This is an optimization exercise on Yosys and OpenROAD, whose aim is small area and few clock cycles per item, not a production implementation.
The RTL was checked by simulation tests, not by an equivalence proof against the original design.
Not every run is shown, and edits may drop behaviour that the tests do not exercise.

--- config.mk ---
export PLATFORM = sky130hd
export DESIGN_NAME = sorting_network
export DESIGN_NICKNAME = sorting_network
export VERILOG_FILES = /design/flow/design.v
export SDC_FILE = /design/flow/constraint.sdc
export NUM_CORES = 4
export LEC_CHECK = 0
export CAP_MARGIN = 20
export CORE_MARGIN = 2
export CORE_UTILIZATION = 40
export PLACE_DENSITY = 0.55
export SETUP_SLACK_MARGIN = 0.1
export SLEW_MARGIN = 20
export SYNTH_HIERARCHICAL = 1
--- constraint.sdc ---
create_clock -name core_clock -period 5.0 [get_ports {clk_i}]
set_input_delay 1.0000 -clock core_clock [delete_from_list [all_inputs] [get_ports {clk_i}]]
set_output_delay 1.0000 -clock core_clock [all_outputs]
set_load 0.01 [all_outputs]
--- design.v ---
module sorting_network #(
  parameter int NUMBER_WIDTH   = 16,
  parameter int NUMBERS_AMOUNT = 16
)(
  input                                                 clk_i,
  input                                                 rst_i,
  input  [NUMBERS_AMOUNT * NUMBER_WIDTH - 1 : 0]       data_i,
  input                                                 data_valid_i,
  output                                                ready_o,
  output [NUMBERS_AMOUNT * NUMBER_WIDTH - 1 : 0]       data_o,
  output                                                data_valid_o,
  input                                                 ready_i
);
logic [3:0] valid_d;
logic       adv;
assign adv          = ready_i | ~valid_d[3];
assign ready_o      = adv;
assign data_valid_o = valid_d[3];
always_ff @( posedge clk_i, posedge rst_i )
  if( rst_i )
    valid_d <= '0;
  else if( adv )
    valid_d <= { valid_d[2:0], data_valid_i };
wire s1_0_13, s1_0_13n;
sn_gt u_gt1_0_13 ( .x( data_i[0 +: 16] ), .y( data_i[208 +: 16] ), .gt( s1_0_13 ), .gtn( s1_0_13n ) );
wire [15:0] l1_0;
sn_seli u_sel1_0 ( .s( s1_0_13 ), .sn( s1_0_13n ), .a( data_i[0 +: 16] ), .b( data_i[208 +: 16] ), .y( l1_0 ) );
wire [15:0] l1_13;
sn_seli u_sel1_13 ( .s( s1_0_13 ), .sn( s1_0_13n ), .a( data_i[208 +: 16] ), .b( data_i[0 +: 16] ), .y( l1_13 ) );
wire s1_1_12, s1_1_12n;
sn_gt u_gt1_1_12 ( .x( data_i[16 +: 16] ), .y( data_i[192 +: 16] ), .gt( s1_1_12 ), .gtn( s1_1_12n ) );
wire [15:0] l1_1;
sn_seli u_sel1_1 ( .s( s1_1_12 ), .sn( s1_1_12n ), .a( data_i[16 +: 16] ), .b( data_i[192 +: 16] ), .y( l1_1 ) );
wire [15:0] l1_12;
sn_seli u_sel1_12 ( .s( s1_1_12 ), .sn( s1_1_12n ), .a( data_i[192 +: 16] ), .b( data_i[16 +: 16] ), .y( l1_12 ) );
wire s1_2_15, s1_2_15n;
sn_gt u_gt1_2_15 ( .x( data_i[32 +: 16] ), .y( data_i[240 +: 16] ), .gt( s1_2_15 ), .gtn( s1_2_15n ) );
wire [15:0] l1_2;
sn_seli u_sel1_2 ( .s( s1_2_15 ), .sn( s1_2_15n ), .a( data_i[32 +: 16] ), .b( data_i[240 +: 16] ), .y( l1_2 ) );
wire [15:0] l1_15;
sn_seli u_sel1_15 ( .s( s1_2_15 ), .sn( s1_2_15n ), .a( data_i[240 +: 16] ), .b( data_i[32 +: 16] ), .y( l1_15 ) );
wire s1_3_14, s1_3_14n;
sn_gt u_gt1_3_14 ( .x( data_i[48 +: 16] ), .y( data_i[224 +: 16] ), .gt( s1_3_14 ), .gtn( s1_3_14n ) );
wire [15:0] l1_3;
sn_seli u_sel1_3 ( .s( s1_3_14 ), .sn( s1_3_14n ), .a( data_i[48 +: 16] ), .b( data_i[224 +: 16] ), .y( l1_3 ) );
wire [15:0] l1_14;
sn_seli u_sel1_14 ( .s( s1_3_14 ), .sn( s1_3_14n ), .a( data_i[224 +: 16] ), .b( data_i[48 +: 16] ), .y( l1_14 ) );
wire s1_4_8, s1_4_8n;
sn_gt u_gt1_4_8 ( .x( data_i[64 +: 16] ), .y( data_i[128 +: 16] ), .gt( s1_4_8 ), .gtn( s1_4_8n ) );
wire [15:0] l1_4;
sn_seli u_sel1_4 ( .s( s1_4_8 ), .sn( s1_4_8n ), .a( data_i[64 +: 16] ), .b( data_i[128 +: 16] ), .y( l1_4 ) );
wire [15:0] l1_8;
sn_seli u_sel1_8 ( .s( s1_4_8 ), .sn( s1_4_8n ), .a( data_i[128 +: 16] ), .b( data_i[64 +: 16] ), .y( l1_8 ) );
wire s1_5_6, s1_5_6n;
sn_gt u_gt1_5_6 ( .x( data_i[80 +: 16] ), .y( data_i[96 +: 16] ), .gt( s1_5_6 ), .gtn( s1_5_6n ) );
wire [15:0] l1_5;
sn_seli u_sel1_5 ( .s( s1_5_6 ), .sn( s1_5_6n ), .a( data_i[80 +: 16] ), .b( data_i[96 +: 16] ), .y( l1_5 ) );
wire [15:0] l1_6;
sn_seli u_sel1_6 ( .s( s1_5_6 ), .sn( s1_5_6n ), .a( data_i[96 +: 16] ), .b( data_i[80 +: 16] ), .y( l1_6 ) );
wire s1_7_11, s1_7_11n;
sn_gt u_gt1_7_11 ( .x( data_i[112 +: 16] ), .y( data_i[176 +: 16] ), .gt( s1_7_11 ), .gtn( s1_7_11n ) );
wire [15:0] l1_7;
sn_seli u_sel1_7 ( .s( s1_7_11 ), .sn( s1_7_11n ), .a( data_i[112 +: 16] ), .b( data_i[176 +: 16] ), .y( l1_7 ) );
wire [15:0] l1_11;
sn_seli u_sel1_11 ( .s( s1_7_11 ), .sn( s1_7_11n ), .a( data_i[176 +: 16] ), .b( data_i[112 +: 16] ), .y( l1_11 ) );
wire s1_9_10, s1_9_10n;
sn_gt u_gt1_9_10 ( .x( data_i[144 +: 16] ), .y( data_i[160 +: 16] ), .gt( s1_9_10 ), .gtn( s1_9_10n ) );
wire [15:0] l1_9;
sn_seli u_sel1_9 ( .s( s1_9_10 ), .sn( s1_9_10n ), .a( data_i[144 +: 16] ), .b( data_i[160 +: 16] ), .y( l1_9 ) );
wire [15:0] l1_10;
sn_seli u_sel1_10 ( .s( s1_9_10 ), .sn( s1_9_10n ), .a( data_i[160 +: 16] ), .b( data_i[144 +: 16] ), .y( l1_10 ) );
wire s2_0_5, s2_0_5n;
sn_gt u_gt2_0_5 ( .x( l1_5 ), .y( l1_0 ), .gt( s2_0_5 ), .gtn( s2_0_5n ) );
wire [15:0] l2_0;
sn_seli u_sel2_0 ( .s( s2_0_5 ), .sn( s2_0_5n ), .a( l1_0 ), .b( l1_5 ), .y( l2_0 ) );
wire [15:0] l2_5;
sn_seli u_sel2_5 ( .s( s2_0_5 ), .sn( s2_0_5n ), .a( l1_5 ), .b( l1_0 ), .y( l2_5 ) );
wire s2_1_7, s2_1_7n;
sn_gt u_gt2_1_7 ( .x( l1_7 ), .y( l1_1 ), .gt( s2_1_7 ), .gtn( s2_1_7n ) );
wire [15:0] l2_1;
sn_seli u_sel2_1 ( .s( s2_1_7 ), .sn( s2_1_7n ), .a( l1_1 ), .b( l1_7 ), .y( l2_1 ) );
wire [15:0] l2_7;
sn_seli u_sel2_7 ( .s( s2_1_7 ), .sn( s2_1_7n ), .a( l1_7 ), .b( l1_1 ), .y( l2_7 ) );
wire s2_2_9, s2_2_9n;
sn_gt u_gt2_2_9 ( .x( l1_9 ), .y( l1_2 ), .gt( s2_2_9 ), .gtn( s2_2_9n ) );
wire [15:0] l2_2;
sn_seli u_sel2_2 ( .s( s2_2_9 ), .sn( s2_2_9n ), .a( l1_2 ), .b( l1_9 ), .y( l2_2 ) );
wire [15:0] l2_9;
sn_seli u_sel2_9 ( .s( s2_2_9 ), .sn( s2_2_9n ), .a( l1_9 ), .b( l1_2 ), .y( l2_9 ) );
wire s2_3_4, s2_3_4n;
sn_gt u_gt2_3_4 ( .x( l1_4 ), .y( l1_3 ), .gt( s2_3_4 ), .gtn( s2_3_4n ) );
wire [15:0] l2_3;
sn_seli u_sel2_3 ( .s( s2_3_4 ), .sn( s2_3_4n ), .a( l1_3 ), .b( l1_4 ), .y( l2_3 ) );
wire [15:0] l2_4;
sn_seli u_sel2_4 ( .s( s2_3_4 ), .sn( s2_3_4n ), .a( l1_4 ), .b( l1_3 ), .y( l2_4 ) );
wire s2_6_13, s2_6_13n;
sn_gt u_gt2_6_13 ( .x( l1_13 ), .y( l1_6 ), .gt( s2_6_13 ), .gtn( s2_6_13n ) );
wire [15:0] l2_6;
sn_seli u_sel2_6 ( .s( s2_6_13 ), .sn( s2_6_13n ), .a( l1_6 ), .b( l1_13 ), .y( l2_6 ) );
wire [15:0] l2_13;
sn_seli u_sel2_13 ( .s( s2_6_13 ), .sn( s2_6_13n ), .a( l1_13 ), .b( l1_6 ), .y( l2_13 ) );
wire s2_8_14, s2_8_14n;
sn_gt u_gt2_8_14 ( .x( l1_14 ), .y( l1_8 ), .gt( s2_8_14 ), .gtn( s2_8_14n ) );
wire [15:0] l2_8;
sn_seli u_sel2_8 ( .s( s2_8_14 ), .sn( s2_8_14n ), .a( l1_8 ), .b( l1_14 ), .y( l2_8 ) );
wire [15:0] l2_14;
sn_seli u_sel2_14 ( .s( s2_8_14 ), .sn( s2_8_14n ), .a( l1_14 ), .b( l1_8 ), .y( l2_14 ) );
wire s2_10_15, s2_10_15n;
sn_gt u_gt2_10_15 ( .x( l1_15 ), .y( l1_10 ), .gt( s2_10_15 ), .gtn( s2_10_15n ) );
wire [15:0] l2_10;
sn_seli u_sel2_10 ( .s( s2_10_15 ), .sn( s2_10_15n ), .a( l1_10 ), .b( l1_15 ), .y( l2_10 ) );
wire [15:0] l2_15;
sn_seli u_sel2_15 ( .s( s2_10_15 ), .sn( s2_10_15n ), .a( l1_15 ), .b( l1_10 ), .y( l2_15 ) );
wire s2_11_12, s2_11_12n;
sn_gt u_gt2_11_12 ( .x( l1_12 ), .y( l1_11 ), .gt( s2_11_12 ), .gtn( s2_11_12n ) );
wire [15:0] l2_11;
sn_seli u_sel2_11 ( .s( s2_11_12 ), .sn( s2_11_12n ), .a( l1_11 ), .b( l1_12 ), .y( l2_11 ) );
wire [15:0] l2_12;
sn_seli u_sel2_12 ( .s( s2_11_12 ), .sn( s2_11_12n ), .a( l1_12 ), .b( l1_11 ), .y( l2_12 ) );
logic [15:0][15:0] r0_q;
always_ff @( posedge clk_i )
  if( adv )
    r0_q <= { l2_15, l2_14, l2_13, l2_12, l2_11, l2_10, l2_9, l2_8, l2_7, l2_6, l2_5, l2_4, l2_3, l2_2, l2_1, l2_0 };
wire s3_0_1, s3_0_1n;
sn_gt u_gt3_0_1 ( .x( r0_q[0] ), .y( r0_q[1] ), .gt( s3_0_1 ), .gtn( s3_0_1n ) );
wire [15:0] l3_0;
sn_seli u_sel3_0 ( .s( s3_0_1 ), .sn( s3_0_1n ), .a( r0_q[0] ), .b( r0_q[1] ), .y( l3_0 ) );
wire [15:0] l3_1;
sn_seli u_sel3_1 ( .s( s3_0_1 ), .sn( s3_0_1n ), .a( r0_q[1] ), .b( r0_q[0] ), .y( l3_1 ) );
wire s3_2_3, s3_2_3n;
sn_gt u_gt3_2_3 ( .x( r0_q[2] ), .y( r0_q[3] ), .gt( s3_2_3 ), .gtn( s3_2_3n ) );
wire [15:0] l3_2;
sn_seli u_sel3_2 ( .s( s3_2_3 ), .sn( s3_2_3n ), .a( r0_q[2] ), .b( r0_q[3] ), .y( l3_2 ) );
wire [15:0] l3_3;
sn_seli u_sel3_3 ( .s( s3_2_3 ), .sn( s3_2_3n ), .a( r0_q[3] ), .b( r0_q[2] ), .y( l3_3 ) );
wire s3_4_5, s3_4_5n;
sn_gt u_gt3_4_5 ( .x( r0_q[4] ), .y( r0_q[5] ), .gt( s3_4_5 ), .gtn( s3_4_5n ) );
wire [15:0] l3_4;
sn_seli u_sel3_4 ( .s( s3_4_5 ), .sn( s3_4_5n ), .a( r0_q[4] ), .b( r0_q[5] ), .y( l3_4 ) );
wire [15:0] l3_5;
sn_seli u_sel3_5 ( .s( s3_4_5 ), .sn( s3_4_5n ), .a( r0_q[5] ), .b( r0_q[4] ), .y( l3_5 ) );
wire s3_6_8, s3_6_8n;
sn_gt u_gt3_6_8 ( .x( r0_q[6] ), .y( r0_q[8] ), .gt( s3_6_8 ), .gtn( s3_6_8n ) );
wire [15:0] l3_6;
sn_seli u_sel3_6 ( .s( s3_6_8 ), .sn( s3_6_8n ), .a( r0_q[6] ), .b( r0_q[8] ), .y( l3_6 ) );
wire [15:0] l3_8;
sn_seli u_sel3_8 ( .s( s3_6_8 ), .sn( s3_6_8n ), .a( r0_q[8] ), .b( r0_q[6] ), .y( l3_8 ) );
wire s3_7_9, s3_7_9n;
sn_gt u_gt3_7_9 ( .x( r0_q[7] ), .y( r0_q[9] ), .gt( s3_7_9 ), .gtn( s3_7_9n ) );
wire [15:0] l3_7;
sn_seli u_sel3_7 ( .s( s3_7_9 ), .sn( s3_7_9n ), .a( r0_q[7] ), .b( r0_q[9] ), .y( l3_7 ) );
wire [15:0] l3_9;
sn_seli u_sel3_9 ( .s( s3_7_9 ), .sn( s3_7_9n ), .a( r0_q[9] ), .b( r0_q[7] ), .y( l3_9 ) );
wire s3_10_11, s3_10_11n;
sn_gt u_gt3_10_11 ( .x( r0_q[10] ), .y( r0_q[11] ), .gt( s3_10_11 ), .gtn( s3_10_11n ) );
wire [15:0] l3_10;
sn_seli u_sel3_10 ( .s( s3_10_11 ), .sn( s3_10_11n ), .a( r0_q[10] ), .b( r0_q[11] ), .y( l3_10 ) );
wire [15:0] l3_11;
sn_seli u_sel3_11 ( .s( s3_10_11 ), .sn( s3_10_11n ), .a( r0_q[11] ), .b( r0_q[10] ), .y( l3_11 ) );
wire s3_12_13, s3_12_13n;
sn_gt u_gt3_12_13 ( .x( r0_q[12] ), .y( r0_q[13] ), .gt( s3_12_13 ), .gtn( s3_12_13n ) );
wire [15:0] l3_12;
sn_seli u_sel3_12 ( .s( s3_12_13 ), .sn( s3_12_13n ), .a( r0_q[12] ), .b( r0_q[13] ), .y( l3_12 ) );
wire [15:0] l3_13;
sn_seli u_sel3_13 ( .s( s3_12_13 ), .sn( s3_12_13n ), .a( r0_q[13] ), .b( r0_q[12] ), .y( l3_13 ) );
wire s3_14_15, s3_14_15n;
sn_gt u_gt3_14_15 ( .x( r0_q[14] ), .y( r0_q[15] ), .gt( s3_14_15 ), .gtn( s3_14_15n ) );
wire [15:0] l3_14;
sn_seli u_sel3_14 ( .s( s3_14_15 ), .sn( s3_14_15n ), .a( r0_q[14] ), .b( r0_q[15] ), .y( l3_14 ) );
wire [15:0] l3_15;
sn_seli u_sel3_15 ( .s( s3_14_15 ), .sn( s3_14_15n ), .a( r0_q[15] ), .b( r0_q[14] ), .y( l3_15 ) );
wire s4_0_2, s4_0_2n;
sn_gt u_gt4_0_2 ( .x( l3_2 ), .y( l3_0 ), .gt( s4_0_2 ), .gtn( s4_0_2n ) );
wire [15:0] l4_0;
sn_seli u_sel4_0 ( .s( s4_0_2 ), .sn( s4_0_2n ), .a( l3_0 ), .b( l3_2 ), .y( l4_0 ) );
wire [15:0] l4_2;
sn_seli u_sel4_2 ( .s( s4_0_2 ), .sn( s4_0_2n ), .a( l3_2 ), .b( l3_0 ), .y( l4_2 ) );
wire s4_1_3, s4_1_3n;
sn_gt u_gt4_1_3 ( .x( l3_3 ), .y( l3_1 ), .gt( s4_1_3 ), .gtn( s4_1_3n ) );
wire [15:0] l4_1;
sn_seli u_sel4_1 ( .s( s4_1_3 ), .sn( s4_1_3n ), .a( l3_1 ), .b( l3_3 ), .y( l4_1 ) );
wire [15:0] l4_3;
sn_seli u_sel4_3 ( .s( s4_1_3 ), .sn( s4_1_3n ), .a( l3_3 ), .b( l3_1 ), .y( l4_3 ) );
wire s4_4_10, s4_4_10n;
sn_gt u_gt4_4_10 ( .x( l3_10 ), .y( l3_4 ), .gt( s4_4_10 ), .gtn( s4_4_10n ) );
wire [15:0] l4_4;
sn_seli u_sel4_4 ( .s( s4_4_10 ), .sn( s4_4_10n ), .a( l3_4 ), .b( l3_10 ), .y( l4_4 ) );
wire [15:0] l4_10;
sn_seli u_sel4_10 ( .s( s4_4_10 ), .sn( s4_4_10n ), .a( l3_10 ), .b( l3_4 ), .y( l4_10 ) );
wire s4_5_11, s4_5_11n;
sn_gt u_gt4_5_11 ( .x( l3_11 ), .y( l3_5 ), .gt( s4_5_11 ), .gtn( s4_5_11n ) );
wire [15:0] l4_5;
sn_seli u_sel4_5 ( .s( s4_5_11 ), .sn( s4_5_11n ), .a( l3_5 ), .b( l3_11 ), .y( l4_5 ) );
wire [15:0] l4_11;
sn_seli u_sel4_11 ( .s( s4_5_11 ), .sn( s4_5_11n ), .a( l3_11 ), .b( l3_5 ), .y( l4_11 ) );
wire s4_6_7, s4_6_7n;
sn_gt u_gt4_6_7 ( .x( l3_7 ), .y( l3_6 ), .gt( s4_6_7 ), .gtn( s4_6_7n ) );
wire [15:0] l4_6;
sn_seli u_sel4_6 ( .s( s4_6_7 ), .sn( s4_6_7n ), .a( l3_6 ), .b( l3_7 ), .y( l4_6 ) );
wire [15:0] l4_7;
sn_seli u_sel4_7 ( .s( s4_6_7 ), .sn( s4_6_7n ), .a( l3_7 ), .b( l3_6 ), .y( l4_7 ) );
wire s4_8_9, s4_8_9n;
sn_gt u_gt4_8_9 ( .x( l3_9 ), .y( l3_8 ), .gt( s4_8_9 ), .gtn( s4_8_9n ) );
wire [15:0] l4_8;
sn_seli u_sel4_8 ( .s( s4_8_9 ), .sn( s4_8_9n ), .a( l3_8 ), .b( l3_9 ), .y( l4_8 ) );
wire [15:0] l4_9;
sn_seli u_sel4_9 ( .s( s4_8_9 ), .sn( s4_8_9n ), .a( l3_9 ), .b( l3_8 ), .y( l4_9 ) );
wire s4_12_14, s4_12_14n;
sn_gt u_gt4_12_14 ( .x( l3_14 ), .y( l3_12 ), .gt( s4_12_14 ), .gtn( s4_12_14n ) );
wire [15:0] l4_12;
sn_seli u_sel4_12 ( .s( s4_12_14 ), .sn( s4_12_14n ), .a( l3_12 ), .b( l3_14 ), .y( l4_12 ) );
wire [15:0] l4_14;
sn_seli u_sel4_14 ( .s( s4_12_14 ), .sn( s4_12_14n ), .a( l3_14 ), .b( l3_12 ), .y( l4_14 ) );
wire s4_13_15, s4_13_15n;
sn_gt u_gt4_13_15 ( .x( l3_15 ), .y( l3_13 ), .gt( s4_13_15 ), .gtn( s4_13_15n ) );
wire [15:0] l4_13;
sn_seli u_sel4_13 ( .s( s4_13_15 ), .sn( s4_13_15n ), .a( l3_13 ), .b( l3_15 ), .y( l4_13 ) );
wire [15:0] l4_15;
sn_seli u_sel4_15 ( .s( s4_13_15 ), .sn( s4_13_15n ), .a( l3_15 ), .b( l3_13 ), .y( l4_15 ) );
logic [15:0][15:0] r1_q;
always_ff @( posedge clk_i )
  if( adv )
    r1_q <= { l4_15, l4_14, l4_13, l4_12, l4_11, l4_10, l4_9, l4_8, l4_7, l4_6, l4_5, l4_4, l4_3, l4_2, l4_1, l4_0 };
wire s5_1_2, s5_1_2n;
sn_gt u_gt5_1_2 ( .x( r1_q[1] ), .y( r1_q[2] ), .gt( s5_1_2 ), .gtn( s5_1_2n ) );
wire [15:0] l5_1;
sn_seli u_sel5_1 ( .s( s5_1_2 ), .sn( s5_1_2n ), .a( r1_q[1] ), .b( r1_q[2] ), .y( l5_1 ) );
wire [15:0] l5_2;
sn_seli u_sel5_2 ( .s( s5_1_2 ), .sn( s5_1_2n ), .a( r1_q[2] ), .b( r1_q[1] ), .y( l5_2 ) );
wire s5_3_12, s5_3_12n;
sn_gt u_gt5_3_12 ( .x( r1_q[3] ), .y( r1_q[12] ), .gt( s5_3_12 ), .gtn( s5_3_12n ) );
wire [15:0] l5_3;
sn_seli u_sel5_3 ( .s( s5_3_12 ), .sn( s5_3_12n ), .a( r1_q[3] ), .b( r1_q[12] ), .y( l5_3 ) );
wire [15:0] l5_12;
sn_seli u_sel5_12 ( .s( s5_3_12 ), .sn( s5_3_12n ), .a( r1_q[12] ), .b( r1_q[3] ), .y( l5_12 ) );
wire s5_4_6, s5_4_6n;
sn_gt u_gt5_4_6 ( .x( r1_q[4] ), .y( r1_q[6] ), .gt( s5_4_6 ), .gtn( s5_4_6n ) );
wire [15:0] l5_4;
sn_seli u_sel5_4 ( .s( s5_4_6 ), .sn( s5_4_6n ), .a( r1_q[4] ), .b( r1_q[6] ), .y( l5_4 ) );
wire [15:0] l5_6;
sn_seli u_sel5_6 ( .s( s5_4_6 ), .sn( s5_4_6n ), .a( r1_q[6] ), .b( r1_q[4] ), .y( l5_6 ) );
wire s5_5_7, s5_5_7n;
sn_gt u_gt5_5_7 ( .x( r1_q[5] ), .y( r1_q[7] ), .gt( s5_5_7 ), .gtn( s5_5_7n ) );
wire [15:0] l5_5;
sn_seli u_sel5_5 ( .s( s5_5_7 ), .sn( s5_5_7n ), .a( r1_q[5] ), .b( r1_q[7] ), .y( l5_5 ) );
wire [15:0] l5_7;
sn_seli u_sel5_7 ( .s( s5_5_7 ), .sn( s5_5_7n ), .a( r1_q[7] ), .b( r1_q[5] ), .y( l5_7 ) );
wire s5_8_10, s5_8_10n;
sn_gt u_gt5_8_10 ( .x( r1_q[8] ), .y( r1_q[10] ), .gt( s5_8_10 ), .gtn( s5_8_10n ) );
wire [15:0] l5_8;
sn_seli u_sel5_8 ( .s( s5_8_10 ), .sn( s5_8_10n ), .a( r1_q[8] ), .b( r1_q[10] ), .y( l5_8 ) );
wire [15:0] l5_10;
sn_seli u_sel5_10 ( .s( s5_8_10 ), .sn( s5_8_10n ), .a( r1_q[10] ), .b( r1_q[8] ), .y( l5_10 ) );
wire s5_9_11, s5_9_11n;
sn_gt u_gt5_9_11 ( .x( r1_q[9] ), .y( r1_q[11] ), .gt( s5_9_11 ), .gtn( s5_9_11n ) );
wire [15:0] l5_9;
sn_seli u_sel5_9 ( .s( s5_9_11 ), .sn( s5_9_11n ), .a( r1_q[9] ), .b( r1_q[11] ), .y( l5_9 ) );
wire [15:0] l5_11;
sn_seli u_sel5_11 ( .s( s5_9_11 ), .sn( s5_9_11n ), .a( r1_q[11] ), .b( r1_q[9] ), .y( l5_11 ) );
wire s5_13_14, s5_13_14n;
sn_gt u_gt5_13_14 ( .x( r1_q[13] ), .y( r1_q[14] ), .gt( s5_13_14 ), .gtn( s5_13_14n ) );
wire [15:0] l5_13;
sn_seli u_sel5_13 ( .s( s5_13_14 ), .sn( s5_13_14n ), .a( r1_q[13] ), .b( r1_q[14] ), .y( l5_13 ) );
wire [15:0] l5_14;
sn_seli u_sel5_14 ( .s( s5_13_14 ), .sn( s5_13_14n ), .a( r1_q[14] ), .b( r1_q[13] ), .y( l5_14 ) );
wire s6_1_4, s6_1_4n;
sn_gt u_gt6_1_4 ( .x( l5_4 ), .y( l5_1 ), .gt( s6_1_4 ), .gtn( s6_1_4n ) );
wire [15:0] l6_1;
sn_seli u_sel6_1 ( .s( s6_1_4 ), .sn( s6_1_4n ), .a( l5_1 ), .b( l5_4 ), .y( l6_1 ) );
wire [15:0] l6_4;
sn_seli u_sel6_4 ( .s( s6_1_4 ), .sn( s6_1_4n ), .a( l5_4 ), .b( l5_1 ), .y( l6_4 ) );
wire s6_2_6, s6_2_6n;
sn_gt u_gt6_2_6 ( .x( l5_6 ), .y( l5_2 ), .gt( s6_2_6 ), .gtn( s6_2_6n ) );
wire [15:0] l6_2;
sn_seli u_sel6_2 ( .s( s6_2_6 ), .sn( s6_2_6n ), .a( l5_2 ), .b( l5_6 ), .y( l6_2 ) );
wire [15:0] l6_6;
sn_sel u_sel6_6 ( .s( s6_2_6 ), .sn( s6_2_6n ), .a( l5_6 ), .b( l5_2 ), .y( l6_6 ) );
wire s6_5_8, s6_5_8n;
sn_gt u_gt6_5_8 ( .x( l5_8 ), .y( l5_5 ), .gt( s6_5_8 ), .gtn( s6_5_8n ) );
wire [15:0] l6_5;
sn_seli u_sel6_5 ( .s( s6_5_8 ), .sn( s6_5_8n ), .a( l5_5 ), .b( l5_8 ), .y( l6_5 ) );
wire [15:0] l6_8;
sn_seli u_sel6_8 ( .s( s6_5_8 ), .sn( s6_5_8n ), .a( l5_8 ), .b( l5_5 ), .y( l6_8 ) );
wire s6_7_10, s6_7_10n;
sn_gt u_gt6_7_10 ( .x( l5_10 ), .y( l5_7 ), .gt( s6_7_10 ), .gtn( s6_7_10n ) );
wire [15:0] l6_7;
sn_seli u_sel6_7 ( .s( s6_7_10 ), .sn( s6_7_10n ), .a( l5_7 ), .b( l5_10 ), .y( l6_7 ) );
wire [15:0] l6_10;
sn_seli u_sel6_10 ( .s( s6_7_10 ), .sn( s6_7_10n ), .a( l5_10 ), .b( l5_7 ), .y( l6_10 ) );
wire s6_9_13, s6_9_13n;
sn_gt u_gt6_9_13 ( .x( l5_13 ), .y( l5_9 ), .gt( s6_9_13 ), .gtn( s6_9_13n ) );
wire [15:0] l6_9;
sn_sel u_sel6_9 ( .s( s6_9_13 ), .sn( s6_9_13n ), .a( l5_9 ), .b( l5_13 ), .y( l6_9 ) );
wire [15:0] l6_13;
sn_seli u_sel6_13 ( .s( s6_9_13 ), .sn( s6_9_13n ), .a( l5_13 ), .b( l5_9 ), .y( l6_13 ) );
wire s6_11_14, s6_11_14n;
sn_gt u_gt6_11_14 ( .x( l5_14 ), .y( l5_11 ), .gt( s6_11_14 ), .gtn( s6_11_14n ) );
wire [15:0] l6_11;
sn_seli u_sel6_11 ( .s( s6_11_14 ), .sn( s6_11_14n ), .a( l5_11 ), .b( l5_14 ), .y( l6_11 ) );
wire [15:0] l6_14;
sn_seli u_sel6_14 ( .s( s6_11_14 ), .sn( s6_11_14n ), .a( l5_14 ), .b( l5_11 ), .y( l6_14 ) );
wire s7_2_4, s7_2_4n;
sn_gt u_gt7_2_4 ( .x( l6_2 ), .y( l6_4 ), .gt( s7_2_4 ), .gtn( s7_2_4n ) );
wire [15:0] l7_2;
sn_sel u_sel7_2 ( .s( s7_2_4 ), .sn( s7_2_4n ), .a( l6_2 ), .b( l6_4 ), .y( l7_2 ) );
wire [15:0] l7_4;
sn_seli u_sel7_4 ( .s( s7_2_4 ), .sn( s7_2_4n ), .a( l6_4 ), .b( l6_2 ), .y( l7_4 ) );
wire s7_3_6, s7_3_6n;
sn_gt u_gt7_3_6 ( .x( l6_6 ), .y( l5_3 ), .gt( s7_3_6 ), .gtn( s7_3_6n ) );
wire [15:0] l7_3;
sn_seli u_sel7_3 ( .s( s7_3_6 ), .sn( s7_3_6n ), .a( l5_3 ), .b( l6_6 ), .y( l7_3 ) );
wire [15:0] l7_6;
sn_seli u_sel7_6 ( .s( s7_3_6 ), .sn( s7_3_6n ), .a( l6_6 ), .b( l5_3 ), .y( l7_6 ) );
wire s7_9_12, s7_9_12n;
sn_gt u_gt7_9_12 ( .x( l5_12 ), .y( l6_9 ), .gt( s7_9_12 ), .gtn( s7_9_12n ) );
wire [15:0] l7_9;
sn_seli u_sel7_9 ( .s( s7_9_12 ), .sn( s7_9_12n ), .a( l6_9 ), .b( l5_12 ), .y( l7_9 ) );
wire [15:0] l7_12;
sn_seli u_sel7_12 ( .s( s7_9_12 ), .sn( s7_9_12n ), .a( l5_12 ), .b( l6_9 ), .y( l7_12 ) );
wire s7_11_13, s7_11_13n;
sn_gt u_gt7_11_13 ( .x( l6_11 ), .y( l6_13 ), .gt( s7_11_13 ), .gtn( s7_11_13n ) );
wire [15:0] l7_11;
sn_seli u_sel7_11 ( .s( s7_11_13 ), .sn( s7_11_13n ), .a( l6_11 ), .b( l6_13 ), .y( l7_11 ) );
wire [15:0] l7_13;
sn_sel u_sel7_13 ( .s( s7_11_13 ), .sn( s7_11_13n ), .a( l6_13 ), .b( l6_11 ), .y( l7_13 ) );
logic [15:0][15:0] r2_q;
always_ff @( posedge clk_i )
  if( adv )
    r2_q <= { r1_q[15], l6_14, l7_13, l7_12, l7_11, l6_10, l7_9, l6_8, l6_7, l7_6, l6_5, l7_4, l7_3, l7_2, l6_1, r1_q[0] };
wire s8_3_5, s8_3_5n;
sn_gt u_gt8_3_5 ( .x( r2_q[3] ), .y( r2_q[5] ), .gt( s8_3_5 ), .gtn( s8_3_5n ) );
wire [15:0] l8_3;
sn_seli u_sel8_3 ( .s( s8_3_5 ), .sn( s8_3_5n ), .a( r2_q[3] ), .b( r2_q[5] ), .y( l8_3 ) );
wire [15:0] l8_5;
sn_seli u_sel8_5 ( .s( s8_3_5 ), .sn( s8_3_5n ), .a( r2_q[5] ), .b( r2_q[3] ), .y( l8_5 ) );
wire s8_6_8, s8_6_8n;
sn_gt u_gt8_6_8 ( .x( r2_q[6] ), .y( r2_q[8] ), .gt( s8_6_8 ), .gtn( s8_6_8n ) );
wire [15:0] l8_6;
sn_seli u_sel8_6 ( .s( s8_6_8 ), .sn( s8_6_8n ), .a( r2_q[6] ), .b( r2_q[8] ), .y( l8_6 ) );
wire [15:0] l8_8;
sn_seli u_sel8_8 ( .s( s8_6_8 ), .sn( s8_6_8n ), .a( r2_q[8] ), .b( r2_q[6] ), .y( l8_8 ) );
wire s8_7_9, s8_7_9n;
sn_gt u_gt8_7_9 ( .x( r2_q[7] ), .y( r2_q[9] ), .gt( s8_7_9 ), .gtn( s8_7_9n ) );
wire [15:0] l8_7;
sn_seli u_sel8_7 ( .s( s8_7_9 ), .sn( s8_7_9n ), .a( r2_q[7] ), .b( r2_q[9] ), .y( l8_7 ) );
wire [15:0] l8_9;
sn_seli u_sel8_9 ( .s( s8_7_9 ), .sn( s8_7_9n ), .a( r2_q[9] ), .b( r2_q[7] ), .y( l8_9 ) );
wire s8_10_12, s8_10_12n;
sn_gt u_gt8_10_12 ( .x( r2_q[10] ), .y( r2_q[12] ), .gt( s8_10_12 ), .gtn( s8_10_12n ) );
wire [15:0] l8_10;
sn_seli u_sel8_10 ( .s( s8_10_12 ), .sn( s8_10_12n ), .a( r2_q[10] ), .b( r2_q[12] ), .y( l8_10 ) );
wire [15:0] l8_12;
sn_seli u_sel8_12 ( .s( s8_10_12 ), .sn( s8_10_12n ), .a( r2_q[12] ), .b( r2_q[10] ), .y( l8_12 ) );
wire s9_3_4, s9_3_4n;
sn_gt u_gt9_3_4 ( .x( r2_q[4] ), .y( l8_3 ), .gt( s9_3_4 ), .gtn( s9_3_4n ) );
wire [15:0] l9_3;
sn_seli u_sel9_3 ( .s( s9_3_4 ), .sn( s9_3_4n ), .a( l8_3 ), .b( r2_q[4] ), .y( l9_3 ) );
wire [15:0] l9_4;
sn_seli u_sel9_4 ( .s( s9_3_4 ), .sn( s9_3_4n ), .a( r2_q[4] ), .b( l8_3 ), .y( l9_4 ) );
wire s9_5_6, s9_5_6n;
sn_gt u_gt9_5_6 ( .x( l8_6 ), .y( l8_5 ), .gt( s9_5_6 ), .gtn( s9_5_6n ) );
wire [15:0] l9_5;
sn_seli u_sel9_5 ( .s( s9_5_6 ), .sn( s9_5_6n ), .a( l8_5 ), .b( l8_6 ), .y( l9_5 ) );
wire [15:0] l9_6;
sn_seli u_sel9_6 ( .s( s9_5_6 ), .sn( s9_5_6n ), .a( l8_6 ), .b( l8_5 ), .y( l9_6 ) );
wire s9_7_8, s9_7_8n;
sn_gt u_gt9_7_8 ( .x( l8_8 ), .y( l8_7 ), .gt( s9_7_8 ), .gtn( s9_7_8n ) );
wire [15:0] l9_7;
sn_seli u_sel9_7 ( .s( s9_7_8 ), .sn( s9_7_8n ), .a( l8_7 ), .b( l8_8 ), .y( l9_7 ) );
wire [15:0] l9_8;
sn_seli u_sel9_8 ( .s( s9_7_8 ), .sn( s9_7_8n ), .a( l8_8 ), .b( l8_7 ), .y( l9_8 ) );
wire s9_9_10, s9_9_10n;
sn_gt u_gt9_9_10 ( .x( l8_10 ), .y( l8_9 ), .gt( s9_9_10 ), .gtn( s9_9_10n ) );
wire [15:0] l9_9;
sn_seli u_sel9_9 ( .s( s9_9_10 ), .sn( s9_9_10n ), .a( l8_9 ), .b( l8_10 ), .y( l9_9 ) );
wire [15:0] l9_10;
sn_seli u_sel9_10 ( .s( s9_9_10 ), .sn( s9_9_10n ), .a( l8_10 ), .b( l8_9 ), .y( l9_10 ) );
wire s9_11_12, s9_11_12n;
sn_gt u_gt9_11_12 ( .x( l8_12 ), .y( r2_q[11] ), .gt( s9_11_12 ), .gtn( s9_11_12n ) );
wire [15:0] l9_11;
sn_seli u_sel9_11 ( .s( s9_11_12 ), .sn( s9_11_12n ), .a( r2_q[11] ), .b( l8_12 ), .y( l9_11 ) );
wire [15:0] l9_12;
sn_seli u_sel9_12 ( .s( s9_11_12 ), .sn( s9_11_12n ), .a( l8_12 ), .b( r2_q[11] ), .y( l9_12 ) );
logic [15:0][15:0] r3_q;
always_ff @( posedge clk_i )
  if( adv )
    r3_q <= { r2_q[15], r2_q[14], r2_q[13], l9_12, l9_11, l9_10, l9_9, l9_8, l9_7, l9_6, l9_5, l9_4, l9_3, r2_q[2], r2_q[1], r2_q[0] };
wire s10_6_7, s10_6_7n;
sn_gt u_gt10_6_7 ( .x( r3_q[6] ), .y( r3_q[7] ), .gt( s10_6_7 ), .gtn( s10_6_7n ) );
wire [15:0] l10_6;
sn_sel u_sel10_6 ( .s( s10_6_7 ), .sn( s10_6_7n ), .a( r3_q[6] ), .b( r3_q[7] ), .y( l10_6 ) );
wire [15:0] l10_7;
sn_sel u_sel10_7 ( .s( s10_6_7 ), .sn( s10_6_7n ), .a( r3_q[7] ), .b( r3_q[6] ), .y( l10_7 ) );
wire s10_8_9, s10_8_9n;
sn_gt u_gt10_8_9 ( .x( r3_q[8] ), .y( r3_q[9] ), .gt( s10_8_9 ), .gtn( s10_8_9n ) );
wire [15:0] l10_8;
sn_sel u_sel10_8 ( .s( s10_8_9 ), .sn( s10_8_9n ), .a( r3_q[8] ), .b( r3_q[9] ), .y( l10_8 ) );
wire [15:0] l10_9;
sn_sel u_sel10_9 ( .s( s10_8_9 ), .sn( s10_8_9n ), .a( r3_q[9] ), .b( r3_q[8] ), .y( l10_9 ) );
assign data_o = { r3_q[15], r3_q[14], r3_q[13], r3_q[12], r3_q[11], r3_q[10], l10_9, l10_8, l10_7, l10_6, r3_q[5], r3_q[4], r3_q[3], r3_q[2], r3_q[1], r3_q[0] };
endmodule
module sn_gt (
  input  [15:0] x,
  input  [15:0] y,
  output        gt,
  output        gtn
);
  wire [15:0] gn0, gen0;    
  wire [7:0]  g1, ge1;      
  wire [3:0]  gn2, gen2;    
  wire [1:0]  g3, ge3;      
  genvar i;
  generate
    for( i = 0; i < 16; i++ ) begin : t0
      sn_nand2b u_g  ( .a( x[i] ), .b( y[i] ), .y( gn0[i] ) );
      if( i > 0 ) begin : ge
        sn_nor2b u_ge ( .a( x[i] ), .b( y[i] ), .y( gen0[i] ) );
      end
    end
    for( i = 0; i < 8; i++ ) begin : t1
      sn_o21ai u_g ( .a1( gen0[2*i+1] ), .a2( gn0[2*i] ), .b1( gn0[2*i+1] ), .y( g1[i] ) );
      if( i > 0 ) begin : ge
        sn_o21ai u_ge ( .a1( gen0[2*i+1] ), .a2( gen0[2*i] ), .b1( gn0[2*i+1] ), .y( ge1[i] ) );
      end
    end
    for( i = 0; i < 4; i++ ) begin : t2
      sn_a21oi u_g ( .a1( ge1[2*i+1] ), .a2( g1[2*i] ), .b1( g1[2*i+1] ), .y( gn2[i] ) );
      if( i > 0 ) begin : ge
        sn_a21oi u_ge ( .a1( ge1[2*i+1] ), .a2( ge1[2*i] ), .b1( g1[2*i+1] ), .y( gen2[i] ) );
      end
    end
    for( i = 0; i < 2; i++ ) begin : t3
      sn_o21ai u_g ( .a1( gen2[2*i+1] ), .a2( gn2[2*i] ), .b1( gn2[2*i+1] ), .y( g3[i] ) );
      if( i > 0 ) begin : ge
        sn_o21ai u_ge ( .a1( gen2[2*i+1] ), .a2( gen2[2*i] ), .b1( gn2[2*i+1] ), .y( ge3[i] ) );
      end
    end
  endgenerate
  wire r, t;
  sn_a21oi u_root ( .a1( ge3[1] ), .a2( g3[0] ), .b1( g3[1] ), .y( r ) );
  sn_inv   u_sdrv  ( .a( r ), .y( gt ) );
  sn_inv_b u_ndrv1 ( .a( r ), .y( t ) );
  sn_inv_c u_ndrv2 ( .a( t ), .y( gtn ) );
endmodule
module sn_nand2b ( input a, input b, output y );
  assign y = ~( a & ~b );
endmodule
module sn_nor2b ( input a, input b, output y );
  assign y = ~( a | ~b );
endmodule
module sn_o21ai ( input a1, input a2, input b1, output y );
  assign y = ~( ( a1 | a2 ) & b1 );
endmodule
module sn_a21oi ( input a1, input a2, input b1, output y );
  assign y = ~( ( a1 & a2 ) | b1 );
endmodule
module sn_inv ( input a, output y );
  assign y = ~a;
endmodule
module sn_inv_b ( input a, output y );
  assign y = ~a;
endmodule
module sn_inv_c ( input a, output y );
  assign y = ~a;
endmodule
module sn_seli (
  input         s,
  input         sn,
  input  [15:0] a,
  input  [15:0] b,
  output [15:0] y
);
  genvar i;
  generate
    for( i = 0; i < 16; i++ ) begin : m
      sn_o22ai u ( .a1( s ), .a2( a[i] ), .b1( sn ), .b2( b[i] ), .y( y[i] ) );
    end
  endgenerate
endmodule
module sn_sel (
  input         s,
  input         sn,
  input  [15:0] a,
  input  [15:0] b,
  output [15:0] y
);
  genvar i;
  generate
    for( i = 0; i < 16; i++ ) begin : m
      sn_o22a u ( .a1( s ), .a2( a[i] ), .b1( sn ), .b2( b[i] ), .y( y[i] ) );
    end
  endgenerate
endmodule
module sn_o22ai ( input a1, input a2, input b1, input b2, output y );
  assign y = ~( ( a1 | a2 ) & ( b1 | b2 ) );
endmodule
module sn_o22a ( input a1, input a2, input b1, input b2, output y );
  assign y = ( a1 | a2 ) & ( b1 | b2 );
endmodule
--- flow/run.sh ---
#!/bin/bash
set -euo pipefail
R=orfs/results/$FLOW_PLATFORM/sorting_network/base
bash standard.sh synth > flow_synth.log 2>&1
cp $R/1_2_yosys.v $R/1_2_yosys.orig.v
python3 flow/downsize.py $FLOW_HOME/platforms/$FLOW_PLATFORM/lib/sky130_fd_sc_hd__tt_025C_1v80.lib $R/1_2_yosys.v > flow_downsize.log 2>&1
bash standard.sh "BUFFER_PORTS_ARGS=-buffer_cell sky130_fd_sc_hd__buf_1" finish > flow_finish.log 2>&1
--- flow/downsize.py ---
#!/usr/bin/env python3
# Rewrite a gate-level netlist so that every combinational sky130hd cell uses
# its smallest drive strength (the strongest of those of least area), except cells whose output
# net matches a rule in UP (those get the given drive strength).  Flip-flops
# keep their cell.
# usage: downsize.py LIB NETLIST
import re, sys
lib, net = sys.argv[1], sys.argv[2]
libtxt = open(lib).read()
area = {}
for m in re.finditer(r'cell\s*\(\s*"?(sky130_fd_sc_hd__\w+?)"?\s*\)\s*\{', libtxt):
    a = re.search(r'area\s*:\s*([\d.]+)', libtxt[m.end():m.end() + 20000])
    area[m.group(1)] = float(a.group(1)) if a else 0.0
cells = set(area)
def smallest(base):
    # strongest drive among the sizes of least area (inv_2 has inv_1's area)
    sizes = [(area[c], -int(c.rsplit('_', 1)[1]), c) for c in cells
             if c.rsplit('_', 1)[0] == base and c.rsplit('_', 1)[1].isdigit()]
    return min(sizes)[2].rsplit('_', 1)[1] if sizes else None
keep = re.compile(r'sky130_fd_sc_hd__(s?e?df|dl|conb|tap|fill|decap|clk|lpflow|probe|dly)')
# compare-and-swap select nets: s<layer>_<a>_<b> and s<layer>_<a>_<b>n
UP = [(re.compile(r'^s\d+_\d+_\d+n?$'), '8'),          # select drivers, 32 loads
      (re.compile(r'^u_gt\d+_\d+_\d+\.r$'), '2'),       # comparator root feeding them
      (re.compile(r'^c\d+_\d+_\d+n$'), '2'),              # root of a comparator at a register
      (re.compile(r'^e[01]_\d+_\d+_\d+$'), '8')]          # select+hold enables, 32 loads
txt = open(net).read()
count = {}
inst = re.compile(r'(sky130_fd_sc_hd__[a-z0-9]+(?:_[a-z0-9]+)*?)_(\d+)(\s+\S+\s*\()(.*?\)\s*;)', re.S)
def sub(m):
    base, drive, mid, body = m.group(1), m.group(2), m.group(3), m.group(4)
    name = base + '_' + drive
    if keep.match(name):
        return m.group(0)
    want = smallest(base) or drive
    out = re.search(r'\.(?:X|Y)\(\s*\\?([^\s)]+)\s*\)', body)
    if out:
        for rx, d in UP:
            if rx.match(out.group(1)):
                want = d
    new = base + '_' + want
    if new == name or new not in cells:
        return m.group(0)
    count[(name, new)] = count.get((name, new), 0) + 1
    return new + mid + body
txt = inst.sub(sub, txt)
open(net, 'w').write(txt)
for (a, b), v in sorted(count.items()):
    print('%5d %s -> %s' % (v, a, b))
--- standard.sh ---
#!/bin/bash
# synth_recipe.tcl (not shown) runs the flow's synth.tcl, then flattens the netlist and writes it again
# the make line also repeats each setting of config.mk as NAME=value (left out here)
make -C /OpenROAD-flow-scripts/flow DESIGN_CONFIG=/design/flow/config.mk WORK_HOME=/design/flow/orfs CLKGATE_MAP_FILE= SYNTH_SCRIPT=/design/flow/synth_recipe.tcl "${@:-finish}"
Figure 1. Met4 routing (run 1).
The bar under the picture is 100 um long. Supply wires on this layer in grey. Cells faint in the background.
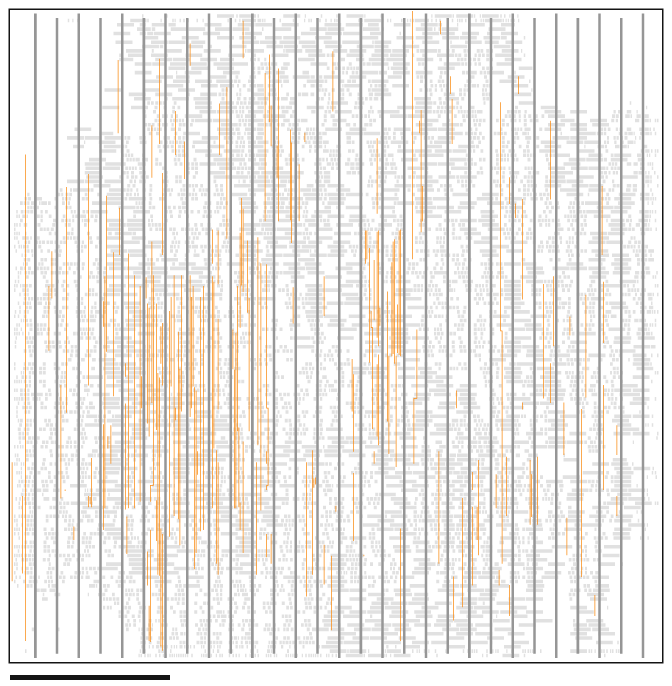
main direction: vertical
share of all routed wire: 4.5%
nets with wire on the layer: 138
wire length on this layer: 10600 um
longest straight run: 304 um

Figure 2. Met1 routing (run 1).
Supply wires on this layer in grey. Cells faint in the background.
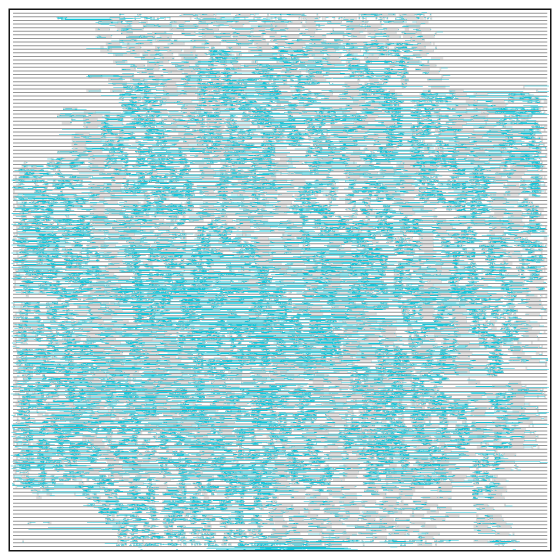
main direction: horizontal
longest straight run: 157 um
wire length on this layer: 101 mm
share of all routed wire: 42%
nets with wire on the layer: 7199

Figure 3. M2 wires (run 1).
The bar under the picture is 100 um long.
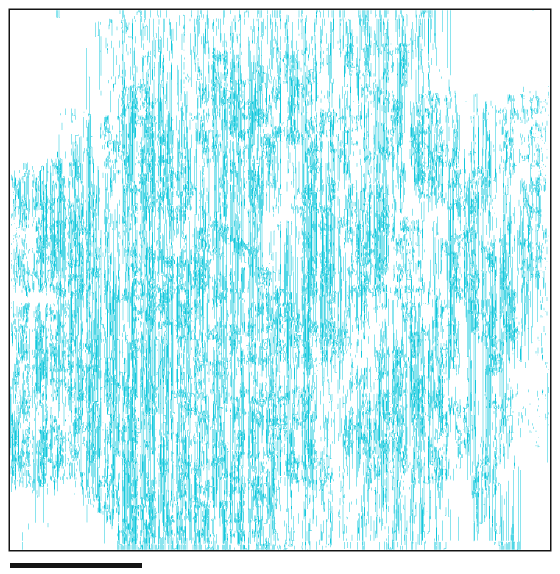
longest straight run: 141 um
main direction: vertical
share of all routed wire: 47%

==> results.yml, run 1 <==
final_layout:
  syn2layout_area_growth_pct: 16.0
  num-fill-cells: 15300
  sh_seq_area_pct: 40.8
  num-multi-input-gates: 5345
  buffer_area_share_pct: 4.01
  clkbuf_count: 123
  utilization_pct: 46.6
sta:
  final.min_clock_period_ps: 4740
  final-hold-violation-count: 0
  worst_hold_slack_ps: 95.2
  final_max_slew_viol_count: 0
setup_path:
  cpMostUsedCell: "sky130_fd_sc_hd__o21ai_1"
  crit_path_dat_ps: 5220
  reg2reg_slack_ps: 260
  rr_endpoint: "r2_q[33]"
  critical_r2r_launch: "r1_q[102]"
  cp-startpoint: "r1_q[102]"
  critical_path_cell_count: 24
  rr_worst_depth: 24
  worst_path_largest_cell_delay_ps: 490
global_route:
  grt_first_pass_wirelength_um: 340000
  globalRoute.busiestLayer: "met2"
  grt_overflow: 0
  grtUsageTotal_pct: 27.2
die:
  initial_core_util_pct: 40.1
  placeableCoreArea_sq_mm: 0.162
  tapCellCount: 2175
  die_w_um: 408
route:
  routed_wire_length_per_instance_um: 24.8
  routed-via-count: 58900
cts:
  clk_path_buf_depth: 3
  cts_resized: 0
  worst_setup_hold_path_clk_slew_ps: 60
outcome:
  run_status: "finished clean"
placed_design:
  post-place-cells: 9325
  dpl_cell_area_sq_mm: 0.0698
Testbench counts for the RTL of run 1, summed over its fixed seeds: cycles 4,016, items 4,000.
--- run 2 (diff from run 1) ---
--- a/config.mk
+++ b/config.mk
@@ -10,4 +10,5 @@
 export CORE_UTILIZATION = 40
+export CTS_BUF_LIST = sky130_fd_sc_hd__clkbuf_4 sky130_fd_sc_hd__clkbuf_8
 export PLACE_DENSITY = 0.55
-export SETUP_SLACK_MARGIN = 0.1
+export SETUP_SLACK_MARGIN = 0.05
 export SLEW_MARGIN = 20
Figure 4. M2 wires (run 2).
The bar under the picture is 100 um long.
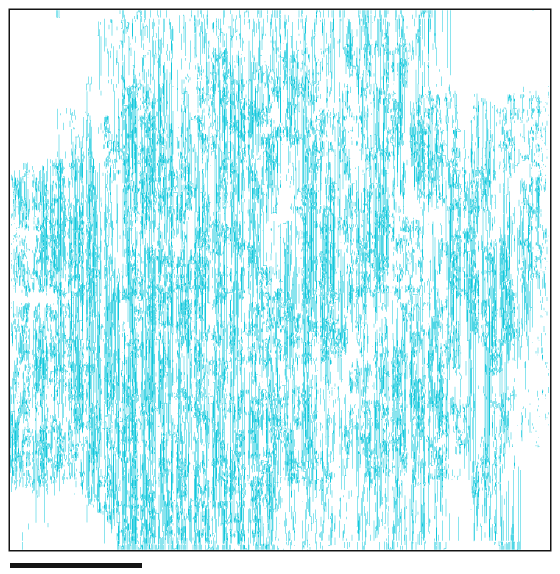
nets with wire on the layer: 6666
main direction: vertical

Figure 5. Clock wiring as the flow saved it (run 2).
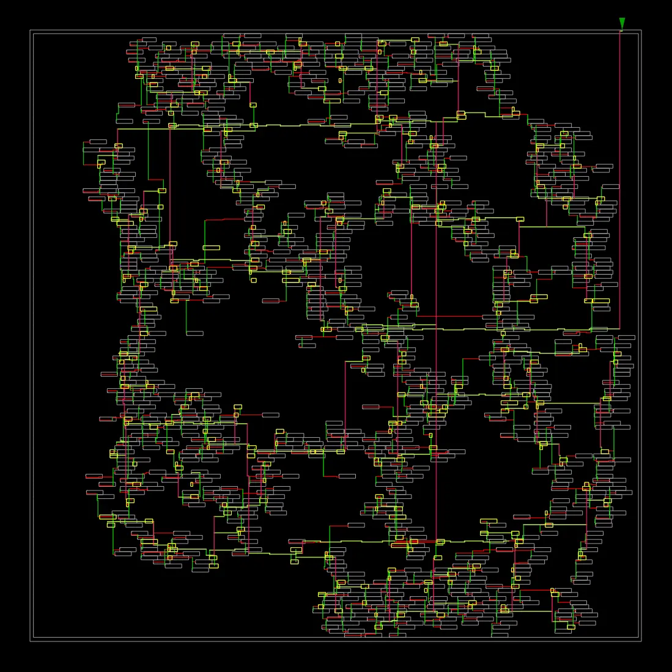
Setup Skew: 64.2 ps
TritonCTS Buffers: 172
count of clock buffers in the final design: 212

==> run 2 against run 1 <==
Sequential cell count did not move. Utilization down 0.72 points. Synthesized cell count did not move. Clock skew grew 23 ps. Critical path type unchanged. Critical path depth is 3 lower. Hold slack better by 220 ps. Die area is the same. Still clean on timing, DRC and antenna. Via count up 0.55%. Critical endpoint is now r2_q[217].
==> results.yml, run 2 <==
cts:
  cts_setup_buffers: 0
  clk-insertion-delay-late_ps: 940
  htree_num_levels: 4
  worst_setup_hold_path_clk_slew_ps: 60
  cts_resized: 0
  clk_path_buf_depth: 3
setup_path:
  reg2reg_slack_ps: 240
  crit_path_dat_ps: 5420
  timing.critical_path.max_delay_family: "compound AO/OA/AOI/OAI gates"
  critical_r2r_launch: "r1_q[159]"
  critical_path.max_fanout: 32
  critical_path_cell_count: 21
  rr_worst_depth: 21
  start_kind: "flip-flop"
  critical_path.endpoint: "r2_q[217]"
  rr_endpoint: "r2_q[217]"
  cpMostUsedCell: "sky130_fd_sc_hd__o21ai_1"
  cp-startpoint: "r1_q[159]"
  worst_path_largest_cell_delay_ps: 470
die:
  die_w_um: 408
  tapCellCount: 2175
  placeableCoreArea_sq_mm: 0.162
  floorplan.rows: 148
  chipHeight_um: 408
  initial_core_util_pct: 40.1
sta:
  finalCritPeriodShare_pct: 95.3
  final_max_slew_viol_count: 0
  grt_setup_unrepaired: "true"
  final-hold-violation-count: 0
  final.min_clock_period_ps: 4760
  worst_hold_slack_ps: 311
global_route:
  gr-usage-met3_pct: 3.85
  grt_overflow: 0
  grt_first_pass_wirelength_um: 341000
  grtUsageTotal_pct: 27.3
  globalRoute.busiestLayer: "met2"
final_layout:
  syn2layout_area_growth_pct: 14.2
  buffer_area_share_pct: 3.62
  num-fill-cells: 15500
  multi_input_area_share_pct: 44.3
  num-multi-input-gates: 5345
  sh_seq_area_pct: 41.4
  utilization_pct: 45.9
  multi_input_area_sq_mm: 0.0330
route:
  routed-wl-met3_um: 16100
  routed-via-count: 59300
  drt-initial-drc-count: 6870
  met2_length_um: 112000
  routed_wire_length_per_instance_um: 24.7
outcome:
  run_status: "finished clean"
placed_design:
  dpl_cell_area_sq_mm: 0.0698
  post-place-cells: 9325
synth:
  syn_nets: 7006
--- run 3 (diff from run 2) ---
--- a/config.mk
+++ b/config.mk
@@ -9,5 +9,5 @@
 export CORE_MARGIN = 2
-export CORE_UTILIZATION = 40
+export CORE_UTILIZATION = 48
 export CTS_BUF_LIST = sky130_fd_sc_hd__clkbuf_4 sky130_fd_sc_hd__clkbuf_8
-export PLACE_DENSITY = 0.55
+export PLACE_DENSITY = 0.62
 export SETUP_SLACK_MARGIN = 0.05
Figure 6. M2 wires (run 3).
The bar under the picture is 100 um long.
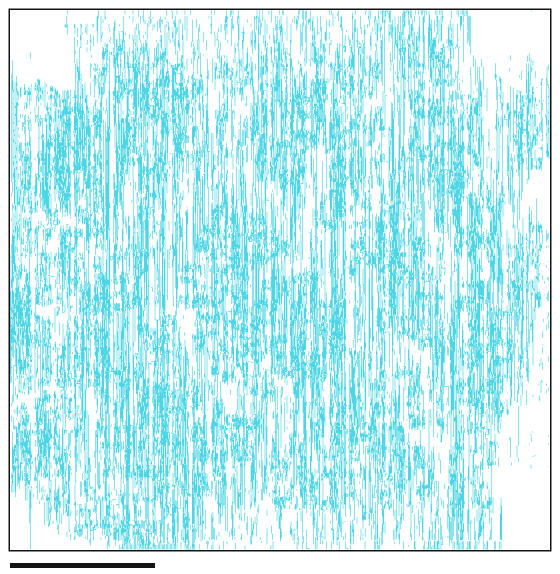
nets with wire on the layer: 6678
wire length on this layer: 106 mm
share of all routed wire: 46%
main direction: vertical
longest straight run: 133 um

Figure 7. Clock wiring as the flow saved it (run 3).
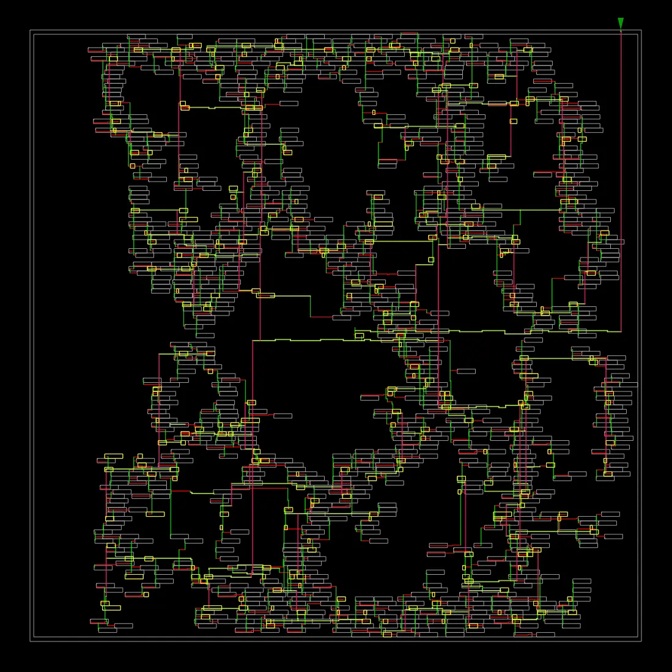
count of clock buffers in the final design: 203
number of clock sinks: 1028

==> run 3 against run 2 <==
First-iteration DRC count is 9.8% higher. Via count increased by 0.77%. Non-clock buffer count is 8 lower. Maximum frequency down 0.11%. Register-to-register slack about the same. Critical path depth increased by 4. Highest routed layer unchanged.
==> results.yml, run 3 <==
outcome:
  run_status: "finished clean"
sta:
  worst_clock_skew_ps: 33.0
  final-hold-violation-count: 0
  final.min_clock_period_ps: 4770
  final_max_slew_viol_count: 0
  finalCritPeriodShare_pct: 95.4
  grt_setup_unrepaired: "true"
  worst_hold_slack_ps: 335
global_route:
  grtUsageTotal_pct: 32.0
  grt_overflow: 0
  grt_first_pass_wirelength_um: 329000
  gr-usage-met3_pct: 4.28
  globalRoute.busiestLayer: "met2"
final_layout:
  sh_seq_area_pct: 42.0
  multi_input_area_share_pct: 44.6
  utilization_pct: 54.4
  num-fill-cells: 12200
  num-multi-input-gates: 5345
  multi_input_area_sq_mm: 0.0328
  syn2layout_area_growth_pct: 12.7
cts:
  htree_num_levels: 4
  clk_path_buf_depth: 3
  cts_resized: 0
  cts_setup_buffers: 0
  numCtsBuffers: 167
setup_path:
  cp-startpoint: "r1_q[183]"
  rr_endpoint: "r2_q[149]"
  cpMostUsedCell: "sky130_fd_sc_hd__o21ai_1"
  critical_r2r_launch: "r1_q[183]"
  start_kind: "flip-flop"
  reg2reg_slack_ps: 230
  crit_path_dat_ps: 5370
  timing.critical_path.max_delay_family: "compound AO/OA/AOI/OAI gates"
  critical_path.endpoint: "r2_q[149]"
  rr_worst_depth: 25
die:
  initial_core_util_pct: 48.2
  placeableCoreArea_sq_mm: 0.135
  tapCellCount: 1781
  floorplan.rows: 135
  chipHeight_um: 373
  die_w_um: 373
route:
  drt-initial-drc-count: 7545
  routed-via-count: 59700
  routed_wire_length_per_instance_um: 25.1
  routed-wl-met3_um: 18500
placed_design:
  dpl_cell_area_sq_mm: 0.0692
  post-place-cells: 8918
synth:
  syn_nets: 7006
--- run 4 (diff from run 3) ---
--- a/flow/run.sh
+++ b/flow/run.sh
@@ -6,2 +6,2 @@
 python3 flow/downsize.py $FLOW_HOME/platforms/$FLOW_PLATFORM/lib/sky130_fd_sc_hd__tt_025C_1v80.lib $R/1_2_yosys.v > flow_downsize.log 2>&1
-bash standard.sh "BUFFER_PORTS_ARGS=-buffer_cell sky130_fd_sc_hd__buf_1" finish > flow_finish.log 2>&1
+bash standard.sh "BUFFER_PORTS_ARGS=-buffer_cell sky130_fd_sc_hd__buf_1" RECOVER_POWER=100 finish > flow_finish.log 2>&1
--- a/config.mk
+++ b/config.mk
@@ -9,5 +9,5 @@
 export CORE_MARGIN = 2
-export CORE_UTILIZATION = 48
+export CORE_UTILIZATION = 44
 export CTS_BUF_LIST = sky130_fd_sc_hd__clkbuf_4 sky130_fd_sc_hd__clkbuf_8
-export PLACE_DENSITY = 0.62
+export PLACE_DENSITY = 0.58
 export SETUP_SLACK_MARGIN = 0.05
Figure 8. Met1 routing (run 4).
Supply wires on this layer in grey. Cells faint in the background.
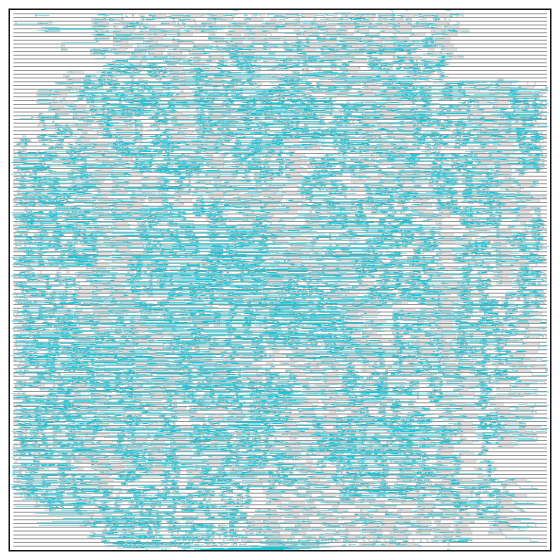
main direction: horizontal
nets with wire on the layer: 7191

Figure 9. M2 wires (run 4).
The bar under the picture is 100 um long.
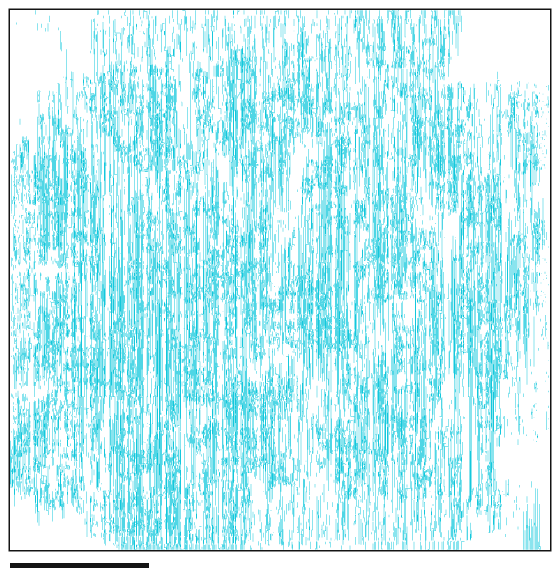
main direction: vertical
longest straight run: 132 um
wire length on this layer: 109 mm

==> run 4 against run 3 <==
The layout now fails its checks (max-capacitance violations, max-slew violations). Wire length grew 1.7%. Clock skew grew 3.8 ps. Final area shrank 0.14%. Die area grew 9.0%. Count of clock-buffer cells in the layout grew 22. Sequential share of layout area grew 0.060 points. Largest cell class unchanged.
==> results.yml, run 4 <==
outcome:
  run_status: "complete, but fails checks"
  checkFailReasons: "max-capacitance violations, max-slew violations"
setup_path:
  rr_endpoint: "r2_q[209]"
  cpMostUsedCell: "sky130_fd_sc_hd__o21ai_1"
  critical_path.endpoint: "r2_q[209]"
  path_cells: "nor2b_1, o21ai_1, a21oi_1, o21ai_1, a21oi_2, buf_4, inv_8, o22ai_2, nor2b_1, o21ai_1, a21oi_1, o21ai_1, a21oi_2, buf_4, inv_8, o22ai_1, nor2b_1, o21ai_1, a21oi_1, o21ai_1, a21oi_2, buf_4, inv_8, o22a_1"
  rr_worst_depth: 24
  cp-startpoint: "r1_q[179]"
  start_kind: "flip-flop"
  critical_r2r_launch: "r1_q[179]"
  crit_path_dat_ps: 5400
  reg2reg_slack_ps: 270
  timing.critical_path.max_delay_family: "compound AO/OA/AOI/OAI gates"
global_route:
  initial_antenna_violation_count: 7
  globalRoute.busiestLayer: "met2"
  gr-usage-met3_pct: 3.98
  grt_overflow: 0
  grt_first_pass_wirelength_um: 336000
  grtUsageTotal_pct: 29.7
  use_met2_pct: 47.9
final_layout:
  multi_input_area_sq_mm: 0.0327
  utilization_pct: 49.8
  layout.cells.most_common_list: "sky130_fd_sc_hd__o22ai_1 (1699), sky130_fd_sc_hd__o21ai_1 (1065), sky130_fd_sc_hd__edfxtp_1 (1024)"
  num-multi-input-gates: 5345
  clkbuf_count: 225
  multi_input_area_share_pct: 44.5
  sh_seq_area_pct: 42.0
die:
  chipHeight_um: 389
  tapCellCount: 1930
  die_w_um: 389
  placeableCoreArea_sq_mm: 0.147
  initial_core_util_pct: 44.2
route:
  met2_length_um: 109000
  routed-via-count: 59300
  routed-wl-met3_um: 16600
  routed_wire_length_per_instance_um: 25.2
  drt-initial-drc-count: 7023
cts:
  htree_num_levels: 4
  numCtsBuffers: 174
  cts_tree: "built"
  clk_path_buf_depth: 3
  cts.sink_count: 1028
  cts_resized: 0
job:
  drv_cap: 4
sta:
  grt_setup_unrepaired: "true"
  worst_hold_slack_ps: 309
  final_max_slew_viol_count: 280
  final-hold-violation-count: 0
  final.min_clock_period_ps: 4730
placed_design:
  post-place-cells: 9047
  dpl_cell_area_sq_mm: 0.0693
min_path:
  worstHoldStart: "data_valid_i"
synth:
  syn_nets: 7006
--- run 5 (diff from run 4) ---
--- a/design.v
+++ b/design.v
@@ -407,19 +407,20 @@
 );
-  wire [15:0] gn0, gen0;    
-  wire [7:0]  g1, ge1;      
-  wire [3:0]  gn2, gen2;    
-  wire [1:0]  g3, ge3;      
+  wire r, t;
+  sn_gtree u_t     ( .x( x ), .y( y ), .r( r ) );
+  sn_inv   u_sdrv  ( .a( r ), .y( gt ) );
+  sn_inv_b u_ndrv1 ( .a( r ), .y( t ) );
+  sn_inv_c u_ndrv2 ( .a( t ), .y( gtn ) );
+endmodule
+module sn_gtree (
+  input  [15:0] x,
+  input  [15:0] y,
+  output        r
+);
+  wire [7:0] g1, ge1;      
+  wire [3:0] gn2, gen2;    
+  wire [1:0] g3, ge3;      
   genvar i;
   generate
-    for( i = 0; i < 16; i++ ) begin : t0
-      sn_nand2b u_g  ( .a( x[i] ), .b( y[i] ), .y( gn0[i] ) );
-      if( i > 0 ) begin : ge
-        sn_nor2b u_ge ( .a( x[i] ), .b( y[i] ), .y( gen0[i] ) );
-      end
-    end
     for( i = 0; i < 8; i++ ) begin : t1
-      sn_o21ai u_g ( .a1( gen0[2*i+1] ), .a2( gn0[2*i] ), .b1( gn0[2*i+1] ), .y( g1[i] ) );
-      if( i > 0 ) begin : ge
-        sn_o21ai u_ge ( .a1( gen0[2*i+1] ), .a2( gen0[2*i] ), .b1( gn0[2*i+1] ), .y( ge1[i] ) );
-      end
+      sn_cmp2 u ( .x1( x[2*i+1] ), .x0( x[2*i] ), .y1( y[2*i+1] ), .y0( y[2*i] ), .g( g1[i] ), .ge( ge1[i] ) );
     end
@@ -438,13 +439,23 @@
   endgenerate
-  wire r, t;
   sn_a21oi u_root ( .a1( ge3[1] ), .a2( g3[0] ), .b1( g3[1] ), .y( r ) );
-  sn_inv   u_sdrv  ( .a( r ), .y( gt ) );
-  sn_inv_b u_ndrv1 ( .a( r ), .y( t ) );
-  sn_inv_c u_ndrv2 ( .a( t ), .y( gtn ) );
 endmodule
-module sn_nand2b ( input a, input b, output y );
-  assign y = ~( a & ~b );
+module sn_cmp2 ( input x1, input x0, input y1, input y0, output g, output ge );
+  wire xn0, lt1, le1;
+  sn_inv    u_i  ( .a( x0 ), .y( xn0 ) );
+  sn_lt     u_lt ( .a( x1 ), .b( y1 ), .y( lt1 ) );
+  sn_le     u_le ( .a( x1 ), .b( y1 ), .y( le1 ) );
+  sn_o31ai  u_g  ( .a1( xn0 ), .a2( y0 ), .a3( lt1 ), .b1( le1 ), .y( g ) );
+  sn_a31oi  u_ge ( .a1( xn0 ), .a2( y0 ), .a3( le1 ), .b1( lt1 ), .y( ge ) );
+endmodule
+module sn_lt ( input a, input b, output y );
+  assign y = ~a & b;
+endmodule
+module sn_le ( input a, input b, output y );
+  assign y = ~a | b;
+endmodule
+module sn_o31ai ( input a1, input a2, input a3, input b1, output y );
+  assign y = ~( ( a1 | a2 | a3 ) & b1 );
 endmodule
-module sn_nor2b ( input a, input b, output y );
-  assign y = ~( a | ~b );
+module sn_a31oi ( input a1, input a2, input a3, input b1, output y );
+  assign y = ~( ( a1 & a2 & a3 ) | b1 );
 endmodule
==> flow/run.sh (replaced) <==
#!/bin/bash
set -euo pipefail
R=orfs/results/$FLOW_PLATFORM/sorting_network/base
bash standard.sh synth > flow_synth.log 2>&1
cp $R/1_2_yosys.v $R/1_2_yosys.orig.v
python3 flow/downsize.py $FLOW_HOME/platforms/$FLOW_PLATFORM/lib/sky130_fd_sc_hd__tt_025C_1v80.lib $R/1_2_yosys.v > flow_downsize.log 2>&1
bash standard.sh "BUFFER_PORTS_ARGS=-buffer_cell sky130_fd_sc_hd__buf_1" finish > flow_finish.log 2>&1
--- a/config.mk
+++ b/config.mk
@@ -9,6 +9,6 @@
 export CORE_MARGIN = 2
-export CORE_UTILIZATION = 44
+export CORE_UTILIZATION = 40
 export CTS_BUF_LIST = sky130_fd_sc_hd__clkbuf_4 sky130_fd_sc_hd__clkbuf_8
-export PLACE_DENSITY = 0.58
-export SETUP_SLACK_MARGIN = 0.05
+export PLACE_DENSITY = 0.55
+export SETUP_SLACK_MARGIN = 0.1
 export SLEW_MARGIN = 20
Figure 10. Clock wiring as the flow saved it (run 5).
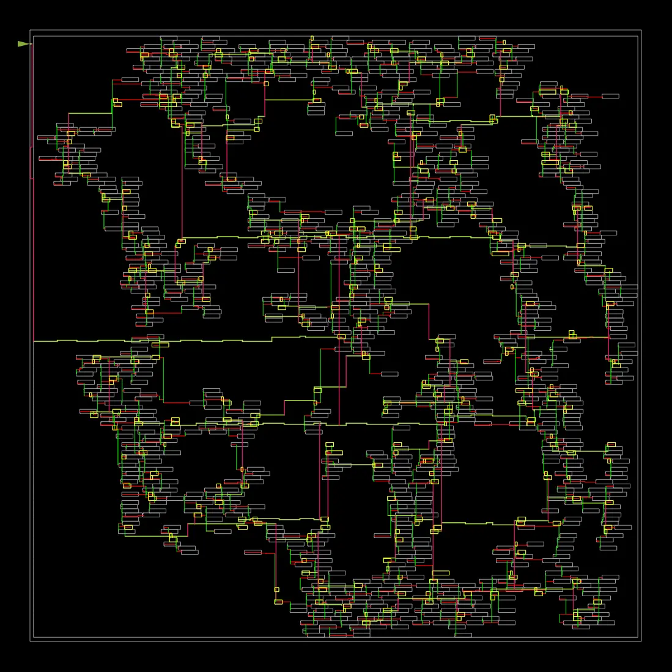
TritonCTS Buffers: 174
count of clock buffers in the final design: 226

Figure 11. Met4 routing (run 5).
The bar under the picture is 100 um long. Supply wires on this layer in grey. Cells faint in the background.
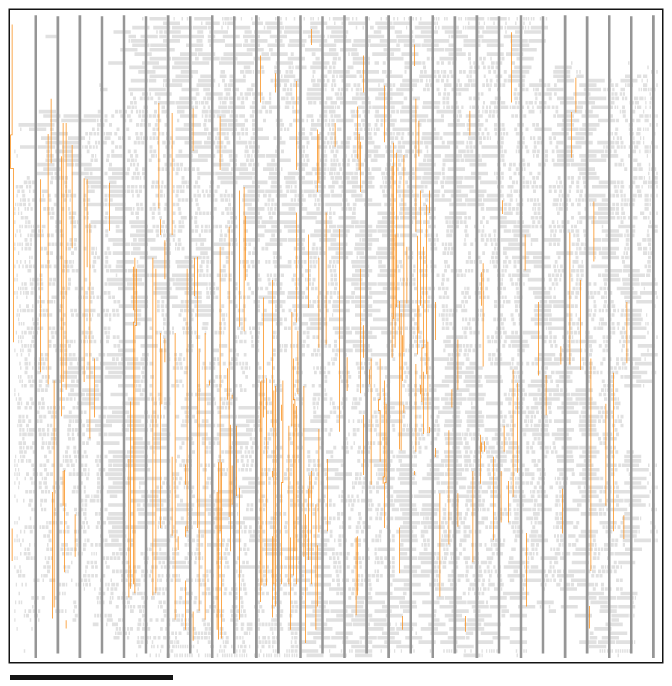
main direction: vertical
nets with wire on the layer: 148
share of all routed wire: 4.7%
longest straight run: 207 um

==> run 5 against run 4 <==
Critical endpoint is now r2_q[98]. Synthesized area shrank 3.2%. Count of clock-buffer cells in the layout increased by 1. Critical path type unchanged. Critical path depth grew 2. Register-to-register slack lost 120 ps. Now clean on timing, DRC and antenna.
==> results.yml, run 5 <==
setup_path:
  timing.critical_path.max_delay_family: "compound AO/OA/AOI/OAI gates"
  rr_endpoint: "r2_q[98]"
  critical_path.endpoint: "r2_q[98]"
  rr_worst_depth: 26
  crit_path_dat_ps: 5450
  critical_r2r_launch: "r1_q[111]"
  cp-startpoint: "r1_q[111]"
  critPathCaptureType: "flip-flop"
  worstPathRequired_ps: 5600
  reg2reg_slack_ps: 150
  cpMostUsedCell: "sky130_fd_sc_hd__a21oi_2"
die:
  die_w_um: 401
  tapCellCount: 2058
  placeableCoreArea_sq_mm: 0.156
  chipHeight_um: 401
sta:
  final-hold-violation-count: 0
  timing.final.ws_setup_ps: 151
  grt_setup_unrepaired: "true"
  final.min_clock_period_ps: 4850
  worst_hold_slack_ps: 324
  final_max_slew_viol_count: 0
global_route:
  globalRoute.busiestLayer: "met2"
  use_met2_pct: 46.4
  initial_antenna_violation_count: 17
  grt_overflow: 0
  grtUsageTotal_pct: 28.8
  grt_max_degree: 155
  gr-usage-met3_pct: 4.13
  grt_first_pass_wirelength_um: 344000
min_path:
  holdPathStages: 2
  worstHoldStart: "data_valid_i"
final_layout:
  multi_input_area_share_pct: 40.4
  sh_seq_area_pct: 41.5
  num-multi-input-gates: 4445
  layout.cells.most_common_list: "sky130_fd_sc_hd__o22ai_1 (1632), sky130_fd_sc_hd__edfxtp_1 (1024), sky130_fd_sc_hd__inv_2 (536)"
  utilization_pct: 47.6
  multi_input_area_sq_mm: 0.0300
synth:
  syn_nets: 6586
cts:
  cts.sink_count: 1028
  cts_tree: "built"
  htree_num_levels: 4
  clk_path_buf_depth: 3
  cts_resized: 4
outcome:
  run_status: "finished clean"
route:
  drt-initial-drc-count: 7343
  routed-wl-met3_um: 18300
  routed-via-count: 59200
  met2_length_um: 114000
  routed_wire_length_per_instance_um: 26.5
  ant_nets: 0
job:
  drv_cap: 0
placed_design:
  dpl_cell_area_sq_mm: 0.0681
  post-place-cells: 8856
Testbench counts for the RTL of run 5, summed over its fixed seeds: cycles 4,016, items 4,000.

==> what the ideal ports hide <==
The results above use ideal ports. As a check the final layouts listed here were re-extracted and re-timed, cells and wires unchanged.
Step 1: set_driving_cell puts a clkbuf_16 on clk_i and a buf_2 on each other input, an assumption about the parent block.
Step 2, shift: input delay + t, output delay - t, t = (earliest + latest rising clock arrival at the registers) / 2. This alone moves slack from input paths to output paths.
Slacks: ideal / step 1 / step 2; pairs: ideal / step 1.
| run | shift t [ns] | setup WS [ns] | worst setup path after step 2 | clock arrival spread, ns |
|---|---|---|---|---|
| run 1 | 0.819 | 0.263 / 0.263 / 0.216 | input to register | 0.041 / 0.042 |
| run 2 | 0.994 | 0.236 / 0.236 / 0.098 | input to register | 0.067 / 0.067 |
| run 3 | 0.982 | 0.230 / 0.230 / 0.230 | register to register | 0.040 / 0.039 |
| run 4 | 1.004 | 0.270 / 0.270 / -0.667 | input to register | 0.040 / 0.040 |
| run 5 | 0.993 | 0.151 / 0.151 / 0.151 | register to register | 0.053 / 0.054 |
For run 4, which loses most, drivers alone change the setup slack by 0.000 ns; drivers and shift together by -0.937 ns.
